This is an optimization exercise on Yosys and OpenROAD, whose aim is a short achievable clock period and few clock cycles, not a production implementation. At most, simulation tests tie the RTL to the original design; equivalence was not proved. Some runs may be left out. An edit can pass the tests and still lose a function that they never use. The RTL of runs 3 to 7 was laid out without a check of its function.

**design.v**
```verilog
`timescale 1ns / 1ps
module AND(
input a,
input b,
output c
    );
assign c = a & b;
endmodule
`timescale 1ns / 1ps
module MUX(
    input wire signal,
    input wire [7:0] mux_in1,
    input wire [7:0] mux_in2,
    output reg [7:0] mux_out
);
always @(*) begin
   case(signal)
       1'b0: mux_out = mux_in1;
       1'b1: mux_out = mux_in2;
   endcase
end
endmodule
`timescale 1ns / 1ps
module ALU(
    input wire [7:0] data_in1,
    input wire [7:0] data_in2,
    input wire [3:0] opcode,
    input wire ALU_src,
    input wire clk,
    input wire rst,
    output reg [7:0] result,
    output reg compare
);
reg [7:0] alu_value;
always @(*) begin
    alu_value = 8'b00000000;
    case (opcode)
        4'b0000: alu_value = data_in1 + data_in2;    
        4'b0001: alu_value = data_in1 - data_in2;    
        4'b0010: alu_value = data_in1 & data_in2;    
        4'b0011: alu_value = data_in1 | data_in2;    
        4'b0100: alu_value = data_in1 ^ data_in2;    
        4'b0101: alu_value = data_in1 >> data_in2;   
        4'b0110: alu_value = data_in1 << data_in2;   
        4'b1001: alu_value = data_in1 + data_in2;    
        4'b1010: alu_value = data_in1 + data_in2;    
        default: alu_value = 8'b00000000;
    endcase
end
always @(*) begin
    compare = 1'b0;
    if (ALU_src) begin
        case (opcode)
            4'b0111: compare = (data_in1 == data_in2);  
            4'b1000: compare = (data_in1 != data_in2);  
            default: compare = 1'b0;
        endcase
    end
end
always @(posedge clk or posedge rst) begin
    if (rst)
        result <= 8'b00000000;
    else if (ALU_src)
        result <= alu_value;
end
endmodule
`timescale 1ns / 1ps
module program_counter(
    input clk,
    input rst,
    input [7:0] pc_increment,  
    input jump,
    input PC_enable,
    input [7:0] jump_label,
    output reg [5:0] instruction_addr
);
    always @(posedge clk or posedge rst) begin
        if (rst) begin
            instruction_addr <= 6'b000001;
        end
        else if (PC_enable) begin
            if (jump)
                instruction_addr <= jump_label[5:0];   
            else if (pc_increment[5:0] == 6'b000000)
                instruction_addr <= instruction_addr + 6'b000001;   
            else
                instruction_addr <= instruction_addr + pc_increment[5:0];  
        end
    end
endmodule
module instruction_decoder(
    input wire [16:0] instruction,   
    output reg [4:0] opcode,         
    output reg [3:0] read_reg1,      
    output reg [3:0] read_reg2,      
    output reg [3:0] write_reg,      
    output reg [7:0] immediate       
);
always @(*) begin
    opcode    = instruction[16:12];  
    read_reg1 = instruction[11:8];   
    read_reg2 = instruction[7:4];    
    if (opcode < 5'b00111) begin  
        write_reg  = instruction[3:0];    
        immediate  = 8'b00000000;         
    end
    else if (instruction[16] == 1'b1) begin  
        write_reg  = instruction[3:0];    
        immediate  = {4'b0000, instruction[11:8]};
    end
    else begin
        write_reg  = instruction[11:8];              
        immediate  = {4'b0000, instruction[3:0]};    
    end
end
endmodule
module control_unit_multicycle(
    input wire clk,               
    input wire reset,             
    input wire [4:0] opcode,      
    output reg reg_write,         
    output reg branch,
    output reg ALU_src,
    output reg load,
    output reg immediate_signal,
    output reg mem_write,
    output reg jump,
    output reg PC_enable,         
    output reg IR_enable,         
    output reg mem_enable,        
    output reg reg_enable,        
    output reg halted             
);
localparam FETCH = 3'b000;
localparam DECODE = 3'b001;
localparam EXECUTE = 3'b010;
localparam MEMORY = 3'b011;
localparam WRITEBACK = 3'b100;
reg [2:0] state, next_state;
always @(posedge clk or posedge reset) begin
    if (reset)
        state <= FETCH;
    else
        state <= next_state;
end
always @(posedge clk or posedge reset) begin
    if (reset)
        halted <= 1'b0;
    else if (state == EXECUTE && opcode > 5'b01011)
        halted <= 1'b1;
end
always @(*) begin
    case (state)
        FETCH: next_state = DECODE;
        DECODE: next_state = EXECUTE;
        EXECUTE: begin
            if (opcode == 5'b01001 || opcode == 5'b01010)   
                next_state = MEMORY;
            else if (opcode < 7)                           
                next_state = WRITEBACK;
            else                                         
                next_state = FETCH;
        end
        MEMORY: begin
            if (opcode == 5'b01001)                       
                next_state = WRITEBACK;
            else                                         
                next_state = FETCH;
        end
        WRITEBACK: next_state = FETCH;
        default: next_state = FETCH;
    endcase
end
always @(*) begin
    reg_write = 1'b0;
    branch = 1'b0;
    ALU_src = 1'b0;
    load = 1'b0;
    immediate_signal = 1'b0;
    mem_write = 1'b0;
    jump = 1'b0;
    PC_enable = 1'b0;
    IR_enable = 1'b0;
    mem_enable = 1'b0;
    reg_enable = 1'b0;
    case (state)
        FETCH: begin
            IR_enable = 1'b1;     
        end
        DECODE: begin
            reg_enable = 1'b1;    
        end
        EXECUTE: begin
            if (opcode < 7) begin
                ALU_src = 1'b1;   
            end
            else if (opcode[4] == 1'b1) begin
                ALU_src = 1'b0;   
                immediate_signal = 1'b1;
            end
            else begin
                case (opcode)
                    5'b00111, 5'b01000: begin   
                        ALU_src = 1'b1;
                        branch = 1'b1;
                        PC_enable = 1'b1;     
                    end
                    5'b01001, 5'b01010: begin   
                        ALU_src = 1'b1;
                        load = 1'b1;          
                    end
                    5'b01011: begin           
                        jump = 1'b1;
                        PC_enable = 1'b1;     
                    end
                    default: ;
                endcase
            end
        end
        MEMORY: begin
            mem_enable = 1'b1;    
            if (opcode == 5'b01010) begin   
                mem_write = 1'b1;
                PC_enable = 1'b1;   
            end
        end
        WRITEBACK: begin
            reg_enable = 1'b1;     
            reg_write = 1'b1;      
            load = (opcode == 5'b01001);  
            PC_enable = 1'b1;      
        end
        default: ;
    endcase
end
endmodule
`timescale 1ns / 1ps
module Register_file(
input clk,
input rst,
input [3:0] read_reg1,
input [3:0] read_reg2,
input [3:0] write_reg,
input [7:0] write_data,
input reg_write,
input reg_enable,
output reg [7:0] read_data1,
output reg [7:0] read_data2,
    output [7:0] r4_out,
    output [7:0] r8_out
);
reg [7:0] register_memory [15:0];
function [7:0] reset_value;
    input [3:0] idx;
    begin
        case (idx)
            4'd1, 4'd2, 4'd7: reset_value = 8'd1;
            4'd6, 4'd8, 4'd9, 4'd10: reset_value = 8'd0;
            4'd11: reset_value = 8'd4;
            default: reset_value = 8'd5;
        endcase
    end
endfunction
integer i;
always @(posedge clk or posedge rst) begin
    if (rst) begin
        for (i = 0; i < 16; i = i + 1)
            register_memory[i] <= reset_value(i[3:0]);
    end
    else if (reg_enable && reg_write) begin
        register_memory[write_reg] <= write_data;
    end
end
always @(posedge clk or posedge rst) begin
    if (rst) begin
        read_data1 <= 8'b00000000;
        read_data2 <= 8'b00000000;
    end
    else if (reg_enable && !reg_write) begin
        read_data1 <= register_memory[read_reg1];
        read_data2 <= register_memory[read_reg2];
    end
end
assign r4_out = register_memory[4];
assign r8_out = register_memory[8];
endmodule
`timescale 1ns / 1ps
module RISC_16_top(
    input clk,
    input rst,
    output [5:0] instruction_addr,
    input [16:0] instruction,
    output [7:0] mem_addr,
    output [7:0] mem_wdata,
    output mem_we,
    input [7:0] mem_rdata,
    output halted,
    output [7:0] r4_out,   
    output [7:0] r8_out    
);
    wire [4:0] opcode;    
    wire [3:0] read_reg1;  
    wire [3:0] read_reg2;  
    wire [3:0] write_reg;  
    wire [7:0] write_data;
    wire [7:0] read_data1;
    wire [7:0] read_data2;
    wire [7:0] immediate;
    wire compare;
    wire mem_write;
    wire load_signal;
    wire reg_write;         
    wire ALU_src;
    wire branch;
    wire jump;
    wire immediate_signal;
    wire branch_increment_signal;
    wire [7:0] pc_increment;
    wire [7:0] alu_result;
    wire [7:0] read_data1_mux;
    wire PC_enable;
    wire reg_enable;
    wire IR_enable;
    wire mem_enable;
    program_counter uut (
        .clk(clk),
        .rst(rst),
        .instruction_addr(instruction_addr),
        .pc_increment(pc_increment),
        .jump(jump),
        .jump_label(immediate),
        .PC_enable(PC_enable)
    );
    instruction_decoder id(
    .opcode(opcode),
    .read_reg1(read_reg1),
    .read_reg2(read_reg2),
    .write_reg(write_reg),
    .instruction(instruction),
    .immediate(immediate)
    );
    control_unit_multicycle cu(
    .reset(rst),
    .clk(clk),
    .opcode(opcode),
    .branch(branch),
    .ALU_src(ALU_src),
    .reg_write(reg_write),
    .load(load_signal),
    .mem_write(mem_write),
    .jump(jump),
    .immediate_signal(immediate_signal),
    .PC_enable(PC_enable),
    .reg_enable(reg_enable),
    .mem_enable(mem_enable),
    .IR_enable(IR_enable),
    .halted(halted)
    );
    Register_file rf(
    .clk(clk),
    .rst(rst),
    .read_reg1(read_reg1),
    .read_reg2(read_reg2),
    .write_reg(write_reg),
    .write_data(write_data),
    .read_data1(read_data1),
    .read_data2(read_data2),
    .reg_write(reg_write),
    .reg_enable(reg_enable),
    .r4_out(r4_out),
    .r8_out(r8_out)
    );
    ALU alu(
    .data_in1(read_data1_mux),
    .data_in2(read_data2),
    .opcode(opcode[3:0]),
    .clk(clk),
    .rst(rst),
    .result(alu_result),
    .ALU_src(ALU_src),
    .compare(compare)
    );
    assign mem_addr  = alu_result;
    assign mem_wdata = read_data1;
    assign mem_we    = mem_write & mem_enable;
    MUX memory_ALU_mux(
    .signal(load_signal),
    .mux_in2(mem_rdata),
    .mux_in1(alu_result),
    .mux_out(write_data)
    );
    AND branch_ALU(
    .a(branch),
    .b(compare),
    .c(branch_increment_signal)
    );
     MUX alu_input_selector(
    .signal(load_signal),
    .mux_in2(immediate),
    .mux_in1(read_data1),
    .mux_out(read_data1_mux)
    );
    MUX branch_mux(
    .signal(branch_increment_signal),
    .mux_in2(immediate),
    .mux_in1(8'b1),
    .mux_out(pc_increment)
    );
endmodule
```
**run.sh**
```bash
#!/bin/bash
# synth_recipe.tcl (not shown) runs the flow's synth.tcl, then flattens the netlist and writes it again
# the make line also repeats each setting of config.mk as NAME=value (left out here)
make -C /OpenROAD-flow-scripts/flow DESIGN_CONFIG=/design/flow/config.mk WORK_HOME=/design/flow/orfs CLKGATE_MAP_FILE= SYNTH_SCRIPT=/design/flow/synth_recipe.tcl finish
```
**config.mk**
```make
export PLATFORM = sky130hd
export DESIGN_NAME = RISC_16_top
export DESIGN_NICKNAME = RISC_16_top
export VERILOG_FILES = /design/flow/design.v
export SDC_FILE = /design/flow/constraint.sdc
export NUM_CORES = 4
export LEC_CHECK = 0
export CAP_MARGIN = 20
export CORE_MARGIN = 2
export CORE_UTILIZATION = 40
export PLACE_DENSITY = 0.6
export SLEW_MARGIN = 20
```
**constraint.sdc**
```tcl
create_clock -name core_clock -period 10.0 [get_ports {clk}]
set_input_delay 2.0000 -clock core_clock [delete_from_list [all_inputs] [get_ports {clk}]]
set_output_delay 2.0000 -clock core_clock [all_outputs]
set_load 0.01 [all_outputs]
```
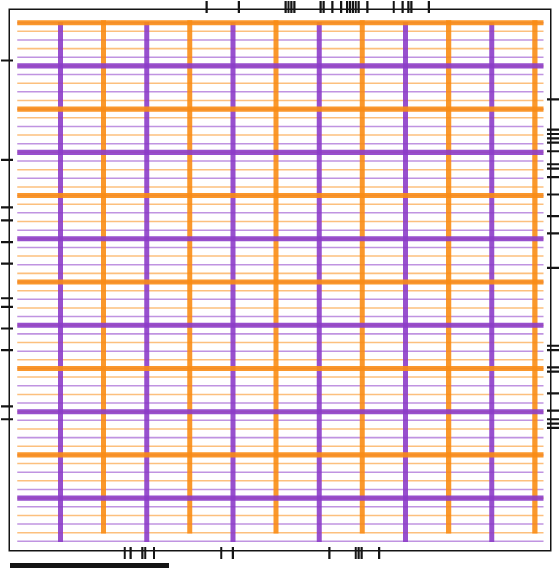
**Above:** run 1 (supply network).
Scale bar: 50 um. Pins as bars on the die edge.
[VDD] orange
[VSS] purple
signal pins: 67
met4 straps: 12
rows: 60
met5 straps: 12
met1 rails: 61

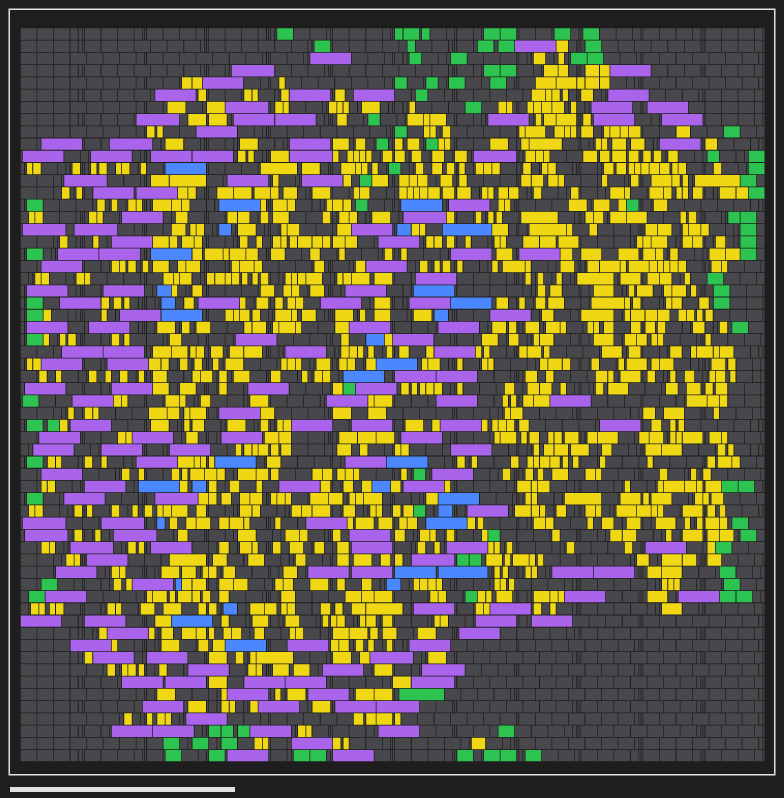
**Above:** run 1 (cell classes on the final placement).
Scale bar: 50 um. Fill, decap, tap and diode cells in gray.
[other buffers and delay cells] green | cells: 92
[combinational and other logic] yellow | cells: 1,023
[clock drivers and dummy loads] blue | cells: 32
[flops] purple | cells: 162

==> results.sh, run 1 <==
export IMPL_status="timing/DRC/antenna clean"
export IMPL_drive_gt1_share_pct=13.4
export IMPL_taps=341
export IMPL_post_place_ws_ns=2.61
export IMPL_cts_tree="built"
export IMPL_synth_top_family_by_area="compound AO/OA/AOI/OAI gates"
export IMPL_hpwlAfterDp_mm=27.8
export IMPL_yosys_register_bits=162
export IMPL_synth_adder_area_share_pct=4.07
export IMPL_reg2reg_setup_slack_ns=5.11
export IMPL_hold_ws_ns=0.484
export IMPL_synth_top_area_share_pct=32.0
export IMPL_use_met3_pct=3.19
export IMPL_fin_skew_ns=0.0139
export IMPL_synthTopCellsByCount="nand2_1, dfrtp_1, o21ai_0"
export IMPL_ant_nets=0
export IMPL_die_w_um=170
export IMPL_wl_per_cell_um=23.8
export IMPL_die_h_um=170
export IMPL_antenna_found_initial=0
export IMPL_cts_root_buf="clkbuf_16"
export IMPL_timing_rr_start="cu.state[2]"
export IMPL_yosys_area_top_type="dfrtp_1"
export IMPL_firstDrtPassIters=5
export IMPL_grt_ovfl_total=0
export IMPL_startpoint="instruction[15]"
export IMPL_clock_latency_ns=0.44
export IMPL_setup_tns_final_ns=0
export IMPL_synth_edff_count=0
export IMPL_clock_path_buffers=2
export IMPL_min_to="cu.halted"
export IMPL_synth_compound_area_share_pct=23.3
export IMPL_setup_viol=0
export IMPL_grt_usage_pct=27.5
export IMPL_worstSetupPathType="in2reg"
Testbench counts for the RTL of run 1, summed over its fixed seeds: cycles 177,589.
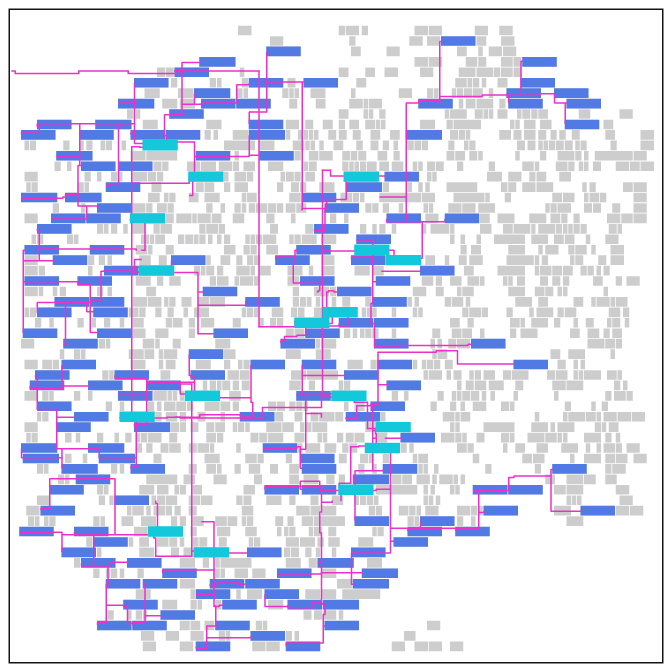
**Above:** run 1 (clock distribution).
[clock drivers] cyan | count: 17
[flip-flops] blue | count: 162
[clock wires] magenta | length: 2,330 um
routed clock nets: 18

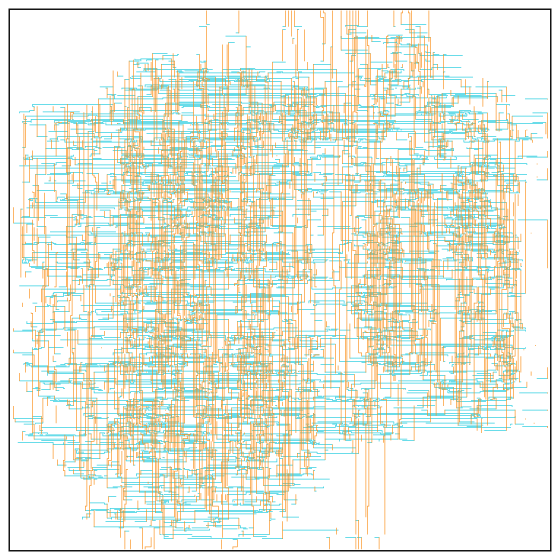
**Above:** run 1 (metal layers overlaid).
Two of the layers only.
[metal 2] orange | wire length: 17,500 um
[metal 1] cyan | wire length: 17,100 um

**Run 1: placed standard cells**

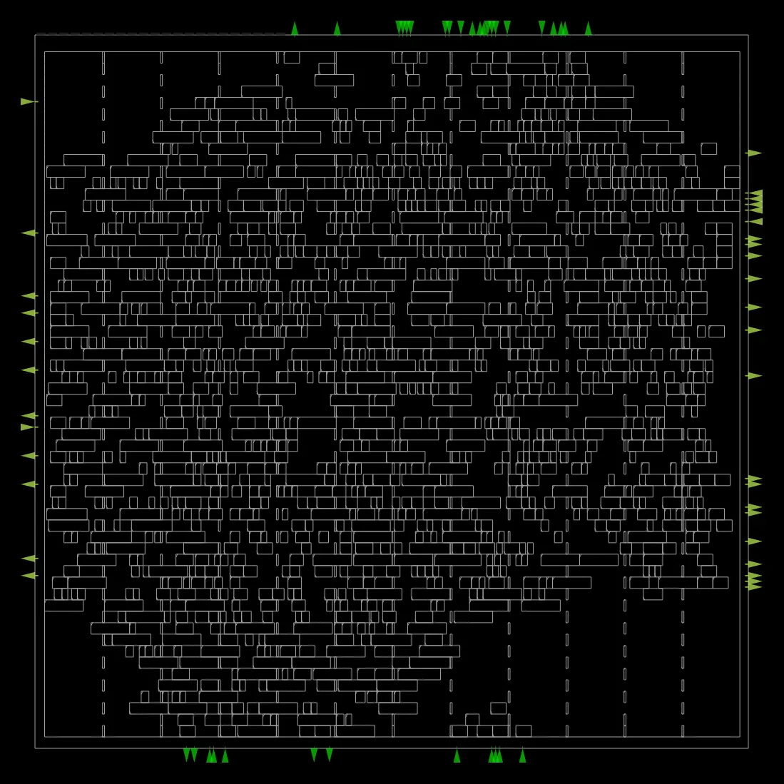

==> run 2, diff against run 1 <==
--- a/design.v
+++ b/design.v
@@ -298,112 +298,143 @@
     output [7:0] r4_out,   
     output [7:0] r8_out    
 );
-    wire [4:0] opcode;    
-    wire [3:0] read_reg1;  
-    wire [3:0] read_reg2;  
-    wire [3:0] write_reg;  
-    wire [7:0] write_data;
-    wire [7:0] read_data1;
-    wire [7:0] read_data2;
-    wire [7:0] immediate;
-    wire compare;
-    wire mem_write;
-    wire load_signal;
-    wire reg_write;         
-    wire ALU_src;
-    wire branch;
-    wire jump;
-    wire immediate_signal;
-    wire branch_increment_signal;
-    wire [7:0] pc_increment;
-    wire [7:0] alu_result;
-    wire [7:0] read_data1_mux;
-    wire PC_enable;
-    wire reg_enable;
-    wire IR_enable;
-    wire mem_enable;
-    program_counter uut (
-        .clk(clk),
-        .rst(rst),
-        .instruction_addr(instruction_addr),
-        .pc_increment(pc_increment),
-        .jump(jump),
-        .jump_label(immediate),
-        .PC_enable(PC_enable)
-    );
-    instruction_decoder id(
-    .opcode(opcode),
-    .read_reg1(read_reg1),
-    .read_reg2(read_reg2),
-    .write_reg(write_reg),
-    .instruction(instruction),
-    .immediate(immediate)
-    );
-    control_unit_multicycle cu(
-    .reset(rst),
-    .clk(clk),
-    .opcode(opcode),
-    .branch(branch),
-    .ALU_src(ALU_src),
-    .reg_write(reg_write),
-    .load(load_signal),
-    .mem_write(mem_write),
-    .jump(jump),
-    .immediate_signal(immediate_signal),
-    .PC_enable(PC_enable),
-    .reg_enable(reg_enable),
-    .mem_enable(mem_enable),
-    .IR_enable(IR_enable),
-    .halted(halted)
-    );
-    Register_file rf(
-    .clk(clk),
-    .rst(rst),
-    .read_reg1(read_reg1),
-    .read_reg2(read_reg2),
-    .write_reg(write_reg),
-    .write_data(write_data),
-    .read_data1(read_data1),
-    .read_data2(read_data2),
-    .reg_write(reg_write),
-    .reg_enable(reg_enable),
-    .r4_out(r4_out),
-    .r8_out(r8_out)
-    );
-    ALU alu(
-    .data_in1(read_data1_mux),
-    .data_in2(read_data2),
-    .opcode(opcode[3:0]),
-    .clk(clk),
-    .rst(rst),
-    .result(alu_result),
-    .ALU_src(ALU_src),
-    .compare(compare)
-    );
-    assign mem_addr  = alu_result;
-    assign mem_wdata = read_data1;
-    assign mem_we    = mem_write & mem_enable;
-    MUX memory_ALU_mux(
-    .signal(load_signal),
-    .mux_in2(mem_rdata),
-    .mux_in1(alu_result),
-    .mux_out(write_data)
-    );
-    AND branch_ALU(
-    .a(branch),
-    .b(compare),
-    .c(branch_increment_signal)
-    );
-     MUX alu_input_selector(
-    .signal(load_signal),
-    .mux_in2(immediate),
-    .mux_in1(read_data1),
-    .mux_out(read_data1_mux)
-    );
-    MUX branch_mux(
-    .signal(branch_increment_signal),
-    .mux_in2(immediate),
-    .mux_in1(8'b1),
-    .mux_out(pc_increment)
-    );
+    reg [5:0] f_pc;      
+    reg [5:0] d_pc;      
+    reg       d_v;       
+    reg       boot;      
+    reg [16:0] ir;
+    reg [5:0]  e_pc;
+    reg        e_v;
+    reg [7:0] R [0:15];
+    reg       l1_v, l2_v;
+    reg [3:0] l1_d, l2_d;
+    reg [7:0] ma, mwd;
+    reg       mwe;
+    reg       halted_r;
+    assign instruction_addr = f_pc;
+    assign mem_addr  = ma;
+    assign mem_wdata = mwd;
+    assign mem_we    = mwe;
+    assign halted    = halted_r;
+    assign r4_out    = R[4];
+    assign r8_out    = R[8];
+    wire [4:0] op = ir[16:12];
+    wire [3:0] fa = ir[11:8];
+    wire [3:0] fb = ir[7:4];
+    wire [3:0] fd = ir[3:0];
+    wire is_alu  = (op < 5'd7);
+    wire is_br   = (op == 5'd7) || (op == 5'd8);
+    wire is_ld   = (op == 5'd9);
+    wire is_st   = (op == 5'd10);
+    wire is_halt = (op >= 5'd12);
+    wire use_a = is_alu | is_br | is_st;
+    wire use_b = is_alu | is_br | is_ld | is_st;
+    wire haz_a = use_a & ((l1_v & (l1_d == fa)) | (l2_v & (l2_d == fa)));
+    wire haz_b = use_b & ((l1_v & (l1_d == fb)) | (l2_v & (l2_d == fb)));
+    wire stall = haz_a | haz_b | (is_halt & l1_v);
+    wire go      = e_v & ~stall & ~halted_r;
+    wire ex_free = ~e_v | go;
+    wire [7:0] a = R[fa];
+    wire [7:0] b = R[fb];
+    reg [7:0] res;
+    always @(*) begin
+        case (op[2:0])
+            3'd0: res = a + b;
+            3'd1: res = a - b;
+            3'd2: res = a & b;
+            3'd3: res = a | b;
+            3'd4: res = a ^ b;
+            3'd5: res = (b[7:3] != 5'd0) ? 8'd0 : (a >> b[2:0]);
+            3'd6: res = (b[7:3] != 5'd0) ? 8'd0 : (a << b[2:0]);
+            default: res = 8'd0;
+        endcase
+    end
+    wire eq    = (a == b);
+    wire taken = go & is_br & (op[0] ? eq : ~eq);    
+    wire [5:0] br_target = e_pc + ((fd == 4'd0) ? 6'd1 : {2'b00, fd});
+    wire halt_now = go & is_halt;
+    wire alu_we   = go & is_alu;
+    wire id_jump = d_v & (instruction[16:12] == 5'd11) & ~taken;
+    wire refetch = d_v & ~ex_free & ~id_jump;
+    always @(posedge clk or posedge rst) begin
+        if (rst) begin
+            f_pc <= 6'd1;
+            d_pc <= 6'd1;
+            d_v  <= 1'b1;
+            boot <= 1'b1;
+        end else if (!halted_r) begin
+            boot <= 1'b0;
+            d_pc <= f_pc;
+            if (halt_now) begin
+                f_pc <= e_pc;
+                d_v  <= 1'b0;
+            end else if (taken) begin
+                f_pc <= br_target;
+                d_v  <= 1'b0;
+            end else if (id_jump) begin
+                f_pc <= {2'b00, instruction[3:0]};
+                d_v  <= 1'b0;
+            end else if (refetch) begin
+                f_pc <= d_pc;
+                d_v  <= 1'b0;
+            end else begin
+                f_pc <= f_pc + 6'd1;
+                d_v  <= ~boot;
+            end
+        end
+    end
+    always @(posedge clk or posedge rst) begin
+        if (rst) begin
+            ir   <= 17'd0;
+            e_pc <= 6'd0;
+            e_v  <= 1'b0;
+        end else if (ex_free) begin
+            ir   <= instruction;
+            e_pc <= d_pc;
+            e_v  <= d_v & ~taken & ~id_jump & ~halt_now
+                    & (instruction[16:12] != 5'd11);
+        end
+    end
+    always @(posedge clk or posedge rst) begin
+        if (rst) begin
+            halted_r <= 1'b0;
+            l1_v <= 1'b0; l1_d <= 4'd0;
+            l2_v <= 1'b0; l2_d <= 4'd0;
+            ma <= 8'd0; mwd <= 8'd0; mwe <= 1'b0;
+        end else begin
+            if (halt_now) halted_r <= 1'b1;
+            l1_v <= go & is_ld;
+            l1_d <= fa;
+            l2_v <= l1_v & ~(alu_we & (fd == l1_d));
+            l2_d <= l1_d;
+            ma  <= b + {4'b0000, fd};
+            mwd <= a;
+            mwe <= go & is_st;
+        end
+    end
+    function [7:0] reset_value;
+        input [3:0] idx;
+        begin
+            case (idx)
+                4'd1, 4'd2, 4'd7: reset_value = 8'd1;
+                4'd6, 4'd8, 4'd9, 4'd10: reset_value = 8'd0;
+                4'd11: reset_value = 8'd4;
+                default: reset_value = 8'd5;
+            endcase
+        end
+    endfunction
+    integer i;
+    always @(posedge clk or posedge rst) begin
+        if (rst) begin
+            for (i = 0; i < 16; i = i + 1)
+                R[i] <= reset_value(i[3:0]);
+        end else begin
+            for (i = 0; i < 16; i = i + 1) begin
+                if (alu_we && fd == i[3:0])
+                    R[i] <= res;
+                else if (l2_v && l2_d == i[3:0])
+                    R[i] <= mem_rdata;
+            end
+        end
+    end
 endmodule
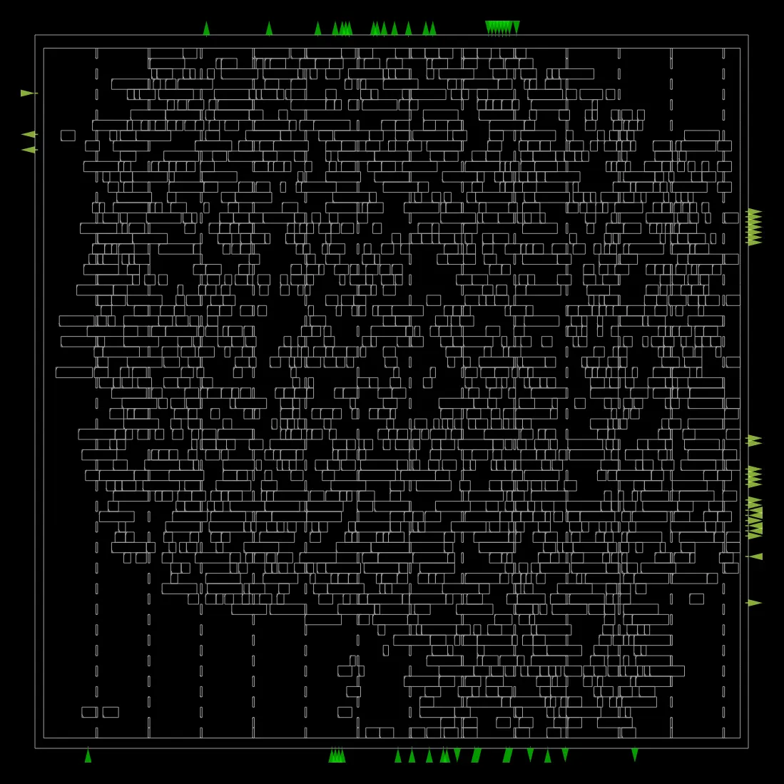
**Above:** run 2 (placed standard cells).
final core utilization: 45.3%
Core ar.: 33,500 um^2
Fill cells: 3,230
Rows: 67

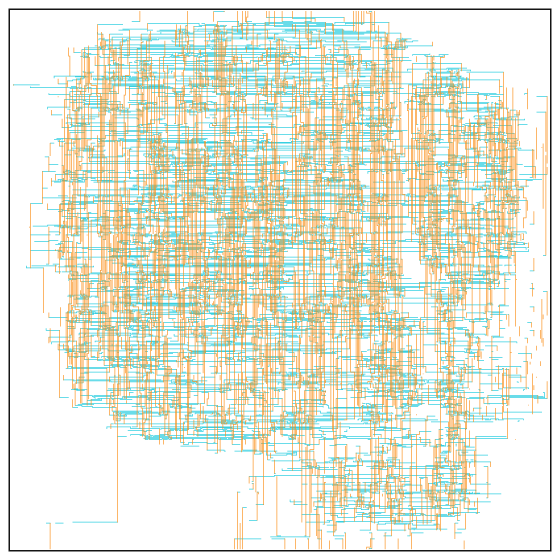
**Above:** run 2 (metal layers overlaid).
Two of the layers only.
[metal 1] cyan | wire length: 21.6 mm
[metal 2] orange | wire length: 23.1 mm

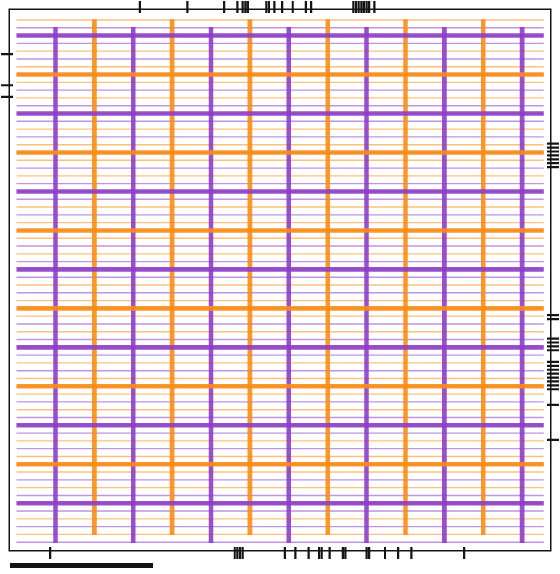
**Above:** run 2 (supply network).
Scale bar: 50 um. Pins as bars on the die edge.
[VSS] purple
[VDD] orange
met1 rails: 68
met4 straps: 13
rows: 67

==> results.sh, run 2 <==
export IMPL_startpoint="ir[10]"
export IMPL_arrival_ns=5.70
export IMPL_design_area_um2=15200
export IMPL_worstSetupPathType="reg2reg"
export IMPL_ant_nets=0
export IMPL_multi_input_area_share_pct=53.4
export IMPL_taps=448
export IMPL_clock_sinks=194
export IMPL_wl_per_cell_um=26.0
export IMPL_synth_compound_area_share_pct=21.4
export IMPL_yosys_register_bits=194
export IMPL_use_met3_pct=4.40
export IMPL_cp_top_family="compound AO/OA/AOI/OAI gates"
export IMPL_clock_path_buffers=2
export IMPL_synth_main_ff_cell="dfrtp_1"
export IMPL_met2_length_mm=23.1
export IMPL_synth_adder_area_share_pct=3.53
export IMPL_cts_tree="built"
export IMPL_firstDrtPassIters=5
export IMPL_post_place_ws_ns=4.55
export IMPL_start_util_pct=40.6
export IMPL_hpwlAfterDp_mm=35.8
export IMPL_setup_viol=0
export IMPL_min_to="e_pc[1]"
export IMPL_grt_usage_pct=28.2
export IMPL_yosysSeqAreaShare_pct=35.9
export IMPL_die_w_um=188
export IMPL_clock_latency_ns=0.46
export IMPL_grt_ovfl_total=0
export IMPL_synthTopCellsByCount="dfrtp_1, a21oi_1, mux2i_1"
export IMPL_setup_tns_final_ns=0
export IMPL_antenna_found_initial=0
export IMPL_cts_root_buf="clkbuf_16"
export IMPL_drive_gt1_share_pct=13.9
export IMPL_synth_top_family_by_area="compound AO/OA/AOI/OAI gates"
export IMPL_yosys_area_top_type="dfrtp_1"
export IMPL_inverters=49
export IMPL_syn_inst=1472
export IMPL_fin_skew_ns=0.0156
export IMPL_hold_ws_ns=0.502
export IMPL_synth_edff_count=0
export IMPL_status="timing/DRC/antenna clean"
export IMPL_highest_layer="met4"
export IMPL_synth_top_area_share_pct=31.3
export IMPL_routed_wl_mm=50.2
export IMPL_reg2reg_setup_slack_ns=4.59
export IMPL_timing_rr_start="ir[10]"
Testbench counts for the RTL of run 2, summed over its fixed seeds: cycles 55,868.
**Run 2: clock distribution**

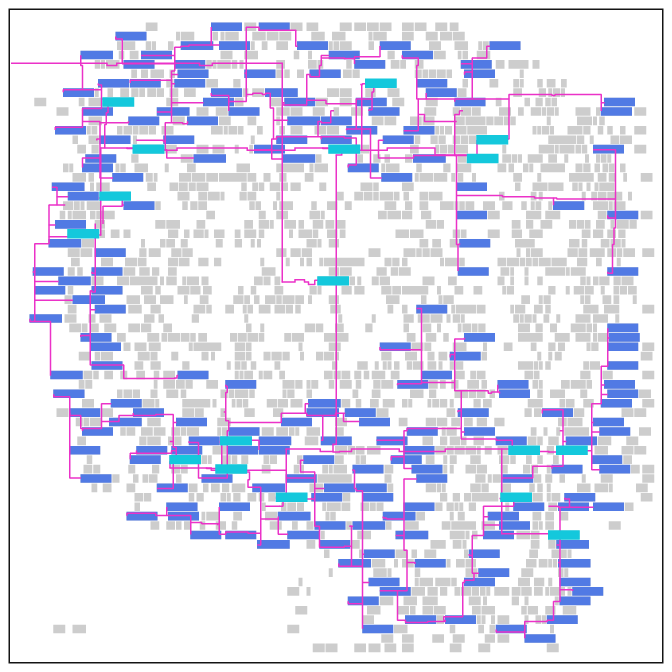

## Run 3: files that changed since run 2, shown whole
removed: run.sh
==> design.v <==
`timescale 1ns / 1ps
module AND(
input a,
input b,
output c
    );
assign c = a & b;
endmodule
`timescale 1ns / 1ps
module MUX(
    input wire signal,
    input wire [7:0] mux_in1,
    input wire [7:0] mux_in2,
    output reg [7:0] mux_out
);
always @(*) begin
   case(signal)
       1'b0: mux_out = mux_in1;
       1'b1: mux_out = mux_in2;
   endcase
end
endmodule
`timescale 1ns / 1ps
module ALU(
    input wire [7:0] data_in1,
    input wire [7:0] data_in2,
    input wire [3:0] opcode,
    input wire ALU_src,
    input wire clk,
    input wire rst,
    output reg [7:0] result,
    output reg compare
);
reg [7:0] alu_value;
always @(*) begin
    alu_value = 8'b00000000;
    case (opcode)
        4'b0000: alu_value = data_in1 + data_in2;    
        4'b0001: alu_value = data_in1 - data_in2;    
        4'b0010: alu_value = data_in1 & data_in2;    
        4'b0011: alu_value = data_in1 | data_in2;    
        4'b0100: alu_value = data_in1 ^ data_in2;    
        4'b0101: alu_value = data_in1 >> data_in2;   
        4'b0110: alu_value = data_in1 << data_in2;   
        4'b1001: alu_value = data_in1 + data_in2;    
        4'b1010: alu_value = data_in1 + data_in2;    
        default: alu_value = 8'b00000000;
    endcase
end
always @(*) begin
    compare = 1'b0;
    if (ALU_src) begin
        case (opcode)
            4'b0111: compare = (data_in1 == data_in2);  
            4'b1000: compare = (data_in1 != data_in2);  
            default: compare = 1'b0;
        endcase
    end
end
always @(posedge clk or posedge rst) begin
    if (rst)
        result <= 8'b00000000;
    else if (ALU_src)
        result <= alu_value;
end
endmodule
`timescale 1ns / 1ps
module program_counter(
    input clk,
    input rst,
    input [7:0] pc_increment,  
    input jump,
    input PC_enable,
    input [7:0] jump_label,
    output reg [5:0] instruction_addr
);
    always @(posedge clk or posedge rst) begin
        if (rst) begin
            instruction_addr <= 6'b000001;
        end
        else if (PC_enable) begin
            if (jump)
                instruction_addr <= jump_label[5:0];   
            else if (pc_increment[5:0] == 6'b000000)
                instruction_addr <= instruction_addr + 6'b000001;   
            else
                instruction_addr <= instruction_addr + pc_increment[5:0];  
        end
    end
endmodule
module instruction_decoder(
    input wire [16:0] instruction,   
    output reg [4:0] opcode,         
    output reg [3:0] read_reg1,      
    output reg [3:0] read_reg2,      
    output reg [3:0] write_reg,      
    output reg [7:0] immediate       
);
always @(*) begin
    opcode    = instruction[16:12];  
    read_reg1 = instruction[11:8];   
    read_reg2 = instruction[7:4];    
    if (opcode < 5'b00111) begin  
        write_reg  = instruction[3:0];    
        immediate  = 8'b00000000;         
    end
    else if (instruction[16] == 1'b1) begin  
        write_reg  = instruction[3:0];    
        immediate  = {4'b0000, instruction[11:8]};
    end
    else begin
        write_reg  = instruction[11:8];              
        immediate  = {4'b0000, instruction[3:0]};    
    end
end
endmodule
module control_unit_multicycle(
    input wire clk,               
    input wire reset,             
    input wire [4:0] opcode,      
    output reg reg_write,         
    output reg branch,
    output reg ALU_src,
    output reg load,
    output reg immediate_signal,
    output reg mem_write,
    output reg jump,
    output reg PC_enable,         
    output reg IR_enable,         
    output reg mem_enable,        
    output reg reg_enable,        
    output reg halted             
);
localparam FETCH = 3'b000;
localparam DECODE = 3'b001;
localparam EXECUTE = 3'b010;
localparam MEMORY = 3'b011;
localparam WRITEBACK = 3'b100;
reg [2:0] state, next_state;
always @(posedge clk or posedge reset) begin
    if (reset)
        state <= FETCH;
    else
        state <= next_state;
end
always @(posedge clk or posedge reset) begin
    if (reset)
        halted <= 1'b0;
    else if (state == EXECUTE && opcode > 5'b01011)
        halted <= 1'b1;
end
always @(*) begin
    case (state)
        FETCH: next_state = DECODE;
        DECODE: next_state = EXECUTE;
        EXECUTE: begin
            if (opcode == 5'b01001 || opcode == 5'b01010)   
                next_state = MEMORY;
            else if (opcode < 7)                           
                next_state = WRITEBACK;
            else                                         
                next_state = FETCH;
        end
        MEMORY: begin
            if (opcode == 5'b01001)                       
                next_state = WRITEBACK;
            else                                         
                next_state = FETCH;
        end
        WRITEBACK: next_state = FETCH;
        default: next_state = FETCH;
    endcase
end
always @(*) begin
    reg_write = 1'b0;
    branch = 1'b0;
    ALU_src = 1'b0;
    load = 1'b0;
    immediate_signal = 1'b0;
    mem_write = 1'b0;
    jump = 1'b0;
    PC_enable = 1'b0;
    IR_enable = 1'b0;
    mem_enable = 1'b0;
    reg_enable = 1'b0;
    case (state)
        FETCH: begin
            IR_enable = 1'b1;     
        end
        DECODE: begin
            reg_enable = 1'b1;    
        end
        EXECUTE: begin
            if (opcode < 7) begin
                ALU_src = 1'b1;   
            end
            else if (opcode[4] == 1'b1) begin
                ALU_src = 1'b0;   
                immediate_signal = 1'b1;
            end
            else begin
                case (opcode)
                    5'b00111, 5'b01000: begin   
                        ALU_src = 1'b1;
                        branch = 1'b1;
                        PC_enable = 1'b1;     
                    end
                    5'b01001, 5'b01010: begin   
                        ALU_src = 1'b1;
                        load = 1'b1;          
                    end
                    5'b01011: begin           
                        jump = 1'b1;
                        PC_enable = 1'b1;     
                    end
                    default: ;
                endcase
            end
        end
        MEMORY: begin
            mem_enable = 1'b1;    
            if (opcode == 5'b01010) begin   
                mem_write = 1'b1;
                PC_enable = 1'b1;   
            end
        end
        WRITEBACK: begin
            reg_enable = 1'b1;     
            reg_write = 1'b1;      
            load = (opcode == 5'b01001);  
            PC_enable = 1'b1;      
        end
        default: ;
    endcase
end
endmodule
`timescale 1ns / 1ps
module Register_file(
input clk,
input rst,
input [3:0] read_reg1,
input [3:0] read_reg2,
input [3:0] write_reg,
input [7:0] write_data,
input reg_write,
input reg_enable,
output reg [7:0] read_data1,
output reg [7:0] read_data2,
    output [7:0] r4_out,
    output [7:0] r8_out
);
reg [7:0] register_memory [15:0];
function [7:0] reset_value;
    input [3:0] idx;
    begin
        case (idx)
            4'd1, 4'd2, 4'd7: reset_value = 8'd1;
            4'd6, 4'd8, 4'd9, 4'd10: reset_value = 8'd0;
            4'd11: reset_value = 8'd4;
            default: reset_value = 8'd5;
        endcase
    end
endfunction
integer i;
always @(posedge clk or posedge rst) begin
    if (rst) begin
        for (i = 0; i < 16; i = i + 1)
            register_memory[i] <= reset_value(i[3:0]);
    end
    else if (reg_enable && reg_write) begin
        register_memory[write_reg] <= write_data;
    end
end
always @(posedge clk or posedge rst) begin
    if (rst) begin
        read_data1 <= 8'b00000000;
        read_data2 <= 8'b00000000;
    end
    else if (reg_enable && !reg_write) begin
        read_data1 <= register_memory[read_reg1];
        read_data2 <= register_memory[read_reg2];
    end
end
assign r4_out = register_memory[4];
assign r8_out = register_memory[8];
endmodule
`timescale 1ns / 1ps
module RISC_16_top(
    input clk,
    input rst,
    output [5:0] instruction_addr,
    input [16:0] instruction,
    output [7:0] mem_addr,
    output [7:0] mem_wdata,
    output mem_we,
    input [7:0] mem_rdata,
    output halted,
    output [7:0] r4_out,   
    output [7:0] r8_out    
);
    function [15:0] onehot;
        input [3:0] x;
        begin
            onehot = 16'd1 << x;
        end
    endfunction
    function [7:0] reset_value;
        input [3:0] idx;
        begin
            case (idx)
                4'd1, 4'd2, 4'd7: reset_value = 8'd1;
                4'd6, 4'd8, 4'd9, 4'd10: reset_value = 8'd0;
                4'd11: reset_value = 8'd4;
                default: reset_value = 8'd5;
            endcase
        end
    endfunction
    reg [5:0]  f_pc;
    reg [5:0]  d_pc;
    reg        d_v;         
    reg        d_pt;        
    reg        boot;        
    reg        e_v;
    reg [1:0]  e_cnt;       
    reg [5:0]  e_pc;
    reg        e_pt;
    reg [7:0]  op_a, op_b;  
    reg [15:0] e_sa, e_sb;  
    reg [15:0] e_wd;        
    reg [3:0]  e_fa;        
    reg [3:0]  e_fd;        
    reg        e_add, e_sub, e_and, e_or, e_xor, e_srl, e_sll;
    reg        e_alu, e_br, e_beq, e_ld, e_st, e_halt;
    reg [5:0]  e_bt;        
    reg [5:0]  e_rt;        
    reg [7:0]  R [0:15];
    reg [15:0] l1_m, l2_m;  
    reg [7:0]  ma, mwd;
    reg        mwe;
    reg        halted_r;
    reg [15:0] bt_v, bt_t;
    reg [1:0]  bt_tag [0:15];
    reg [5:0]  bt_tgt [0:15];
    reg        js_v;
    reg [5:0]  js_key;
    reg [3:0]  js_tgt;
    assign instruction_addr = f_pc;
    assign mem_addr  = ma;
    assign mem_wdata = mwd;
    assign mem_we    = mwe;
    assign halted    = halted_r;
    assign r4_out    = R[4];
    assign r8_out    = R[8];
    wire stall   = (e_cnt != 2'd0);
    wire go      = e_v & ~stall & ~halted_r;
    wire ex_free = ~e_v | go;
    wire       sub = e_sub;
    wire [7:0] sum = op_a + (op_b ^ {8{sub}}) + {7'd0, sub};
    wire       shz = |op_b[7:3];
    wire [7:0] srl = shz ? 8'd0 : (op_a >> op_b[2:0]);
    wire [7:0] sll = shz ? 8'd0 : (op_a << op_b[2:0]);
    wire [7:0] res = ({8{e_add | e_sub}} & sum)
                   | ({8{e_and}} & (op_a & op_b))
                   | ({8{e_or}}  & (op_a | op_b))
                   | ({8{e_xor}} & (op_a ^ op_b))
                   | ({8{e_srl}} & srl)
                   | ({8{e_sll}} & sll);
    wire eq       = (op_a == op_b);
    wire br_cond  = e_beq ? eq : ~eq;
    wire br_go    = go & e_br;
    wire mispred  = br_go & (br_cond != e_pt);
    wire halt_now = go & e_halt;
    wire [15:0] alu_we = go ? e_wd : 16'd0;
    wire hit_a = |(l2_m & e_sa);
    wire hit_b = |(l2_m & e_sb);
    wire [7:0] a_m = hit_a ? mem_rdata : op_a;
    wire [7:0] b_m = hit_b ? mem_rdata : op_b;
    wire [4:0] i_op = instruction[16:12];
    wire [3:0] i_a  = instruction[11:8];
    wire [3:0] i_b  = instruction[7:4];
    wire [3:0] i_d  = instruction[3:0];
    wire i_alu  = (i_op < 5'd7);
    wire i_br   = (i_op == 5'd7) | (i_op == 5'd8);
    wire i_ld   = (i_op == 5'd9);
    wire i_st   = (i_op == 5'd10);
    wire i_jmp  = (i_op == 5'd11);
    wire i_halt = (i_op >= 5'd12);
    wire [15:0] i_sa = onehot(i_a);
    wire [15:0] i_sb = onehot(i_b);
    wire i_ua  = i_alu | i_br | i_st;          
    wire i_ub  = i_alu | i_br | i_ld | i_st;   
    wire i_mem = i_ld | i_st;                  
    wire p_alu = e_v & e_alu;                  
    wire [15:0] l2_w = l2_m & ~(p_alu ? e_wd : 16'd0);
    reg  [7:0] rf_a, rf_b;
    integer k;
    always @(*) begin
        rf_a = R[i_a];
        rf_b = R[i_b];
    end
    wire [7:0] rd_a = (p_alu & (e_fd == i_a)) ? res : (|(l2_w & i_sa)) ? mem_rdata : rf_a;
    wire [7:0] rd_b = (p_alu & (e_fd == i_b)) ? res : (|(l2_w & i_sb)) ? mem_rdata : rf_b;
    wire ex_ld = e_v & e_ld;                            
    wire [15:0] l1_live = l1_m & ~(p_alu ? e_wd : 16'd0);  
    wire h1a = ex_ld & i_ua & (i_a == e_fa);
    wire h1b = ex_ld & i_ub & (i_b == e_fa);
    wire h2a = i_ua & |(i_sa & l1_live);
    wire h2b = i_ub & |(i_sb & l1_live);
    wire [1:0] i_cnt = ((h1a | h1b) & ~i_mem) ? 2'd2 :
                       ((h1a | h1b) | ((h2a | h2b) & ~i_mem) | (i_halt & ex_ld)) ? 2'd1 : 2'd0;
    wire [5:0] i_bt  = d_pc + ((i_d == 4'd0) ? 6'd1 : {2'b00, i_d});
    wire id_jump = d_v & i_jmp & ~mispred;
    wire id_fix  = d_v & d_pt & ~i_br & ~i_jmp & ~mispred;
    wire refetch = d_v & ~ex_free & ~id_jump;
    wire [3:0] f_ix = f_pc[3:0];
    wire       f_bh = bt_v[f_ix] & (bt_tag[f_ix] == f_pc[5:4]);
    wire       f_bt = f_bh & bt_t[f_ix];
    wire       f_js = js_v & (js_key == f_pc);
    wire [5:0] f_next = f_bt ? bt_tgt[f_ix] :
                        f_js ? {2'b00, js_tgt} : f_pc + 6'd1;
    always @(posedge clk or posedge rst) begin
        if (rst) begin
            f_pc <= 6'd1;
            d_pc <= 6'd1;
            d_v  <= 1'b1;
            d_pt <= 1'b0;
            boot <= 1'b1;
        end else if (!halted_r) begin
            boot <= 1'b0;
            d_pc <= f_pc;
            d_pt <= f_bt;
            if (mispred) begin
                f_pc <= e_rt;
                d_v  <= 1'b0;
            end else if (halt_now) begin
                f_pc <= e_pc;
                d_v  <= 1'b0;
            end else if (id_jump) begin
                f_pc <= {2'b00, i_d};
                d_v  <= 1'b0;
            end else if (refetch) begin
                f_pc <= d_pc;
                d_v  <= 1'b0;
            end else if (id_fix) begin
                f_pc <= d_pc + 6'd1;
                d_v  <= 1'b0;
            end else begin
                f_pc <= f_next;
                d_v  <= ~boot;
            end
        end
    end
    always @(posedge clk or posedge rst) begin
        if (rst) begin
            e_v   <= 1'b0;
            e_cnt <= 2'd0;
        end else if (ex_free) begin
            e_v   <= d_v & ~i_jmp & ~mispred & ~id_fix & ~halt_now;
            e_cnt <= i_cnt;
        end else if (stall) begin
            e_cnt <= e_cnt - 2'd1;
        end
    end
    always @(posedge clk) begin
        if (ex_free) begin
            e_pc <= d_pc;
            e_pt <= d_pt;
            op_a <= rd_a;
            op_b <= rd_b;
            e_sa <= i_sa;
            e_sb <= i_sb;
            e_wd <= i_alu ? onehot(i_d) : 16'd0;
            e_fa <= i_a;
            e_fd <= i_d;
            e_add <= (i_op == 5'd0);
            e_sub <= (i_op == 5'd1);
            e_and <= (i_op == 5'd2);
            e_or  <= (i_op == 5'd3);
            e_xor <= (i_op == 5'd4);
            e_srl <= (i_op == 5'd5);
            e_sll <= (i_op == 5'd6);
            e_alu <= i_alu;
            e_br  <= i_br;
            e_beq <= (i_op == 5'd7);
            e_ld  <= i_ld;
            e_st  <= i_st;
            e_halt <= i_halt;
            e_bt  <= i_bt;
            e_rt  <= d_pt ? d_pc + 6'd1 : i_bt;
        end else begin
            op_a <= a_m;
            op_b <= b_m;
        end
    end
    always @(posedge clk or posedge rst) begin
        if (rst) begin
            halted_r <= 1'b0;
            l1_m <= 16'd0;
            l2_m <= 16'd0;
            mwe  <= 1'b0;
        end else begin
            if (halt_now) halted_r <= 1'b1;
            l1_m <= (go & e_ld) ? onehot(e_fa) : 16'd0;
            l2_m <= l1_m & ~alu_we;
            mwe  <= go & e_st;
        end
    end
    always @(posedge clk) begin
        ma  <= b_m + {4'b0000, e_fd};
        mwd <= a_m;
    end
    always @(posedge clk or posedge rst) begin
        if (rst) begin
            bt_v <= 16'd0;
            bt_t <= 16'd0;
            js_v <= 1'b0;
        end else begin
            if (br_go) begin
                bt_v[e_pc[3:0]] <= 1'b1;
                bt_t[e_pc[3:0]] <= br_cond;
            end
            if (d_v && i_jmp && !halted_r)
                js_v <= 1'b1;
        end
    end
    always @(posedge clk) begin
        if (br_go) begin
            bt_tag[e_pc[3:0]] <= e_pc[5:4];
            bt_tgt[e_pc[3:0]] <= e_bt;
        end
        if (d_v && i_jmp && !halted_r) begin
            js_key <= d_pc - 6'd1;
            js_tgt <= i_d;
        end
    end
    integer i;
    always @(posedge clk or posedge rst) begin
        if (rst) begin
            for (i = 0; i < 16; i = i + 1)
                R[i] <= reset_value(i[3:0]);
        end else begin
            for (i = 0; i < 16; i = i + 1) begin
                if (alu_we[i])
                    R[i] <= res;
                else if (l2_m[i])
                    R[i] <= mem_rdata;
            end
        end
    end
endmodule
==> flow/run.sh <==
#!/bin/bash
# Layout: the standard flow (standard.sh), with the standard synthesis
# unchanged. Placement and repair differ only in: ports are buffered with
# buf_4 cells instead of the default delay buffer, the resizer may change a
# cell's footprint, and timing repair aims for extra setup margin.
set -euo pipefail
bash standard.sh synth > synth.log 2>&1
bash standard.sh MATCH_CELL_FOOTPRINT=0 \
    "BUFFER_PORTS_ARGS=-buffer_cell sky130_fd_sc_hd__buf_4" \
    SETUP_SLACK_MARGIN=7.5 finish > layout.log 2>&1
==> standard.sh <==
#!/bin/bash
# synth_recipe.tcl (not shown) runs the flow's synth.tcl, then flattens the netlist and writes it again
# the make line also repeats each setting of config.mk as NAME=value (left out here)
make -C /OpenROAD-flow-scripts/flow DESIGN_CONFIG=/design/flow/config.mk WORK_HOME=/design/flow/orfs CLKGATE_MAP_FILE= SYNTH_SCRIPT=/design/flow/synth_recipe.tcl "${@:-finish}"
==> config.mk <==
export PLATFORM = sky130hd
export DESIGN_NAME = RISC_16_top
export DESIGN_NICKNAME = RISC_16_top
export VERILOG_FILES = /design/flow/design.v
export SDC_FILE = /design/flow/constraint.sdc
export NUM_CORES = 4
export LEC_CHECK = 0
export ABC_CLOCK_PERIOD_IN_PS = 2000
export CAP_MARGIN = 20
export CORE_MARGIN = 2
export CORE_UTILIZATION = 40
export PLACE_DENSITY = 0.6
export SLEW_MARGIN = 20
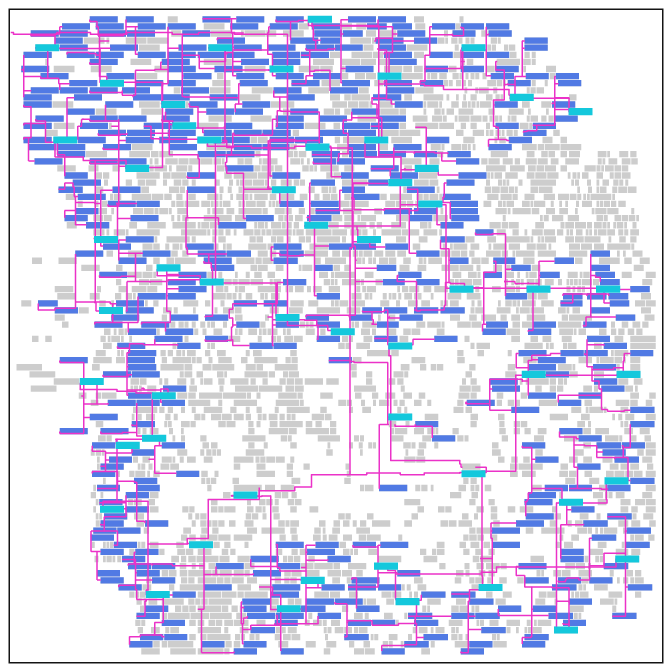
**Above:** run 3 (clock distribution).
[flip-flops] blue | count: 471
[clock drivers] cyan | count: 53
[clock wires] magenta | length: 6,620 um
flops lie: widely spread
routed clock nets: 54

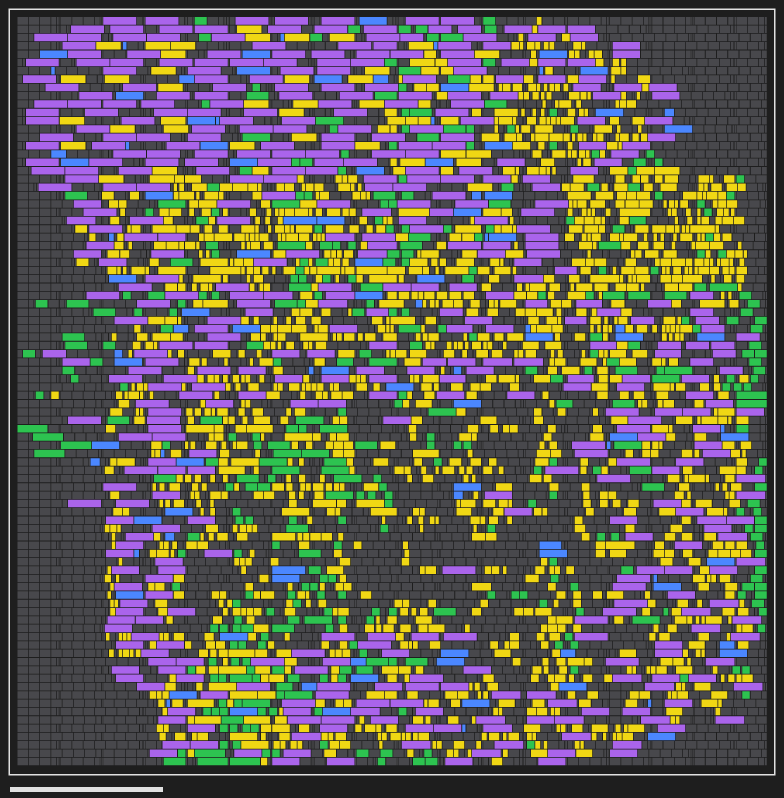
**Above:** run 3 (cell classes on the final placement).
Scale bar: 50 um. Fill, decap, tap and diode cells in gray.
[combinational and other logic] yellow | cells: 1,522
[clock drivers and dummy loads] blue | cells: 100
[flops] purple | cells: 471
[other buffers and delay cells] green | cells: 382

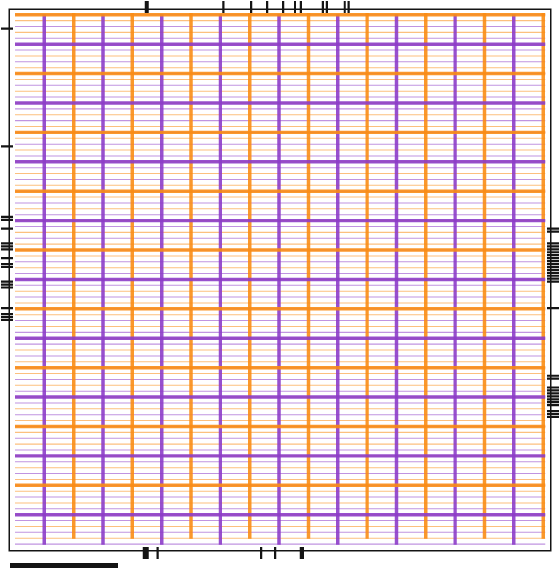
**Above:** run 3 (supply network).
Scale bar: 50 um. Pins as bars on the die edge.
[VSS] purple
[VDD] orange
rows: 90
met1 rails: 91
met5 straps: 18
met4 straps: 18
signal pins: 67

==> results.sh, run 3 <==
export IMPL_design_area_um2=33000
export IMPL_taps=782
export IMPL_startpoint="f_pc[0]"
export IMPL_fin_skew_ns=0.0465
export IMPL_hpwlAfterDp_mm=63.6
export IMPL_highest_layer="met5"
export IMPL_fillers=4985
export IMPL_die_w_um=250
export IMPL_synth_edff_count=226
export IMPL_postLayoutCoreUtil_pct=54.9
export IMPL_synth_main_ff_cell="edfxtp_1"
export IMPL_timing_rr_start="f_pc[2]"
export IMPL_status="timing/DRC/antenna clean"
export IMPL_inverters=60
export IMPL_cts_root_buf="clkbuf_16"
export IMPL_hold_ws_ns=0.466
export IMPL_synthTopCellsByCount="edfxtp_1, nor2_1, dfrtp_1"
export IMPL_worstSetupPathType="reg2out"
export IMPL_wl_per_cell_um=31.5
export IMPL_grt_ovfl_total=0
export IMPL_synth_compound_area_share_pct=13.0
export IMPL_use_met3_pct=6.34
export IMPL_ant_nets=0
export IMPL_cp_top_family="flip-flops"
export IMPL_cts_tree="built"
export IMPL_routed_wl_mm=102
export IMPL_synth_top_area_share_pct=28.1
export IMPL_min_to="bt_v[7]"
export IMPL_syn_inst=2161
export IMPL_yosys_register_bits=471
export IMPL_clock_latency_ns=0.64
export IMPL_synth_top_family_by_area="compound AO/OA/AOI/OAI gates"
export IMPL_clock_sinks=471
export IMPL_yosys_area_top_type="edfxtp_1"
export IMPL_clock_path_buffers=3
export IMPL_post_place_ws_ns=5.14
export IMPL_drive_gt1_share_pct=39.8
export IMPL_setup_viol=0
export IMPL_yosysSeqAreaShare_pct=52.9
export IMPL_core_rowCount=90
**Run 3: metal layers overlaid**

Two of the layers only.
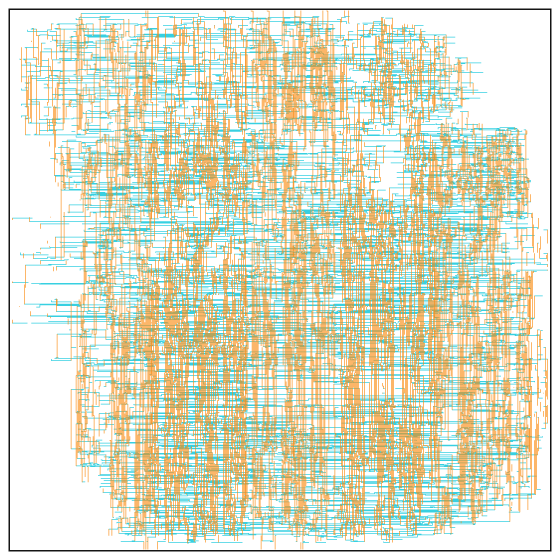

==> run 4, diff against run 3 <==
--- a/design.v
+++ b/design.v
@@ -315,7 +315,8 @@
             endcase
         end
     endfunction
-    reg [5:0]  f_pc;
+    reg [5:0]  f_pcs;       
+    wire [5:0] f_pc = f_pcs ^ 6'd1;
     reg [5:0]  d_pc;
     reg        d_v;         
     reg        d_pt;        
@@ -333,7 +334,14 @@
     reg        e_alu, e_br, e_beq, e_ld, e_st, e_halt;
     reg [5:0]  e_bt;        
     reg [5:0]  e_rt;        
-    reg [7:0]  R [0:15];
+    reg [7:0]  Rs [0:15];   
+    wire [7:0] R [0:15];
+    genvar g;
+    generate
+        for (g = 0; g < 16; g = g + 1) begin : rdec
+            assign R[g] = Rs[g] ^ reset_value(g);
+        end
+    endgenerate
     reg [15:0] l1_m, l2_m;  
     reg [7:0]  ma, mwd;
     reg        mwe;
@@ -420,7 +428,7 @@
                         f_js ? {2'b00, js_tgt} : f_pc + 6'd1;
     always @(posedge clk or posedge rst) begin
         if (rst) begin
-            f_pc <= 6'd1;
+            f_pcs <= 6'd0;
             d_pc <= 6'd1;
             d_v  <= 1'b1;
             d_pt <= 1'b0;
@@ -430,22 +438,22 @@
             d_pc <= f_pc;
             d_pt <= f_bt;
             if (mispred) begin
-                f_pc <= e_rt;
+                f_pcs <= (e_rt) ^ 6'd1;
                 d_v  <= 1'b0;
             end else if (halt_now) begin
-                f_pc <= e_pc;
+                f_pcs <= (e_pc) ^ 6'd1;
                 d_v  <= 1'b0;
             end else if (id_jump) begin
-                f_pc <= {2'b00, i_d};
+                f_pcs <= ({2'b00, i_d}) ^ 6'd1;
                 d_v  <= 1'b0;
             end else if (refetch) begin
-                f_pc <= d_pc;
+                f_pcs <= (d_pc) ^ 6'd1;
                 d_v  <= 1'b0;
             end else if (id_fix) begin
-                f_pc <= d_pc + 6'd1;
+                f_pcs <= (d_pc + 6'd1) ^ 6'd1;
                 d_v  <= 1'b0;
             end else begin
-                f_pc <= f_next;
+                f_pcs <= (f_next) ^ 6'd1;
                 d_v  <= ~boot;
             end
         end
@@ -537,13 +545,13 @@
     always @(posedge clk or posedge rst) begin
         if (rst) begin
             for (i = 0; i < 16; i = i + 1)
-                R[i] <= reset_value(i[3:0]);
+                Rs[i] <= 8'd0;
         end else begin
             for (i = 0; i < 16; i = i + 1) begin
                 if (alu_we[i])
-                    R[i] <= res;
+                    Rs[i] <= res ^ reset_value(i[3:0]);
                 else if (l2_m[i])
-                    R[i] <= mem_rdata;
+                    Rs[i] <= mem_rdata ^ reset_value(i[3:0]);
             end
         end
     end
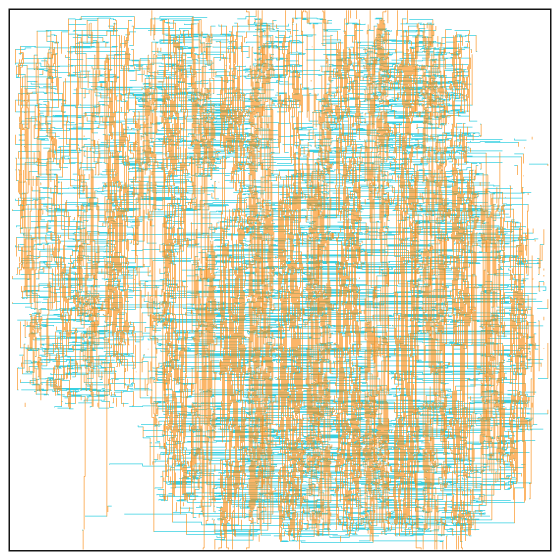
**Above:** run 4 (metal layers overlaid).
Two of the layers only.
[metal 1] cyan | wire length: 41.4 mm
[metal 2] orange | wire length: 50.4 mm

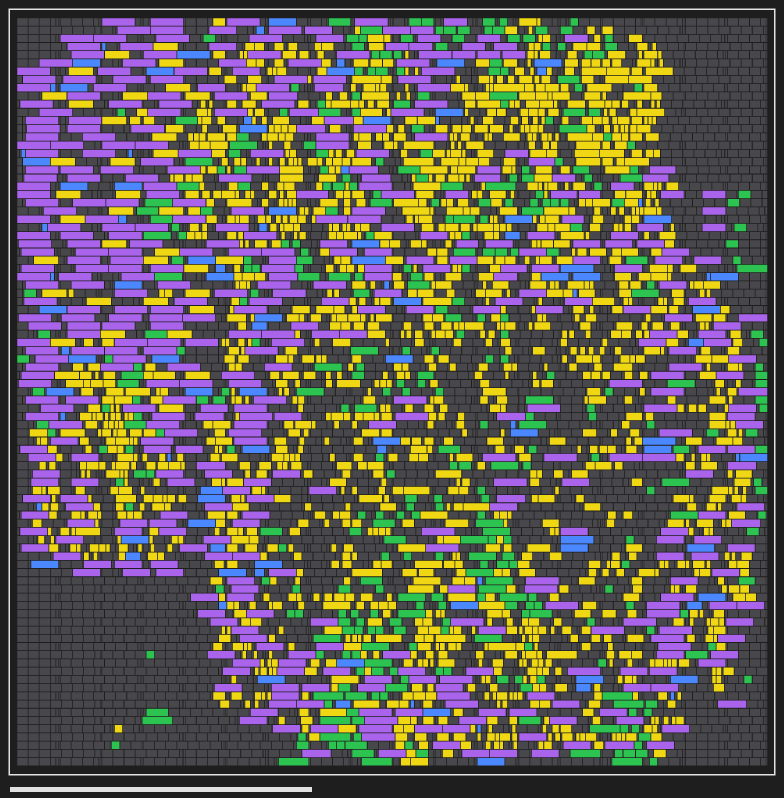
**Above:** run 4 (cell classes on the final placement).
Scale bar: 100 um. Fill, decap, tap and diode cells in gray.
[flops] purple | cells: 471
[combinational and other logic] yellow | cells: 1,576
[other buffers and delay cells] green | cells: 380
[clock drivers and dummy loads] blue | cells: 100

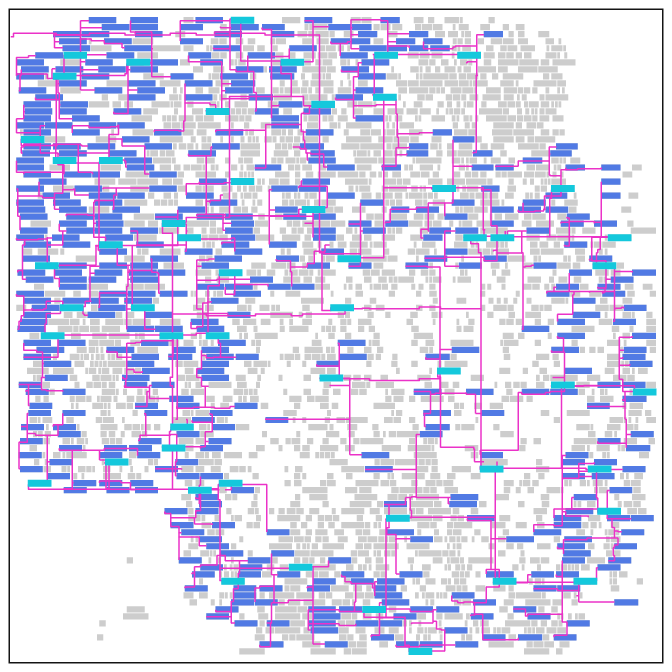
**Above:** run 4 (clock distribution).
[clock drivers] cyan | count: 53
[flip-flops] blue | count: 471
[clock wires] magenta | length: 6,610 um
flops lie: widely spread

==> results.sh, run 4 <==
export IMPL_status="timing/DRC/antenna clean"
export IMPL_gp_congestion=1.02
export IMPL_fin_skew_ns=0.0551
export IMPL_yosys_warnings=2
export IMPL_syn_inst=2231
export IMPL_yosys_register_bits=471
export IMPL_startpoint="instruction[11]"
export IMPL_yosys_area_top_type="edfxtp_1"
export IMPL_grt_ovfl_total=0
export IMPL_postLayoutCoreUtil_pct=55.2
export IMPL_ant_nets=0
export IMPL_synth_compound_area_share_pct=13.9
export IMPL_synthTopCellsByCount="edfxtp_1, dfrtp_1, nand2_1"
export IMPL_cts_tree="built"
export IMPL_worstSetupPathType="in2reg"
export IMPL_use_met3_pct=6.31
export IMPL_synth_main_ff_cell="edfxtp_1"
export IMPL_hpwlAfterDp_mm=64.9
export IMPL_synth_edff_count=226
export IMPL_clock_sinks=471
export IMPL_clock_path_buffers=3
export IMPL_core_rowCount=91
export IMPL_post_place_ws_ns=5.00
export IMPL_synth_top_family_by_area="compound AO/OA/AOI/OAI gates"
export IMPL_cp_top_family="compound AO/OA/AOI/OAI gates"
export IMPL_yosysSeqAreaShare_pct=51.5
export IMPL_highest_layer="met4"
export IMPL_hold_ws_ns=0.456
export IMPL_die_w_um=253
export IMPL_clock_latency_ns=0.64
export IMPL_taps=790
**Run 4: supply network**

Scale bar: 100 um. Pins as bars on the die edge.
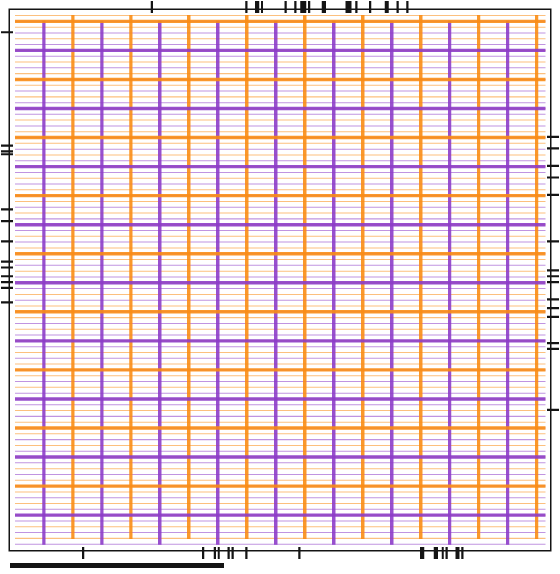

## Run 5: files that changed since run 4, shown whole
==> design.v <==
`timescale 1ns / 1ps
module AND(
input a,
input b,
output c
    );
assign c = a & b;
endmodule
`timescale 1ns / 1ps
module MUX(
    input wire signal,
    input wire [7:0] mux_in1,
    input wire [7:0] mux_in2,
    output reg [7:0] mux_out
);
always @(*) begin
   case(signal)
       1'b0: mux_out = mux_in1;
       1'b1: mux_out = mux_in2;
   endcase
end
endmodule
`timescale 1ns / 1ps
module ALU(
    input wire [7:0] data_in1,
    input wire [7:0] data_in2,
    input wire [3:0] opcode,
    input wire ALU_src,
    input wire clk,
    input wire rst,
    output reg [7:0] result,
    output reg compare
);
reg [7:0] alu_value;
always @(*) begin
    alu_value = 8'b00000000;
    case (opcode)
        4'b0000: alu_value = data_in1 + data_in2;    
        4'b0001: alu_value = data_in1 - data_in2;    
        4'b0010: alu_value = data_in1 & data_in2;    
        4'b0011: alu_value = data_in1 | data_in2;    
        4'b0100: alu_value = data_in1 ^ data_in2;    
        4'b0101: alu_value = data_in1 >> data_in2;   
        4'b0110: alu_value = data_in1 << data_in2;   
        4'b1001: alu_value = data_in1 + data_in2;    
        4'b1010: alu_value = data_in1 + data_in2;    
        default: alu_value = 8'b00000000;
    endcase
end
always @(*) begin
    compare = 1'b0;
    if (ALU_src) begin
        case (opcode)
            4'b0111: compare = (data_in1 == data_in2);  
            4'b1000: compare = (data_in1 != data_in2);  
            default: compare = 1'b0;
        endcase
    end
end
always @(posedge clk or posedge rst) begin
    if (rst)
        result <= 8'b00000000;
    else if (ALU_src)
        result <= alu_value;
end
endmodule
`timescale 1ns / 1ps
module program_counter(
    input clk,
    input rst,
    input [7:0] pc_increment,  
    input jump,
    input PC_enable,
    input [7:0] jump_label,
    output reg [5:0] instruction_addr
);
    always @(posedge clk or posedge rst) begin
        if (rst) begin
            instruction_addr <= 6'b000001;
        end
        else if (PC_enable) begin
            if (jump)
                instruction_addr <= jump_label[5:0];   
            else if (pc_increment[5:0] == 6'b000000)
                instruction_addr <= instruction_addr + 6'b000001;   
            else
                instruction_addr <= instruction_addr + pc_increment[5:0];  
        end
    end
endmodule
module instruction_decoder(
    input wire [16:0] instruction,   
    output reg [4:0] opcode,         
    output reg [3:0] read_reg1,      
    output reg [3:0] read_reg2,      
    output reg [3:0] write_reg,      
    output reg [7:0] immediate       
);
always @(*) begin
    opcode    = instruction[16:12];  
    read_reg1 = instruction[11:8];   
    read_reg2 = instruction[7:4];    
    if (opcode < 5'b00111) begin  
        write_reg  = instruction[3:0];    
        immediate  = 8'b00000000;         
    end
    else if (instruction[16] == 1'b1) begin  
        write_reg  = instruction[3:0];    
        immediate  = {4'b0000, instruction[11:8]};
    end
    else begin
        write_reg  = instruction[11:8];              
        immediate  = {4'b0000, instruction[3:0]};    
    end
end
endmodule
module control_unit_multicycle(
    input wire clk,               
    input wire reset,             
    input wire [4:0] opcode,      
    output reg reg_write,         
    output reg branch,
    output reg ALU_src,
    output reg load,
    output reg immediate_signal,
    output reg mem_write,
    output reg jump,
    output reg PC_enable,         
    output reg IR_enable,         
    output reg mem_enable,        
    output reg reg_enable,        
    output reg halted             
);
localparam FETCH = 3'b000;
localparam DECODE = 3'b001;
localparam EXECUTE = 3'b010;
localparam MEMORY = 3'b011;
localparam WRITEBACK = 3'b100;
reg [2:0] state, next_state;
always @(posedge clk or posedge reset) begin
    if (reset)
        state <= FETCH;
    else
        state <= next_state;
end
always @(posedge clk or posedge reset) begin
    if (reset)
        halted <= 1'b0;
    else if (state == EXECUTE && opcode > 5'b01011)
        halted <= 1'b1;
end
always @(*) begin
    case (state)
        FETCH: next_state = DECODE;
        DECODE: next_state = EXECUTE;
        EXECUTE: begin
            if (opcode == 5'b01001 || opcode == 5'b01010)   
                next_state = MEMORY;
            else if (opcode < 7)                           
                next_state = WRITEBACK;
            else                                         
                next_state = FETCH;
        end
        MEMORY: begin
            if (opcode == 5'b01001)                       
                next_state = WRITEBACK;
            else                                         
                next_state = FETCH;
        end
        WRITEBACK: next_state = FETCH;
        default: next_state = FETCH;
    endcase
end
always @(*) begin
    reg_write = 1'b0;
    branch = 1'b0;
    ALU_src = 1'b0;
    load = 1'b0;
    immediate_signal = 1'b0;
    mem_write = 1'b0;
    jump = 1'b0;
    PC_enable = 1'b0;
    IR_enable = 1'b0;
    mem_enable = 1'b0;
    reg_enable = 1'b0;
    case (state)
        FETCH: begin
            IR_enable = 1'b1;     
        end
        DECODE: begin
            reg_enable = 1'b1;    
        end
        EXECUTE: begin
            if (opcode < 7) begin
                ALU_src = 1'b1;   
            end
            else if (opcode[4] == 1'b1) begin
                ALU_src = 1'b0;   
                immediate_signal = 1'b1;
            end
            else begin
                case (opcode)
                    5'b00111, 5'b01000: begin   
                        ALU_src = 1'b1;
                        branch = 1'b1;
                        PC_enable = 1'b1;     
                    end
                    5'b01001, 5'b01010: begin   
                        ALU_src = 1'b1;
                        load = 1'b1;          
                    end
                    5'b01011: begin           
                        jump = 1'b1;
                        PC_enable = 1'b1;     
                    end
                    default: ;
                endcase
            end
        end
        MEMORY: begin
            mem_enable = 1'b1;    
            if (opcode == 5'b01010) begin   
                mem_write = 1'b1;
                PC_enable = 1'b1;   
            end
        end
        WRITEBACK: begin
            reg_enable = 1'b1;     
            reg_write = 1'b1;      
            load = (opcode == 5'b01001);  
            PC_enable = 1'b1;      
        end
        default: ;
    endcase
end
endmodule
`timescale 1ns / 1ps
module Register_file(
input clk,
input rst,
input [3:0] read_reg1,
input [3:0] read_reg2,
input [3:0] write_reg,
input [7:0] write_data,
input reg_write,
input reg_enable,
output reg [7:0] read_data1,
output reg [7:0] read_data2,
    output [7:0] r4_out,
    output [7:0] r8_out
);
reg [7:0] register_memory [15:0];
function [7:0] reset_value;
    input [3:0] idx;
    begin
        case (idx)
            4'd1, 4'd2, 4'd7: reset_value = 8'd1;
            4'd6, 4'd8, 4'd9, 4'd10: reset_value = 8'd0;
            4'd11: reset_value = 8'd4;
            default: reset_value = 8'd5;
        endcase
    end
endfunction
integer i;
always @(posedge clk or posedge rst) begin
    if (rst) begin
        for (i = 0; i < 16; i = i + 1)
            register_memory[i] <= reset_value(i[3:0]);
    end
    else if (reg_enable && reg_write) begin
        register_memory[write_reg] <= write_data;
    end
end
always @(posedge clk or posedge rst) begin
    if (rst) begin
        read_data1 <= 8'b00000000;
        read_data2 <= 8'b00000000;
    end
    else if (reg_enable && !reg_write) begin
        read_data1 <= register_memory[read_reg1];
        read_data2 <= register_memory[read_reg2];
    end
end
assign r4_out = register_memory[4];
assign r8_out = register_memory[8];
endmodule
`timescale 1ns / 1ps
module RISC_16_top(
    input clk,
    input rst,
    output [5:0] instruction_addr,
    input [16:0] instruction,
    output [7:0] mem_addr,
    output [7:0] mem_wdata,
    output mem_we,
    input [7:0] mem_rdata,
    output halted,
    output [7:0] r4_out,   
    output [7:0] r8_out    
);
    function [15:0] onehot;
        input [3:0] x;
        begin
            onehot = 16'd1 << x;
        end
    endfunction
    function [7:0] reset_value;
        input [3:0] idx;
        begin
            case (idx)
                4'd1, 4'd2, 4'd7: reset_value = 8'd1;
                4'd6, 4'd8, 4'd9, 4'd10: reset_value = 8'd0;
                4'd11: reset_value = 8'd4;
                default: reset_value = 8'd5;
            endcase
        end
    endfunction
    reg [5:0]  f_pc;        
    reg [5:0]  d_pc;
    reg        d_v;         
    reg        d_pt;        
    reg        d1_v;
    reg [5:0]  d1_pc;
    reg        d1_pt;
    reg [3:0]  d1_a, d1_b, d1_d;
    reg        d1_add, d1_sub, d1_and, d1_or, d1_xor, d1_srl, d1_sll;
    reg        d1_alu, d1_br, d1_beq, d1_ld, d1_st, d1_halt;
    reg        d1_ua, d1_ub, d1_mem;
    reg [15:0] d1_sa, d1_sb, d1_wd;
    reg [5:0]  d1_bt, d1_rt;
    reg        e_v;
    reg [1:0]  e_cnt;       
    reg [5:0]  e_pc;
    reg        e_pt;
    reg [7:0]  op_a, op_b;  
    reg [15:0] e_sa, e_sb;  
    reg [15:0] e_wd;        
    reg [3:0]  e_fa;        
    reg [3:0]  e_fd;        
    reg        e_add, e_sub, e_and, e_or, e_xor, e_srl, e_sll;
    reg        e_alu, e_br, e_beq, e_ld, e_st, e_halt;
    reg [5:0]  e_bt;        
    reg [5:0]  e_rt;        
    reg [7:0]  R [0:15];    
    reg [15:0] l1_m, l2_m;  
    reg [7:0]  ma, mwd;
    reg        mwe;
    reg        halted_r;
    reg [15:0] bt_v, bt_t;
    reg [1:0]  bt_tag [0:15];
    reg [5:0]  bt_tgt [0:15];
    reg        js_v;
    reg [5:0]  js_key;
    reg [3:0]  js_tgt;
    assign instruction_addr = f_pc;
    assign mem_addr  = ma;
    assign mem_wdata = mwd;
    assign mem_we    = mwe;
    assign halted    = halted_r;
    assign r4_out    = R[4];
    assign r8_out    = R[8];
    wire stall   = (e_cnt != 2'd0);
    wire go      = e_v & ~stall & ~halted_r;
    wire ex_free = ~e_v | go;
    wire       sub = e_sub;
    wire [7:0] sum = op_a + (op_b ^ {8{sub}}) + {7'd0, sub};
    wire       shz = |op_b[7:3];
    wire [7:0] srl = shz ? 8'd0 : (op_a >> op_b[2:0]);
    wire [7:0] sll = shz ? 8'd0 : (op_a << op_b[2:0]);
    wire [7:0] res = ({8{e_add | e_sub}} & sum)
                   | ({8{e_and}} & (op_a & op_b))
                   | ({8{e_or}}  & (op_a | op_b))
                   | ({8{e_xor}} & (op_a ^ op_b))
                   | ({8{e_srl}} & srl)
                   | ({8{e_sll}} & sll);
    wire eq       = (op_a == op_b);
    wire br_cond  = e_beq ? eq : ~eq;
    wire br_go    = go & e_br;
    wire mispred  = br_go & (br_cond != e_pt);
    wire halt_now = go & e_halt;
    wire flush    = mispred | halt_now;
    wire [15:0] alu_we = go ? e_wd : 16'd0;
    wire hit_a = |(l2_m & e_sa);
    wire hit_b = |(l2_m & e_sb);
    wire [7:0] a_m = hit_a ? mem_rdata : op_a;
    wire [7:0] b_m = hit_b ? mem_rdata : op_b;
    wire p_alu = e_v & e_alu;                  
    wire [15:0] p_wd = p_alu ? e_wd : 16'd0;
    wire [15:0] l2_w = l2_m & ~p_wd;
    wire [7:0] rd_a = (p_alu & (e_fd == d1_a)) ? res :
                      (|(l2_w & d1_sa)) ? mem_rdata : R[d1_a];
    wire [7:0] rd_b = (p_alu & (e_fd == d1_b)) ? res :
                      (|(l2_w & d1_sb)) ? mem_rdata : R[d1_b];
    wire ex_ld = e_v & e_ld;                   
    wire [15:0] l1_live = l1_m & ~p_wd;        
    wire h1a = ex_ld & d1_ua & (d1_a == e_fa);
    wire h1b = ex_ld & d1_ub & (d1_b == e_fa);
    wire h2a = d1_ua & |(d1_sa & l1_live);
    wire h2b = d1_ub & |(d1_sb & l1_live);
    wire [1:0] d1_cnt = ((h1a | h1b) & ~d1_mem) ? 2'd2 :
                        ((h1a | h1b) | ((h2a | h2b) & ~d1_mem) | (d1_halt & ex_ld)) ? 2'd1 : 2'd0;
    wire d1_free = ~d1_v | ex_free;
    wire [4:0] i_op = instruction[16:12];
    wire [3:0] i_a  = instruction[11:8];
    wire [3:0] i_b  = instruction[7:4];
    wire [3:0] i_d  = instruction[3:0];
    wire i_alu  = (i_op < 5'd7);
    wire i_br   = (i_op == 5'd7) | (i_op == 5'd8);
    wire i_ld   = (i_op == 5'd9);
    wire i_st   = (i_op == 5'd10);
    wire i_jmp  = (i_op == 5'd11);
    wire i_halt = (i_op >= 5'd12);
    wire [5:0] i_bt = d_pc + ((i_d == 4'd0) ? 6'd1 : {2'b00, i_d});
    wire id_jump = d_v & i_jmp & ~flush;
    wire id_fix  = d_v & d_pt & ~i_br & ~i_jmp & ~flush;
    wire refetch = d_v & ~d1_free & ~i_jmp;
    wire [3:0] f_ix = f_pc[3:0];
    wire       f_bh = bt_v[f_ix] & (bt_tag[f_ix] == f_pc[5:4]);
    wire       f_bt = f_bh & bt_t[f_ix];
    wire       f_js = js_v & (js_key == f_pc);
    wire [5:0] f_next = f_bt ? bt_tgt[f_ix] :
                        f_js ? {2'b00, js_tgt} : f_pc + 6'd1;
    always @(posedge clk) begin
        if (rst)
            f_pc <= 6'd1;
        else if (!halted_r) begin
            if (mispred)
                f_pc <= e_rt;
            else if (halt_now)
                f_pc <= e_pc;
            else if (id_jump)
                f_pc <= {2'b00, i_d};
            else if (refetch)
                f_pc <= d_pc;
            else if (id_fix)
                f_pc <= d_pc + 6'd1;
            else
                f_pc <= f_next;
        end
    end
    always @(posedge clk or posedge rst) begin
        if (rst) begin
            d_pc <= 6'd1;
            d_v  <= 1'b0;
            d_pt <= 1'b0;
        end else if (!halted_r) begin
            d_pc <= f_pc;
            d_pt <= f_bt;
            d_v  <= ~(flush | id_jump | refetch | id_fix);
        end
    end
    always @(posedge clk or posedge rst) begin
        if (rst)
            d1_v <= 1'b0;
        else if (d1_free)
            d1_v <= d_v & ~i_jmp & ~id_fix & ~flush;
    end
    always @(posedge clk) begin
        if (d1_free) begin
            d1_pc <= d_pc;
            d1_pt <= d_pt;
            d1_a  <= i_a;
            d1_b  <= i_b;
            d1_d  <= i_d;
            d1_sa <= onehot(i_a);
            d1_sb <= onehot(i_b);
            d1_wd <= i_alu ? onehot(i_d) : 16'd0;
            d1_add <= (i_op == 5'd0);
            d1_sub <= (i_op == 5'd1);
            d1_and <= (i_op == 5'd2);
            d1_or  <= (i_op == 5'd3);
            d1_xor <= (i_op == 5'd4);
            d1_srl <= (i_op == 5'd5);
            d1_sll <= (i_op == 5'd6);
            d1_alu <= i_alu;
            d1_br  <= i_br;
            d1_beq <= (i_op == 5'd7);
            d1_ld  <= i_ld;
            d1_st  <= i_st;
            d1_halt <= i_halt;
            d1_ua  <= i_alu | i_br | i_st;
            d1_ub  <= i_alu | i_br | i_ld | i_st;
            d1_mem <= i_ld | i_st;
            d1_bt  <= i_bt;
            d1_rt  <= d_pt ? d_pc + 6'd1 : i_bt;
        end
    end
    always @(posedge clk or posedge rst) begin
        if (rst) begin
            e_v   <= 1'b0;
            e_cnt <= 2'd0;
        end else if (ex_free) begin
            e_v   <= d1_v & ~flush;
            e_cnt <= d1_cnt;
        end else if (stall) begin
            e_cnt <= e_cnt - 2'd1;
        end
    end
    always @(posedge clk) begin
        if (ex_free) begin
            e_pc <= d1_pc;
            e_pt <= d1_pt;
            op_a <= rd_a;
            op_b <= rd_b;
            e_sa <= d1_sa;
            e_sb <= d1_sb;
            e_wd <= d1_wd;
            e_fa <= d1_a;
            e_fd <= d1_d;
            e_add <= d1_add;
            e_sub <= d1_sub;
            e_and <= d1_and;
            e_or  <= d1_or;
            e_xor <= d1_xor;
            e_srl <= d1_srl;
            e_sll <= d1_sll;
            e_alu <= d1_alu;
            e_br  <= d1_br;
            e_beq <= d1_beq;
            e_ld  <= d1_ld;
            e_st  <= d1_st;
            e_halt <= d1_halt;
            e_bt  <= d1_bt;
            e_rt  <= d1_rt;
        end else begin
            op_a <= a_m;
            op_b <= b_m;
        end
    end
    always @(posedge clk or posedge rst) begin
        if (rst) begin
            halted_r <= 1'b0;
            l1_m <= 16'd0;
            l2_m <= 16'd0;
        end else begin
            if (halt_now) halted_r <= 1'b1;
            l1_m <= (go & e_ld) ? onehot(e_fa) : 16'd0;
            l2_m <= l1_m & ~alu_we;
        end
    end
    always @(posedge clk) begin
        mwe <= go & e_st;
        ma  <= b_m + {4'b0000, e_fd};
        mwd <= a_m;
    end
    always @(posedge clk or posedge rst) begin
        if (rst) begin
            bt_v <= 16'd0;
            bt_t <= 16'd0;
            js_v <= 1'b0;
        end else begin
            if (br_go) begin
                bt_v[e_pc[3:0]] <= 1'b1;
                bt_t[e_pc[3:0]] <= br_cond;
            end
            if (d_v && i_jmp && !halted_r)
                js_v <= 1'b1;
        end
    end
    always @(posedge clk) begin
        if (br_go) begin
            bt_tag[e_pc[3:0]] <= e_pc[5:4];
            bt_tgt[e_pc[3:0]] <= e_bt;
        end
        if (d_v && i_jmp && !halted_r) begin
            js_key <= d_pc - 6'd1;
            js_tgt <= i_d;
        end
    end
    integer i;
    always @(posedge clk) begin
        for (i = 0; i < 16; i = i + 1) begin
            if (rst)
                R[i] <= reset_value(i[3:0]);
            else if (alu_we[i])
                R[i] <= res;
            else if (l2_m[i])
                R[i] <= mem_rdata;
        end
    end
endmodule
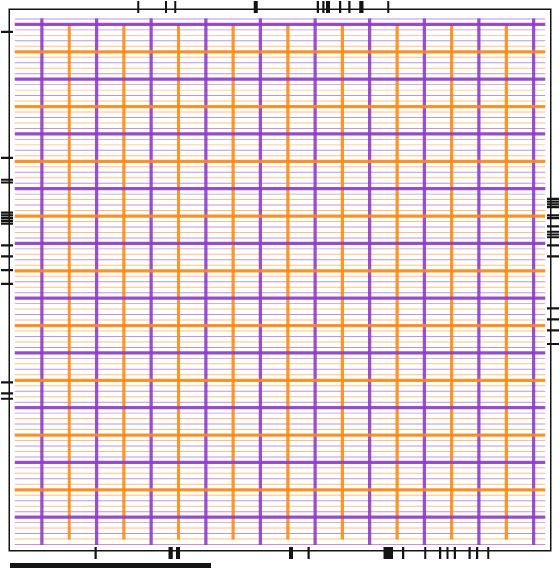
**Above:** run 5 (supply network).
Scale bar: 100 um. Pins as bars on the die edge.
[VSS] purple
[VDD] orange
signal pins: 67
rows: 96
met4 straps: 19
met5 straps: 19

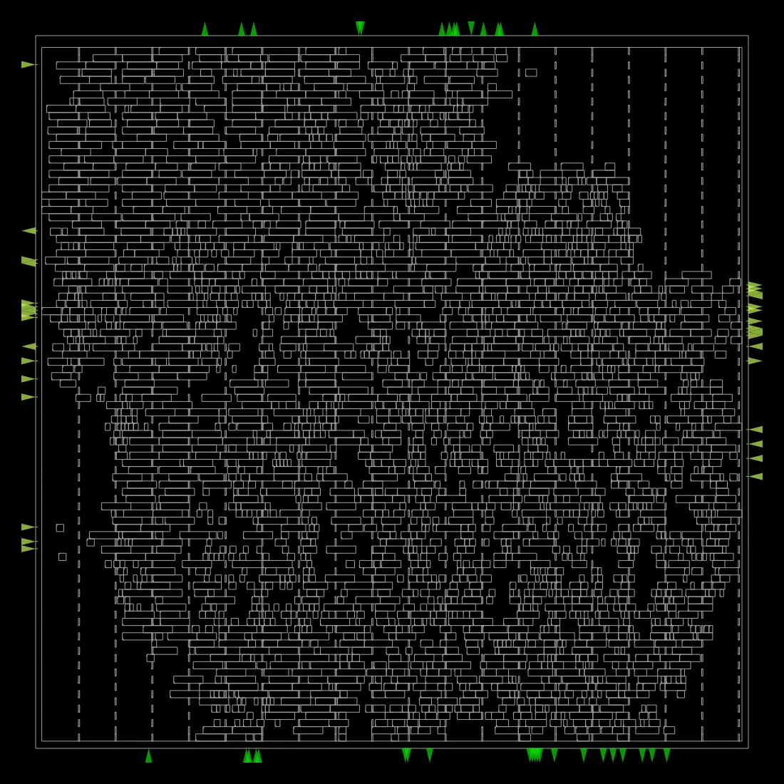
**Above:** run 5 (placed standard cells).
Core ar.: 68,800 um^2
Well Taps: 931

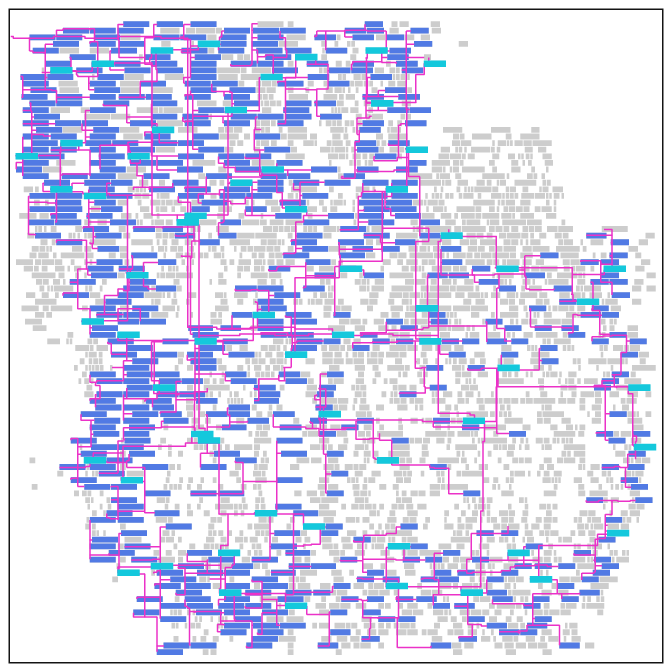
**Above:** run 5 (clock distribution).
[clock drivers] cyan | count: 61
[flip-flops] blue | count: 570
[clock wires] magenta | length: 7,270 um
routed clock nets: 62

==> results.sh, run 5 <==
export IMPL_synth_compound_area_share_pct=14.9
export IMPL_clock_latency_ns=0.66
export IMPL_post_place_ws_ns=5.80
export IMPL_core_rowCount=96
export IMPL_end_kind="register"
export IMPL_min_path_type="reg2reg"
export IMPL_startpoint="instruction[12]"
export IMPL_hpwlAfterDp_mm=63.4
export IMPL_layout_common_cells="edfxtp_1, buf_4, nor2_1"
export IMPL_synth_main_ff_cell="edfxtp_1"
export IMPL_postLayoutCoreUtil_pct=52.6
export IMPL_yosys_warnings=2
export IMPL_clock_path_buffers=3
export IMPL_worstSetupPathType="in2reg"
export IMPL_cts_root_buf="clkbuf_16"
export IMPL_syn_inst=2518
export IMPL_io_buffers=66
export IMPL_synth_edff_count=321
export IMPL_die_h_um=268
export IMPL_grt_ovfl_total=0
export IMPL_yosysSeqAreaShare_pct=53.7
export IMPL_synth_area_um2=27900
export IMPL_yosys_register_bits=570
export IMPL_cp_top_family="simple AND/OR/NAND/NOR gates"
export IMPL_yosys_area_top_type="edfxtp_1"
export IMPL_die_w_um=268
export IMPL_clock_sinks=570
export IMPL_synth_top_family_by_area="compound AO/OA/AOI/OAI gates"
export IMPL_hold_depth=0
export IMPL_hold_ws_ns=0.413
export IMPL_inverters=58
export IMPL_nNetsFinal=2762
export IMPL_fmax_mhz=295
export IMPL_min_to="e_add"
export IMPL_synthTopCellsByCount="edfxtp_1, nor2_1, dfxtp_1"
export IMPL_status="timing/DRC/antenna clean"
export IMPL_bufAreaShareNonClock_pct=9.72
export IMPL_synth_simple_area_share_pct=14.2
export IMPL_grt_usage_pct=26.4
export IMPL_use_met3_pct=3.46
export IMPL_seqCellArea_um2=15200
export IMPL_fin_skew_ns=0.0405
export IMPL_gp_congestion=0.943
export IMPL_ant_nets=0
export IMPL_dominant_cells="flip-flops and latches"
export IMPL_highest_layer="met5"
export IMPL_cts_tree="built"
**Run 5: metal layers overlaid**

Two of the layers only.
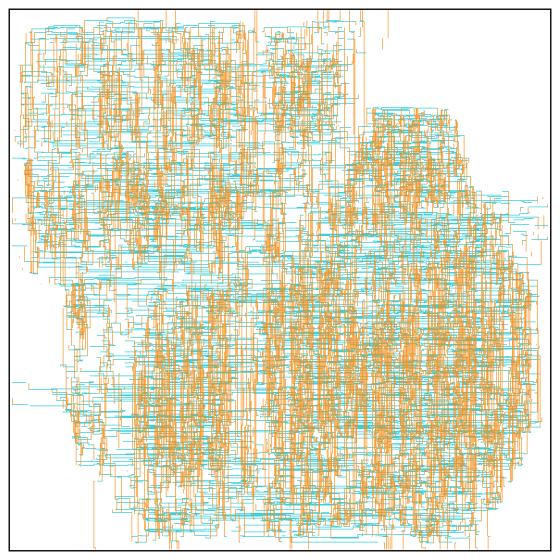

==> run 6, diff against run 5 <==
--- a/design.v
+++ b/design.v
@@ -319,13 +319,17 @@
     reg [5:0]  d_pc;
     reg        d_v;         
     reg        d_pt;        
+    reg        sk_v;
+    reg [16:0] sk_w;
+    reg [5:0]  sk_pc;
+    reg        sk_pt;
     reg        d1_v;
     reg [5:0]  d1_pc;
     reg        d1_pt;
     reg [3:0]  d1_a, d1_b, d1_d;
     reg        d1_add, d1_sub, d1_and, d1_or, d1_xor, d1_srl, d1_sll;
     reg        d1_alu, d1_br, d1_beq, d1_ld, d1_st, d1_halt;
-    reg        d1_ua, d1_ub, d1_mem;
+    reg        d1_ua, d1_ub, d1_mem, d1_jmp;
     reg [15:0] d1_sa, d1_sb, d1_wd;
     reg [5:0]  d1_bt, d1_rt;
     reg        e_v;
@@ -345,7 +349,8 @@
     reg [15:0] l1_m, l2_m;  
     reg [7:0]  ma, mwd;
     reg        mwe;
-    reg        halted_r;
+    reg        halted_r;    
+    reg        frz;         
     reg [15:0] bt_v, bt_t;
     reg [1:0]  bt_tag [0:15];
     reg [5:0]  bt_tgt [0:15];
@@ -360,7 +365,7 @@
     assign r4_out    = R[4];
     assign r8_out    = R[8];
     wire stall   = (e_cnt != 2'd0);
-    wire go      = e_v & ~stall & ~halted_r;
+    wire go      = e_v & ~stall;
     wire ex_free = ~e_v | go;
     wire       sub = e_sub;
     wire [7:0] sum = op_a + (op_b ^ {8{sub}}) + {7'd0, sub};
@@ -399,21 +404,28 @@
     wire h2b = d1_ub & |(d1_sb & l1_live);
     wire [1:0] d1_cnt = ((h1a | h1b) & ~d1_mem) ? 2'd2 :
                         ((h1a | h1b) | ((h2a | h2b) & ~d1_mem) | (d1_halt & ex_ld)) ? 2'd1 : 2'd0;
-    wire d1_free = ~d1_v | ex_free;
-    wire [4:0] i_op = instruction[16:12];
-    wire [3:0] i_a  = instruction[11:8];
-    wire [3:0] i_b  = instruction[7:4];
-    wire [3:0] i_d  = instruction[3:0];
+    wire d1_jump = d1_v & d1_jmp & ~flush;
+    wire d1_fix  = d1_v & d1_pt & ~d1_br & ~d1_jmp & ~flush;
+    wire redir1  = d1_jump | d1_fix;
+    wire d1_free = ~d1_v | ex_free | d1_jump;
+    wire [16:0] s_w  = sk_v ? sk_w  : instruction;
+    wire [5:0]  s_pc = sk_v ? sk_pc : d_pc;
+    wire        s_pt = sk_v ? sk_pt : d_pt;
+    wire        s_v  = sk_v | d_v;
+    wire [4:0] i_op = s_w[16:12];
+    wire [3:0] i_a  = s_w[11:8];
+    wire [3:0] i_b  = s_w[7:4];
+    wire [3:0] i_d  = s_w[3:0];
     wire i_alu  = (i_op < 5'd7);
     wire i_br   = (i_op == 5'd7) | (i_op == 5'd8);
     wire i_ld   = (i_op == 5'd9);
     wire i_st   = (i_op == 5'd10);
     wire i_jmp  = (i_op == 5'd11);
     wire i_halt = (i_op >= 5'd12);
-    wire [5:0] i_bt = d_pc + ((i_d == 4'd0) ? 6'd1 : {2'b00, i_d});
-    wire id_jump = d_v & i_jmp & ~flush;
-    wire id_fix  = d_v & d_pt & ~i_br & ~i_jmp & ~flush;
-    wire refetch = d_v & ~d1_free & ~i_jmp;
+    wire [5:0] i_bt = s_pc + ((i_d == 4'd0) ? 6'd1 : {2'b00, i_d});
+    wire kill    = flush | redir1;
+    wire refetch = d_v & sk_v & ~d1_free;
+    wire sk_load = d_v & ((sk_v & d1_free) | (~sk_v & ~d1_free));
     wire [3:0] f_ix = f_pc[3:0];
     wire       f_bh = bt_v[f_ix] & (bt_tag[f_ix] == f_pc[5:4]);
     wire       f_bt = f_bh & bt_t[f_ix];
@@ -423,17 +435,17 @@
     always @(posedge clk) begin
         if (rst)
             f_pc <= 6'd1;
-        else if (!halted_r) begin
+        else if (!frz) begin
             if (mispred)
                 f_pc <= e_rt;
             else if (halt_now)
                 f_pc <= e_pc;
-            else if (id_jump)
-                f_pc <= {2'b00, i_d};
+            else if (d1_jump)
+                f_pc <= {2'b00, d1_d};
+            else if (d1_fix)
+                f_pc <= d1_pc + 6'd1;
             else if (refetch)
                 f_pc <= d_pc;
-            else if (id_fix)
-                f_pc <= d_pc + 6'd1;
             else
                 f_pc <= f_next;
         end
@@ -443,22 +455,37 @@
             d_pc <= 6'd1;
             d_v  <= 1'b0;
             d_pt <= 1'b0;
-        end else if (!halted_r) begin
+        end else begin
             d_pc <= f_pc;
             d_pt <= f_bt;
-            d_v  <= ~(flush | id_jump | refetch | id_fix);
+            d_v  <= ~(frz | kill | refetch);
         end
     end
     always @(posedge clk or posedge rst) begin
         if (rst)
             d1_v <= 1'b0;
         else if (d1_free)
-            d1_v <= d_v & ~i_jmp & ~id_fix & ~flush;
+            d1_v <= s_v & ~kill;
+    end
+    always @(posedge clk or posedge rst) begin
+        if (rst)
+            sk_v <= 1'b0;
+        else if (kill)
+            sk_v <= 1'b0;
+        else
+            sk_v <= sk_load | (sk_v & ~d1_free);
+    end
+    always @(posedge clk) begin
+        if (sk_load) begin
+            sk_w  <= instruction;
+            sk_pc <= d_pc;
+            sk_pt <= d_pt;
+        end
     end
     always @(posedge clk) begin
         if (d1_free) begin
-            d1_pc <= d_pc;
-            d1_pt <= d_pt;
+            d1_pc <= s_pc;
+            d1_pt <= s_pt;
             d1_a  <= i_a;
             d1_b  <= i_b;
             d1_d  <= i_d;
@@ -481,8 +508,9 @@
             d1_ua  <= i_alu | i_br | i_st;
             d1_ub  <= i_alu | i_br | i_ld | i_st;
             d1_mem <= i_ld | i_st;
+            d1_jmp <= i_jmp;
             d1_bt  <= i_bt;
-            d1_rt  <= d_pt ? d_pc + 6'd1 : i_bt;
+            d1_rt  <= s_pt ? s_pc + 6'd1 : i_bt;
         end
     end
     always @(posedge clk or posedge rst) begin
@@ -490,7 +518,7 @@
             e_v   <= 1'b0;
             e_cnt <= 2'd0;
         end else if (ex_free) begin
-            e_v   <= d1_v & ~flush;
+            e_v   <= d1_v & ~d1_jmp & ~flush;
             e_cnt <= d1_cnt;
         end else if (stall) begin
             e_cnt <= e_cnt - 2'd1;
@@ -530,10 +558,12 @@
     always @(posedge clk or posedge rst) begin
         if (rst) begin
             halted_r <= 1'b0;
+            frz  <= 1'b0;
             l1_m <= 16'd0;
             l2_m <= 16'd0;
         end else begin
             if (halt_now) halted_r <= 1'b1;
+            if (halt_now) frz <= 1'b1;
             l1_m <= (go & e_ld) ? onehot(e_fa) : 16'd0;
             l2_m <= l1_m & ~alu_we;
         end
@@ -553,7 +583,7 @@
                 bt_v[e_pc[3:0]] <= 1'b1;
                 bt_t[e_pc[3:0]] <= br_cond;
             end
-            if (d_v && i_jmp && !halted_r)
+            if (d1_jump)
                 js_v <= 1'b1;
         end
     end
@@ -562,9 +592,9 @@
             bt_tag[e_pc[3:0]] <= e_pc[5:4];
             bt_tgt[e_pc[3:0]] <= e_bt;
         end
-        if (d_v && i_jmp && !halted_r) begin
-            js_key <= d_pc - 6'd1;
-            js_tgt <= i_d;
+        if (d1_jump) begin
+            js_key <= d1_pc - 6'd1;
+            js_tgt <= d1_d;
         end
     end
     integer i;
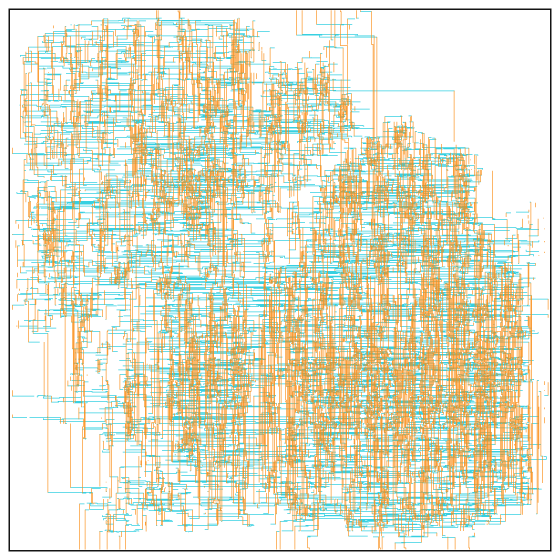
**Above:** run 6 (metal layers overlaid).
Two of the layers only.
[metal 2] orange | wire length: 44.7 mm
[metal 1] cyan | wire length: 41.1 mm

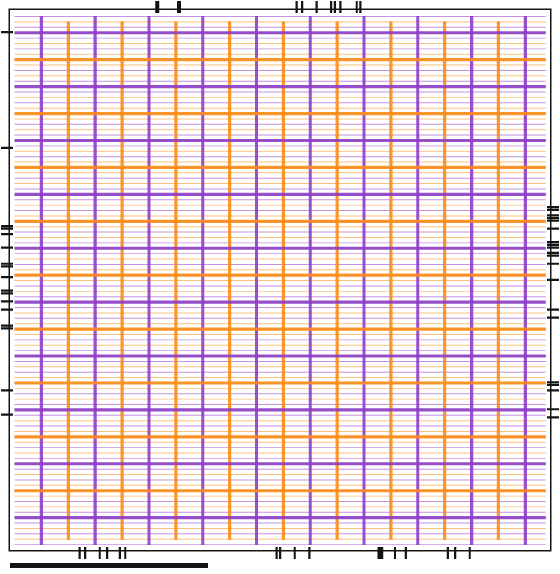
**Above:** run 6 (supply network).
Scale bar: 100 um. Pins as bars on the die edge.
[VSS] purple
[VDD] orange
rows: 98
met4 straps: 19

==> results.sh, run 6 <==
export IMPL_startpoint="instruction[3]"
export IMPL_clock_sinks=596
export IMPL_min_path_type="reg2reg"
export IMPL_synth_compound_area_share_pct=13.5
export IMPL_gp_congestion=0.948
export IMPL_wl_met3_mm=7.46
export IMPL_clock_latency_ns=0.63
export IMPL_dominant_cells="flip-flops and latches"
export IMPL_synth_main_ff_cell="edfxtp_1"
export IMPL_bufAreaShareNonClock_pct=8.03
export IMPL_cts_tree="built"
export IMPL_status="timing/DRC/antenna clean"
export IMPL_yosys_register_bits=596
export IMPL_cp_top_family="adder cells"
export IMPL_synth_area_um2=28900
export IMPL_die_w_um=273
export IMPL_ant_nets=0
export IMPL_end_kind="register"
export IMPL_synthTopCellsByCount="edfxtp_1, dfxtp_1, a211oi_1"
export IMPL_yosys_area_top_type="edfxtp_1"
export IMPL_use_met3_pct=3.96
export IMPL_yosysSeqAreaShare_pct=54.7
export IMPL_hpwlAfterDp_mm=61.7
export IMPL_cts_root_buf="clkbuf_16"
export IMPL_finalHoldViolCount=0
export IMPL_syn_inst=2506
export IMPL_io_buffers=66
export IMPL_taps=950
export IMPL_seqCellArea_um2=16000
export IMPL_largest_register_ffs=128
export IMPL_worstSetupPathType="in2reg"
export IMPL_hold_depth=0
export IMPL_synth_most_common_cell="edfxtp_1"
export IMPL_fin_skew_ns=0.0370
export IMPL_die_h_um=273
export IMPL_highest_layer="met4"
export IMPL_synth_simple_area_share_pct=13.1
export IMPL_postLayoutCoreUtil_pct=51.8
export IMPL_synth_edff_count=346
export IMPL_post_place_ws_ns=5.92
export IMPL_hold_ws_ns=0.414
export IMPL_clock_path_buffers=3
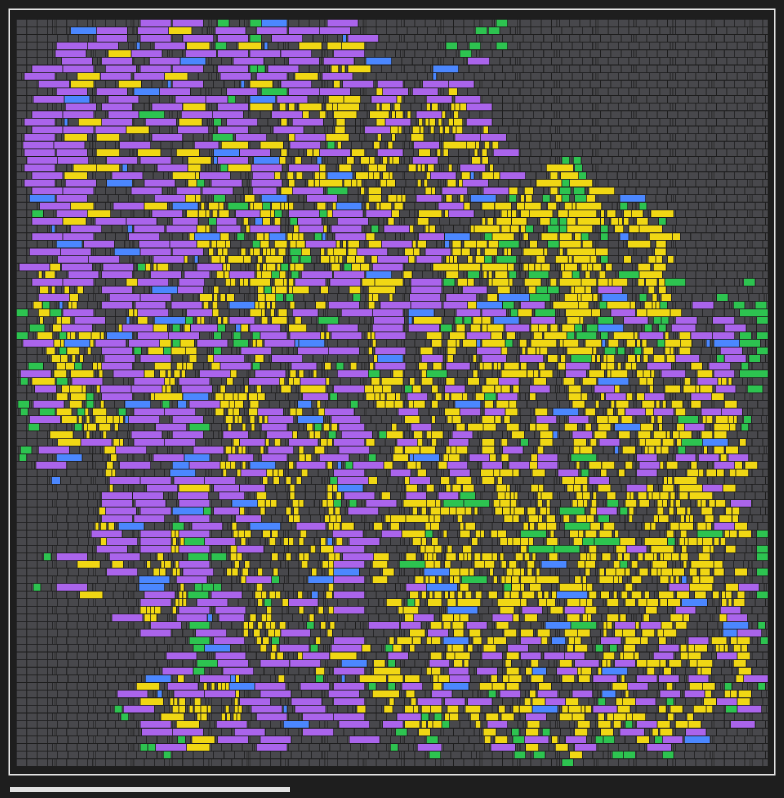
**Above:** run 6 (cell classes on the final placement).
Scale bar: 100 um. Fill, decap, tap and diode cells in gray.
[other buffers and delay cells] green | cells: 273
[combinational and other logic] yellow | cells: 1,718
[clock drivers and dummy loads] blue | cells: 125
[flops] purple | cells: 596

**Run 6: clock distribution**

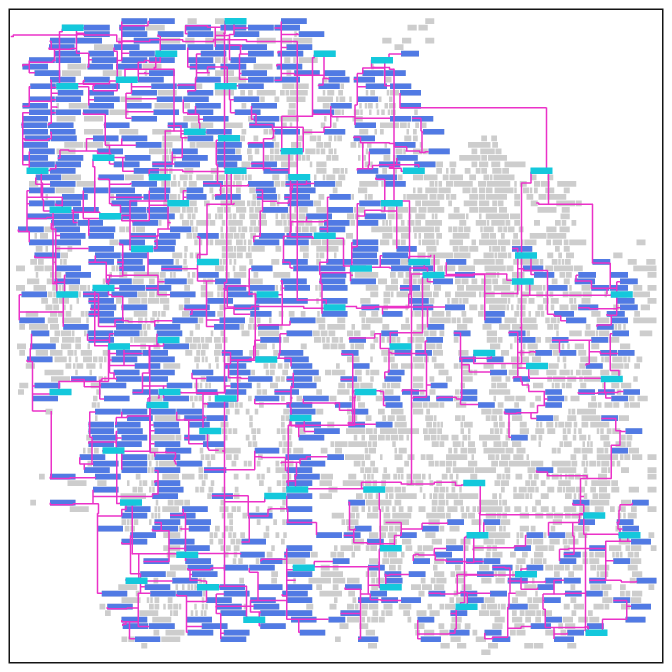

==> run 7, diff against run 6 <==
--- a/design.v
+++ b/design.v
@@ -330,23 +330,23 @@
     reg        d1_add, d1_sub, d1_and, d1_or, d1_xor, d1_srl, d1_sll;
     reg        d1_alu, d1_br, d1_beq, d1_ld, d1_st, d1_halt;
     reg        d1_ua, d1_ub, d1_mem, d1_jmp;
-    reg [15:0] d1_sa, d1_sb, d1_wd;
-    reg [5:0]  d1_bt, d1_rt;
     reg        e_v;
     reg [1:0]  e_cnt;       
     reg [5:0]  e_pc;
     reg        e_pt;
     reg [7:0]  op_a, op_b;  
-    reg [15:0] e_sa, e_sb;  
     reg [15:0] e_wd;        
     reg [3:0]  e_fa;        
+    reg [3:0]  e_fb;        
     reg [3:0]  e_fd;        
     reg        e_add, e_sub, e_and, e_or, e_xor, e_srl, e_sll;
     reg        e_alu, e_br, e_beq, e_ld, e_st, e_halt;
     reg [5:0]  e_bt;        
     reg [5:0]  e_rt;        
     reg [7:0]  R [0:15];    
-    reg [15:0] l1_m, l2_m;  
+    reg        l1_v, l2_v;
+    reg [3:0]  l1_d, l2_d;  
+    wire [15:0] l2_m = l2_v ? onehot(l2_d) : 16'd0;
     reg [7:0]  ma, mwd;
     reg        mwe;
     reg        halted_r;    
@@ -385,25 +385,26 @@
     wire halt_now = go & e_halt;
     wire flush    = mispred | halt_now;
     wire [15:0] alu_we = go ? e_wd : 16'd0;
-    wire hit_a = |(l2_m & e_sa);
-    wire hit_b = |(l2_m & e_sb);
+    wire hit_a = l2_v & (l2_d == e_fa);
+    wire hit_b = l2_v & (l2_d == e_fb);
     wire [7:0] a_m = hit_a ? mem_rdata : op_a;
     wire [7:0] b_m = hit_b ? mem_rdata : op_b;
     wire p_alu = e_v & e_alu;                  
-    wire [15:0] p_wd = p_alu ? e_wd : 16'd0;
-    wire [15:0] l2_w = l2_m & ~p_wd;
+    wire l2_live = l2_v & ~(p_alu & (e_fd == l2_d));
     wire [7:0] rd_a = (p_alu & (e_fd == d1_a)) ? res :
-                      (|(l2_w & d1_sa)) ? mem_rdata : R[d1_a];
+                      (l2_live & (l2_d == d1_a)) ? mem_rdata : R[d1_a];
     wire [7:0] rd_b = (p_alu & (e_fd == d1_b)) ? res :
-                      (|(l2_w & d1_sb)) ? mem_rdata : R[d1_b];
+                      (l2_live & (l2_d == d1_b)) ? mem_rdata : R[d1_b];
     wire ex_ld = e_v & e_ld;                   
-    wire [15:0] l1_live = l1_m & ~p_wd;        
+    wire l1_live = l1_v & ~(p_alu & (e_fd == l1_d));    
     wire h1a = ex_ld & d1_ua & (d1_a == e_fa);
     wire h1b = ex_ld & d1_ub & (d1_b == e_fa);
-    wire h2a = d1_ua & |(d1_sa & l1_live);
-    wire h2b = d1_ub & |(d1_sb & l1_live);
+    wire h2a = l1_live & d1_ua & (d1_a == l1_d);
+    wire h2b = l1_live & d1_ub & (d1_b == l1_d);
     wire [1:0] d1_cnt = ((h1a | h1b) & ~d1_mem) ? 2'd2 :
                         ((h1a | h1b) | ((h2a | h2b) & ~d1_mem) | (d1_halt & ex_ld)) ? 2'd1 : 2'd0;
+    wire [5:0] d1_bt = d1_pc + ((d1_d == 4'd0) ? 6'd1 : {2'b00, d1_d});
+    wire [5:0] d1_rt = d1_pt ? d1_pc + 6'd1 : d1_bt;
     wire d1_jump = d1_v & d1_jmp & ~flush;
     wire d1_fix  = d1_v & d1_pt & ~d1_br & ~d1_jmp & ~flush;
     wire redir1  = d1_jump | d1_fix;
@@ -422,7 +423,6 @@
     wire i_st   = (i_op == 5'd10);
     wire i_jmp  = (i_op == 5'd11);
     wire i_halt = (i_op >= 5'd12);
-    wire [5:0] i_bt = s_pc + ((i_d == 4'd0) ? 6'd1 : {2'b00, i_d});
     wire kill    = flush | redir1;
     wire refetch = d_v & sk_v & ~d1_free;
     wire sk_load = d_v & ((sk_v & d1_free) | (~sk_v & ~d1_free));
@@ -489,9 +489,6 @@
             d1_a  <= i_a;
             d1_b  <= i_b;
             d1_d  <= i_d;
-            d1_sa <= onehot(i_a);
-            d1_sb <= onehot(i_b);
-            d1_wd <= i_alu ? onehot(i_d) : 16'd0;
             d1_add <= (i_op == 5'd0);
             d1_sub <= (i_op == 5'd1);
             d1_and <= (i_op == 5'd2);
@@ -509,8 +506,6 @@
             d1_ub  <= i_alu | i_br | i_ld | i_st;
             d1_mem <= i_ld | i_st;
             d1_jmp <= i_jmp;
-            d1_bt  <= i_bt;
-            d1_rt  <= s_pt ? s_pc + 6'd1 : i_bt;
         end
     end
     always @(posedge clk or posedge rst) begin
@@ -530,10 +525,9 @@
             e_pt <= d1_pt;
             op_a <= rd_a;
             op_b <= rd_b;
-            e_sa <= d1_sa;
-            e_sb <= d1_sb;
-            e_wd <= d1_wd;
+            e_wd <= d1_alu ? onehot(d1_d) : 16'd0;
             e_fa <= d1_a;
+            e_fb <= d1_b;
             e_fd <= d1_d;
             e_add <= d1_add;
             e_sub <= d1_sub;
@@ -559,16 +553,20 @@
         if (rst) begin
             halted_r <= 1'b0;
             frz  <= 1'b0;
-            l1_m <= 16'd0;
-            l2_m <= 16'd0;
+            l1_v <= 1'b0;
+            l2_v <= 1'b0;
         end else begin
             if (halt_now) halted_r <= 1'b1;
             if (halt_now) frz <= 1'b1;
-            l1_m <= (go & e_ld) ? onehot(e_fa) : 16'd0;
-            l2_m <= l1_m & ~alu_we;
+            l1_v <= go & e_ld;
+            l2_v <= l1_v & ~(go & e_alu & (e_fd == l1_d));
         end
     end
     always @(posedge clk) begin
+        l1_d <= e_fa;
+        l2_d <= l1_d;
+    end
+    always @(posedge clk) begin
         mwe <= go & e_st;
         ma  <= b_m + {4'b0000, e_fd};
         mwd <= a_m;
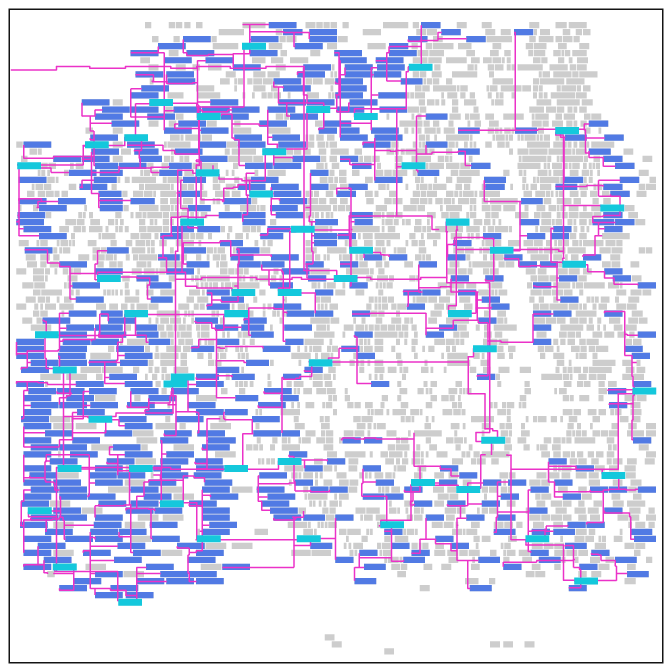
**Above:** run 7 (clock distribution).
[clock wires] magenta | length: 6,530 um
[flip-flops] blue | count: 486
[clock drivers] cyan | count: 53
routed clock nets: 54

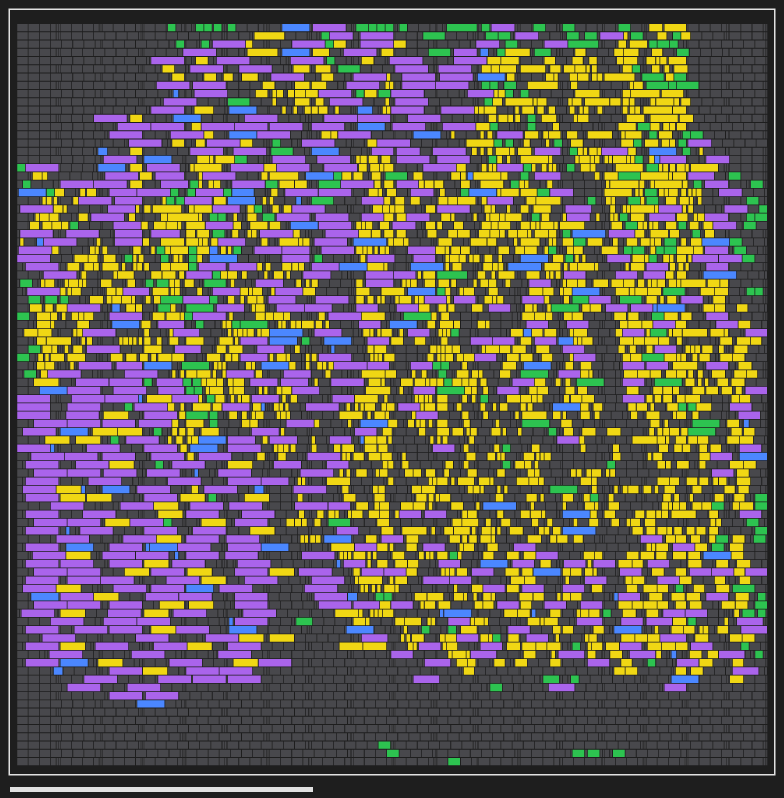
**Above:** run 7 (cell classes on the final placement).
Scale bar: 100 um. Fill, decap, tap and diode cells in gray.
[combinational and other logic] yellow | cells: 1,624
[other buffers and delay cells] green | cells: 244
[flops] purple | cells: 486
[clock drivers and dummy loads] blue | cells: 98

==> results.sh, run 7 <==
export IMPL_status="timing/DRC/antenna clean"
export IMPL_startpoint="f_pc[1]"
export IMPL_synth_area_um2=24600
export IMPL_synth_simple_area_share_pct=11.9
export IMPL_clock_path_buffers=3
export IMPL_clock_sinks=486
export IMPL_multi_input_area_um2=13300
export IMPL_wl_met3_mm=5.53
export IMPL_postLayoutCoreUtil_pct=52.6
export IMPL_dominant_cells="multi-input combinational cells"
export IMPL_hold_depth=0
export IMPL_bufAreaShareNonClock_pct=8.34
export IMPL_yosys_register_bits=486
export IMPL_finalHoldViolCount=0
export IMPL_cts_tree="built"
export IMPL_syn_inst=2267
export IMPL_clock_latency_ns=0.65
export IMPL_post_place_ws_ns=5.93
export IMPL_gp_congestion=0.969
export IMPL_die_h_um=252
export IMPL_min_path_type="reg2reg"
export IMPL_die_w_um=252
export IMPL_met1_length_mm=33.7
export IMPL_worstSetupPathType="reg2out"
export IMPL_end_kind="output port"
export IMPL_io_buffers=66
export IMPL_placed_area_um2=26200
export IMPL_hpwlAfterDp_mm=53.6
export IMPL_synth_main_ff_cell="edfxtp_1"
export IMPL_h_tree_depth=2
export IMPL_synth_most_common_cell="edfxtp_1"
export IMPL_largest_register_ffs=128
export IMPL_hold_ws_ns=0.404
export IMPL_inverters=59
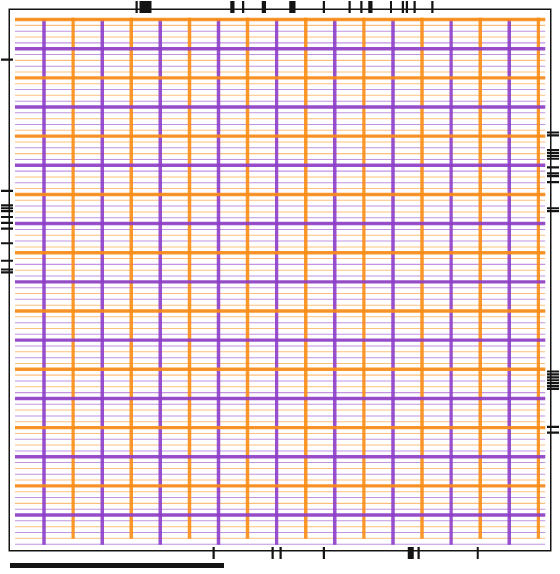
**Above:** run 7 (supply network).
Scale bar: 100 um. Pins as bars on the die edge.
[VDD] orange
[VSS] purple
signal pins: 67
met5 straps: 18
rows: 90


==> notes/layouts.md <==
Pictures saved along the way, in no particular order.

Placed standard cells.
(a)
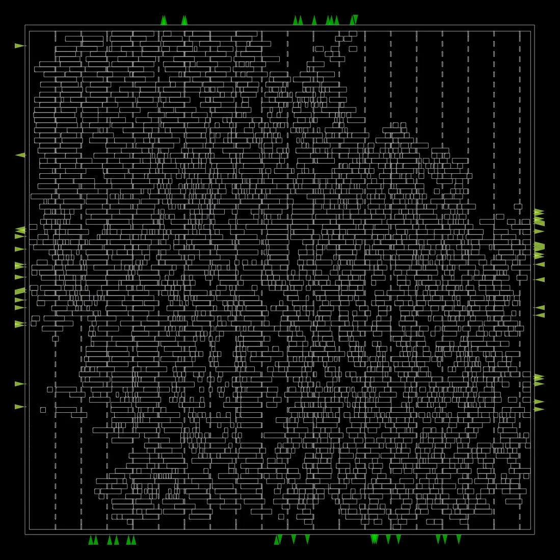
(b)
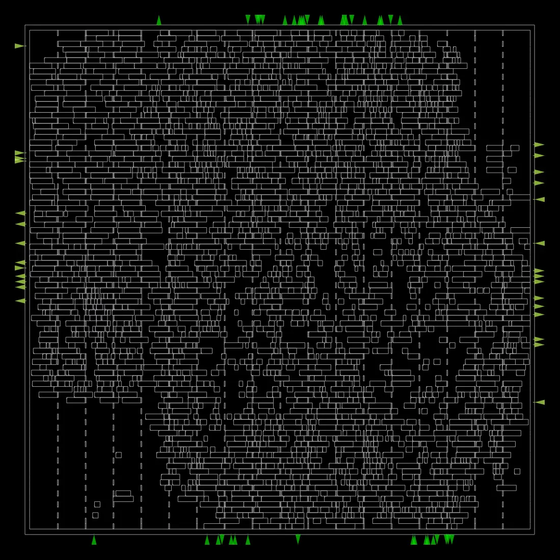
(c)
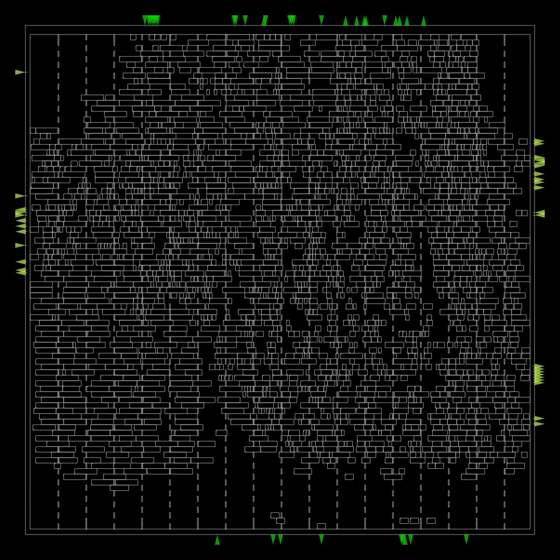
(d)
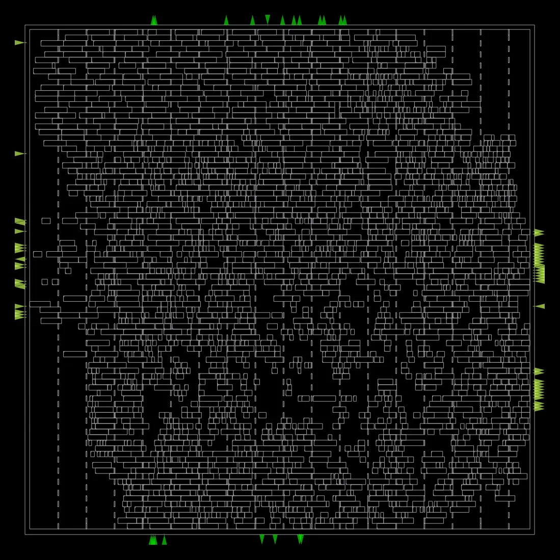
(d) -> run 3
(b) -> run 4
(a) -> run 6
(c) -> run 7

afterwards: timing with drivers on the ports:
The flow's constraints put no driver on any port. The routed layouts listed below were extracted and timed again, unchanged, in two steps.
Step 1 sets driving cells, clkbuf_16 on the clock port and buf_2 on the other inputs (assumed; they add their load-dependent delay and slew).
Step 2 moves the port delays by t, midway between the first and last clock arrival at a register: inputs arrive t later, outputs are due t later. That takes back most of the time a late clock gives input paths.
Slacks: no drivers / after step 1 / after step 2; pairs: no drivers / after step 1.
| run | t, ns | slack for setup (ns) | pins driven straight from the clock port |
|---|---|---|---|
| run 1 | 0.483 | 2.976 / 2.996 / 2.513 | 1 |
| run 2 | 0.506 | 4.588 / 4.588 / 4.588 | 1 |
| run 3 | 0.680 | 6.524 / 6.461 / 5.805 | 1 |
| run 4 | 0.679 | 6.502 / 6.324 / 5.645 | 1 |
| run 5 | 0.710 | 6.605 / 6.581 / 5.871 | 1 |
| run 6 | 0.680 | 6.666 / 6.697 / 6.017 | 1 |
| run 7 | 0.687 | 6.773 / 6.715 / 6.213 | 1 |
After both steps every run listed still meets setup and hold. The setup slack of run 4, which loses most, moves by -0.178 ns with the drivers and by -0.857 ns with both steps.
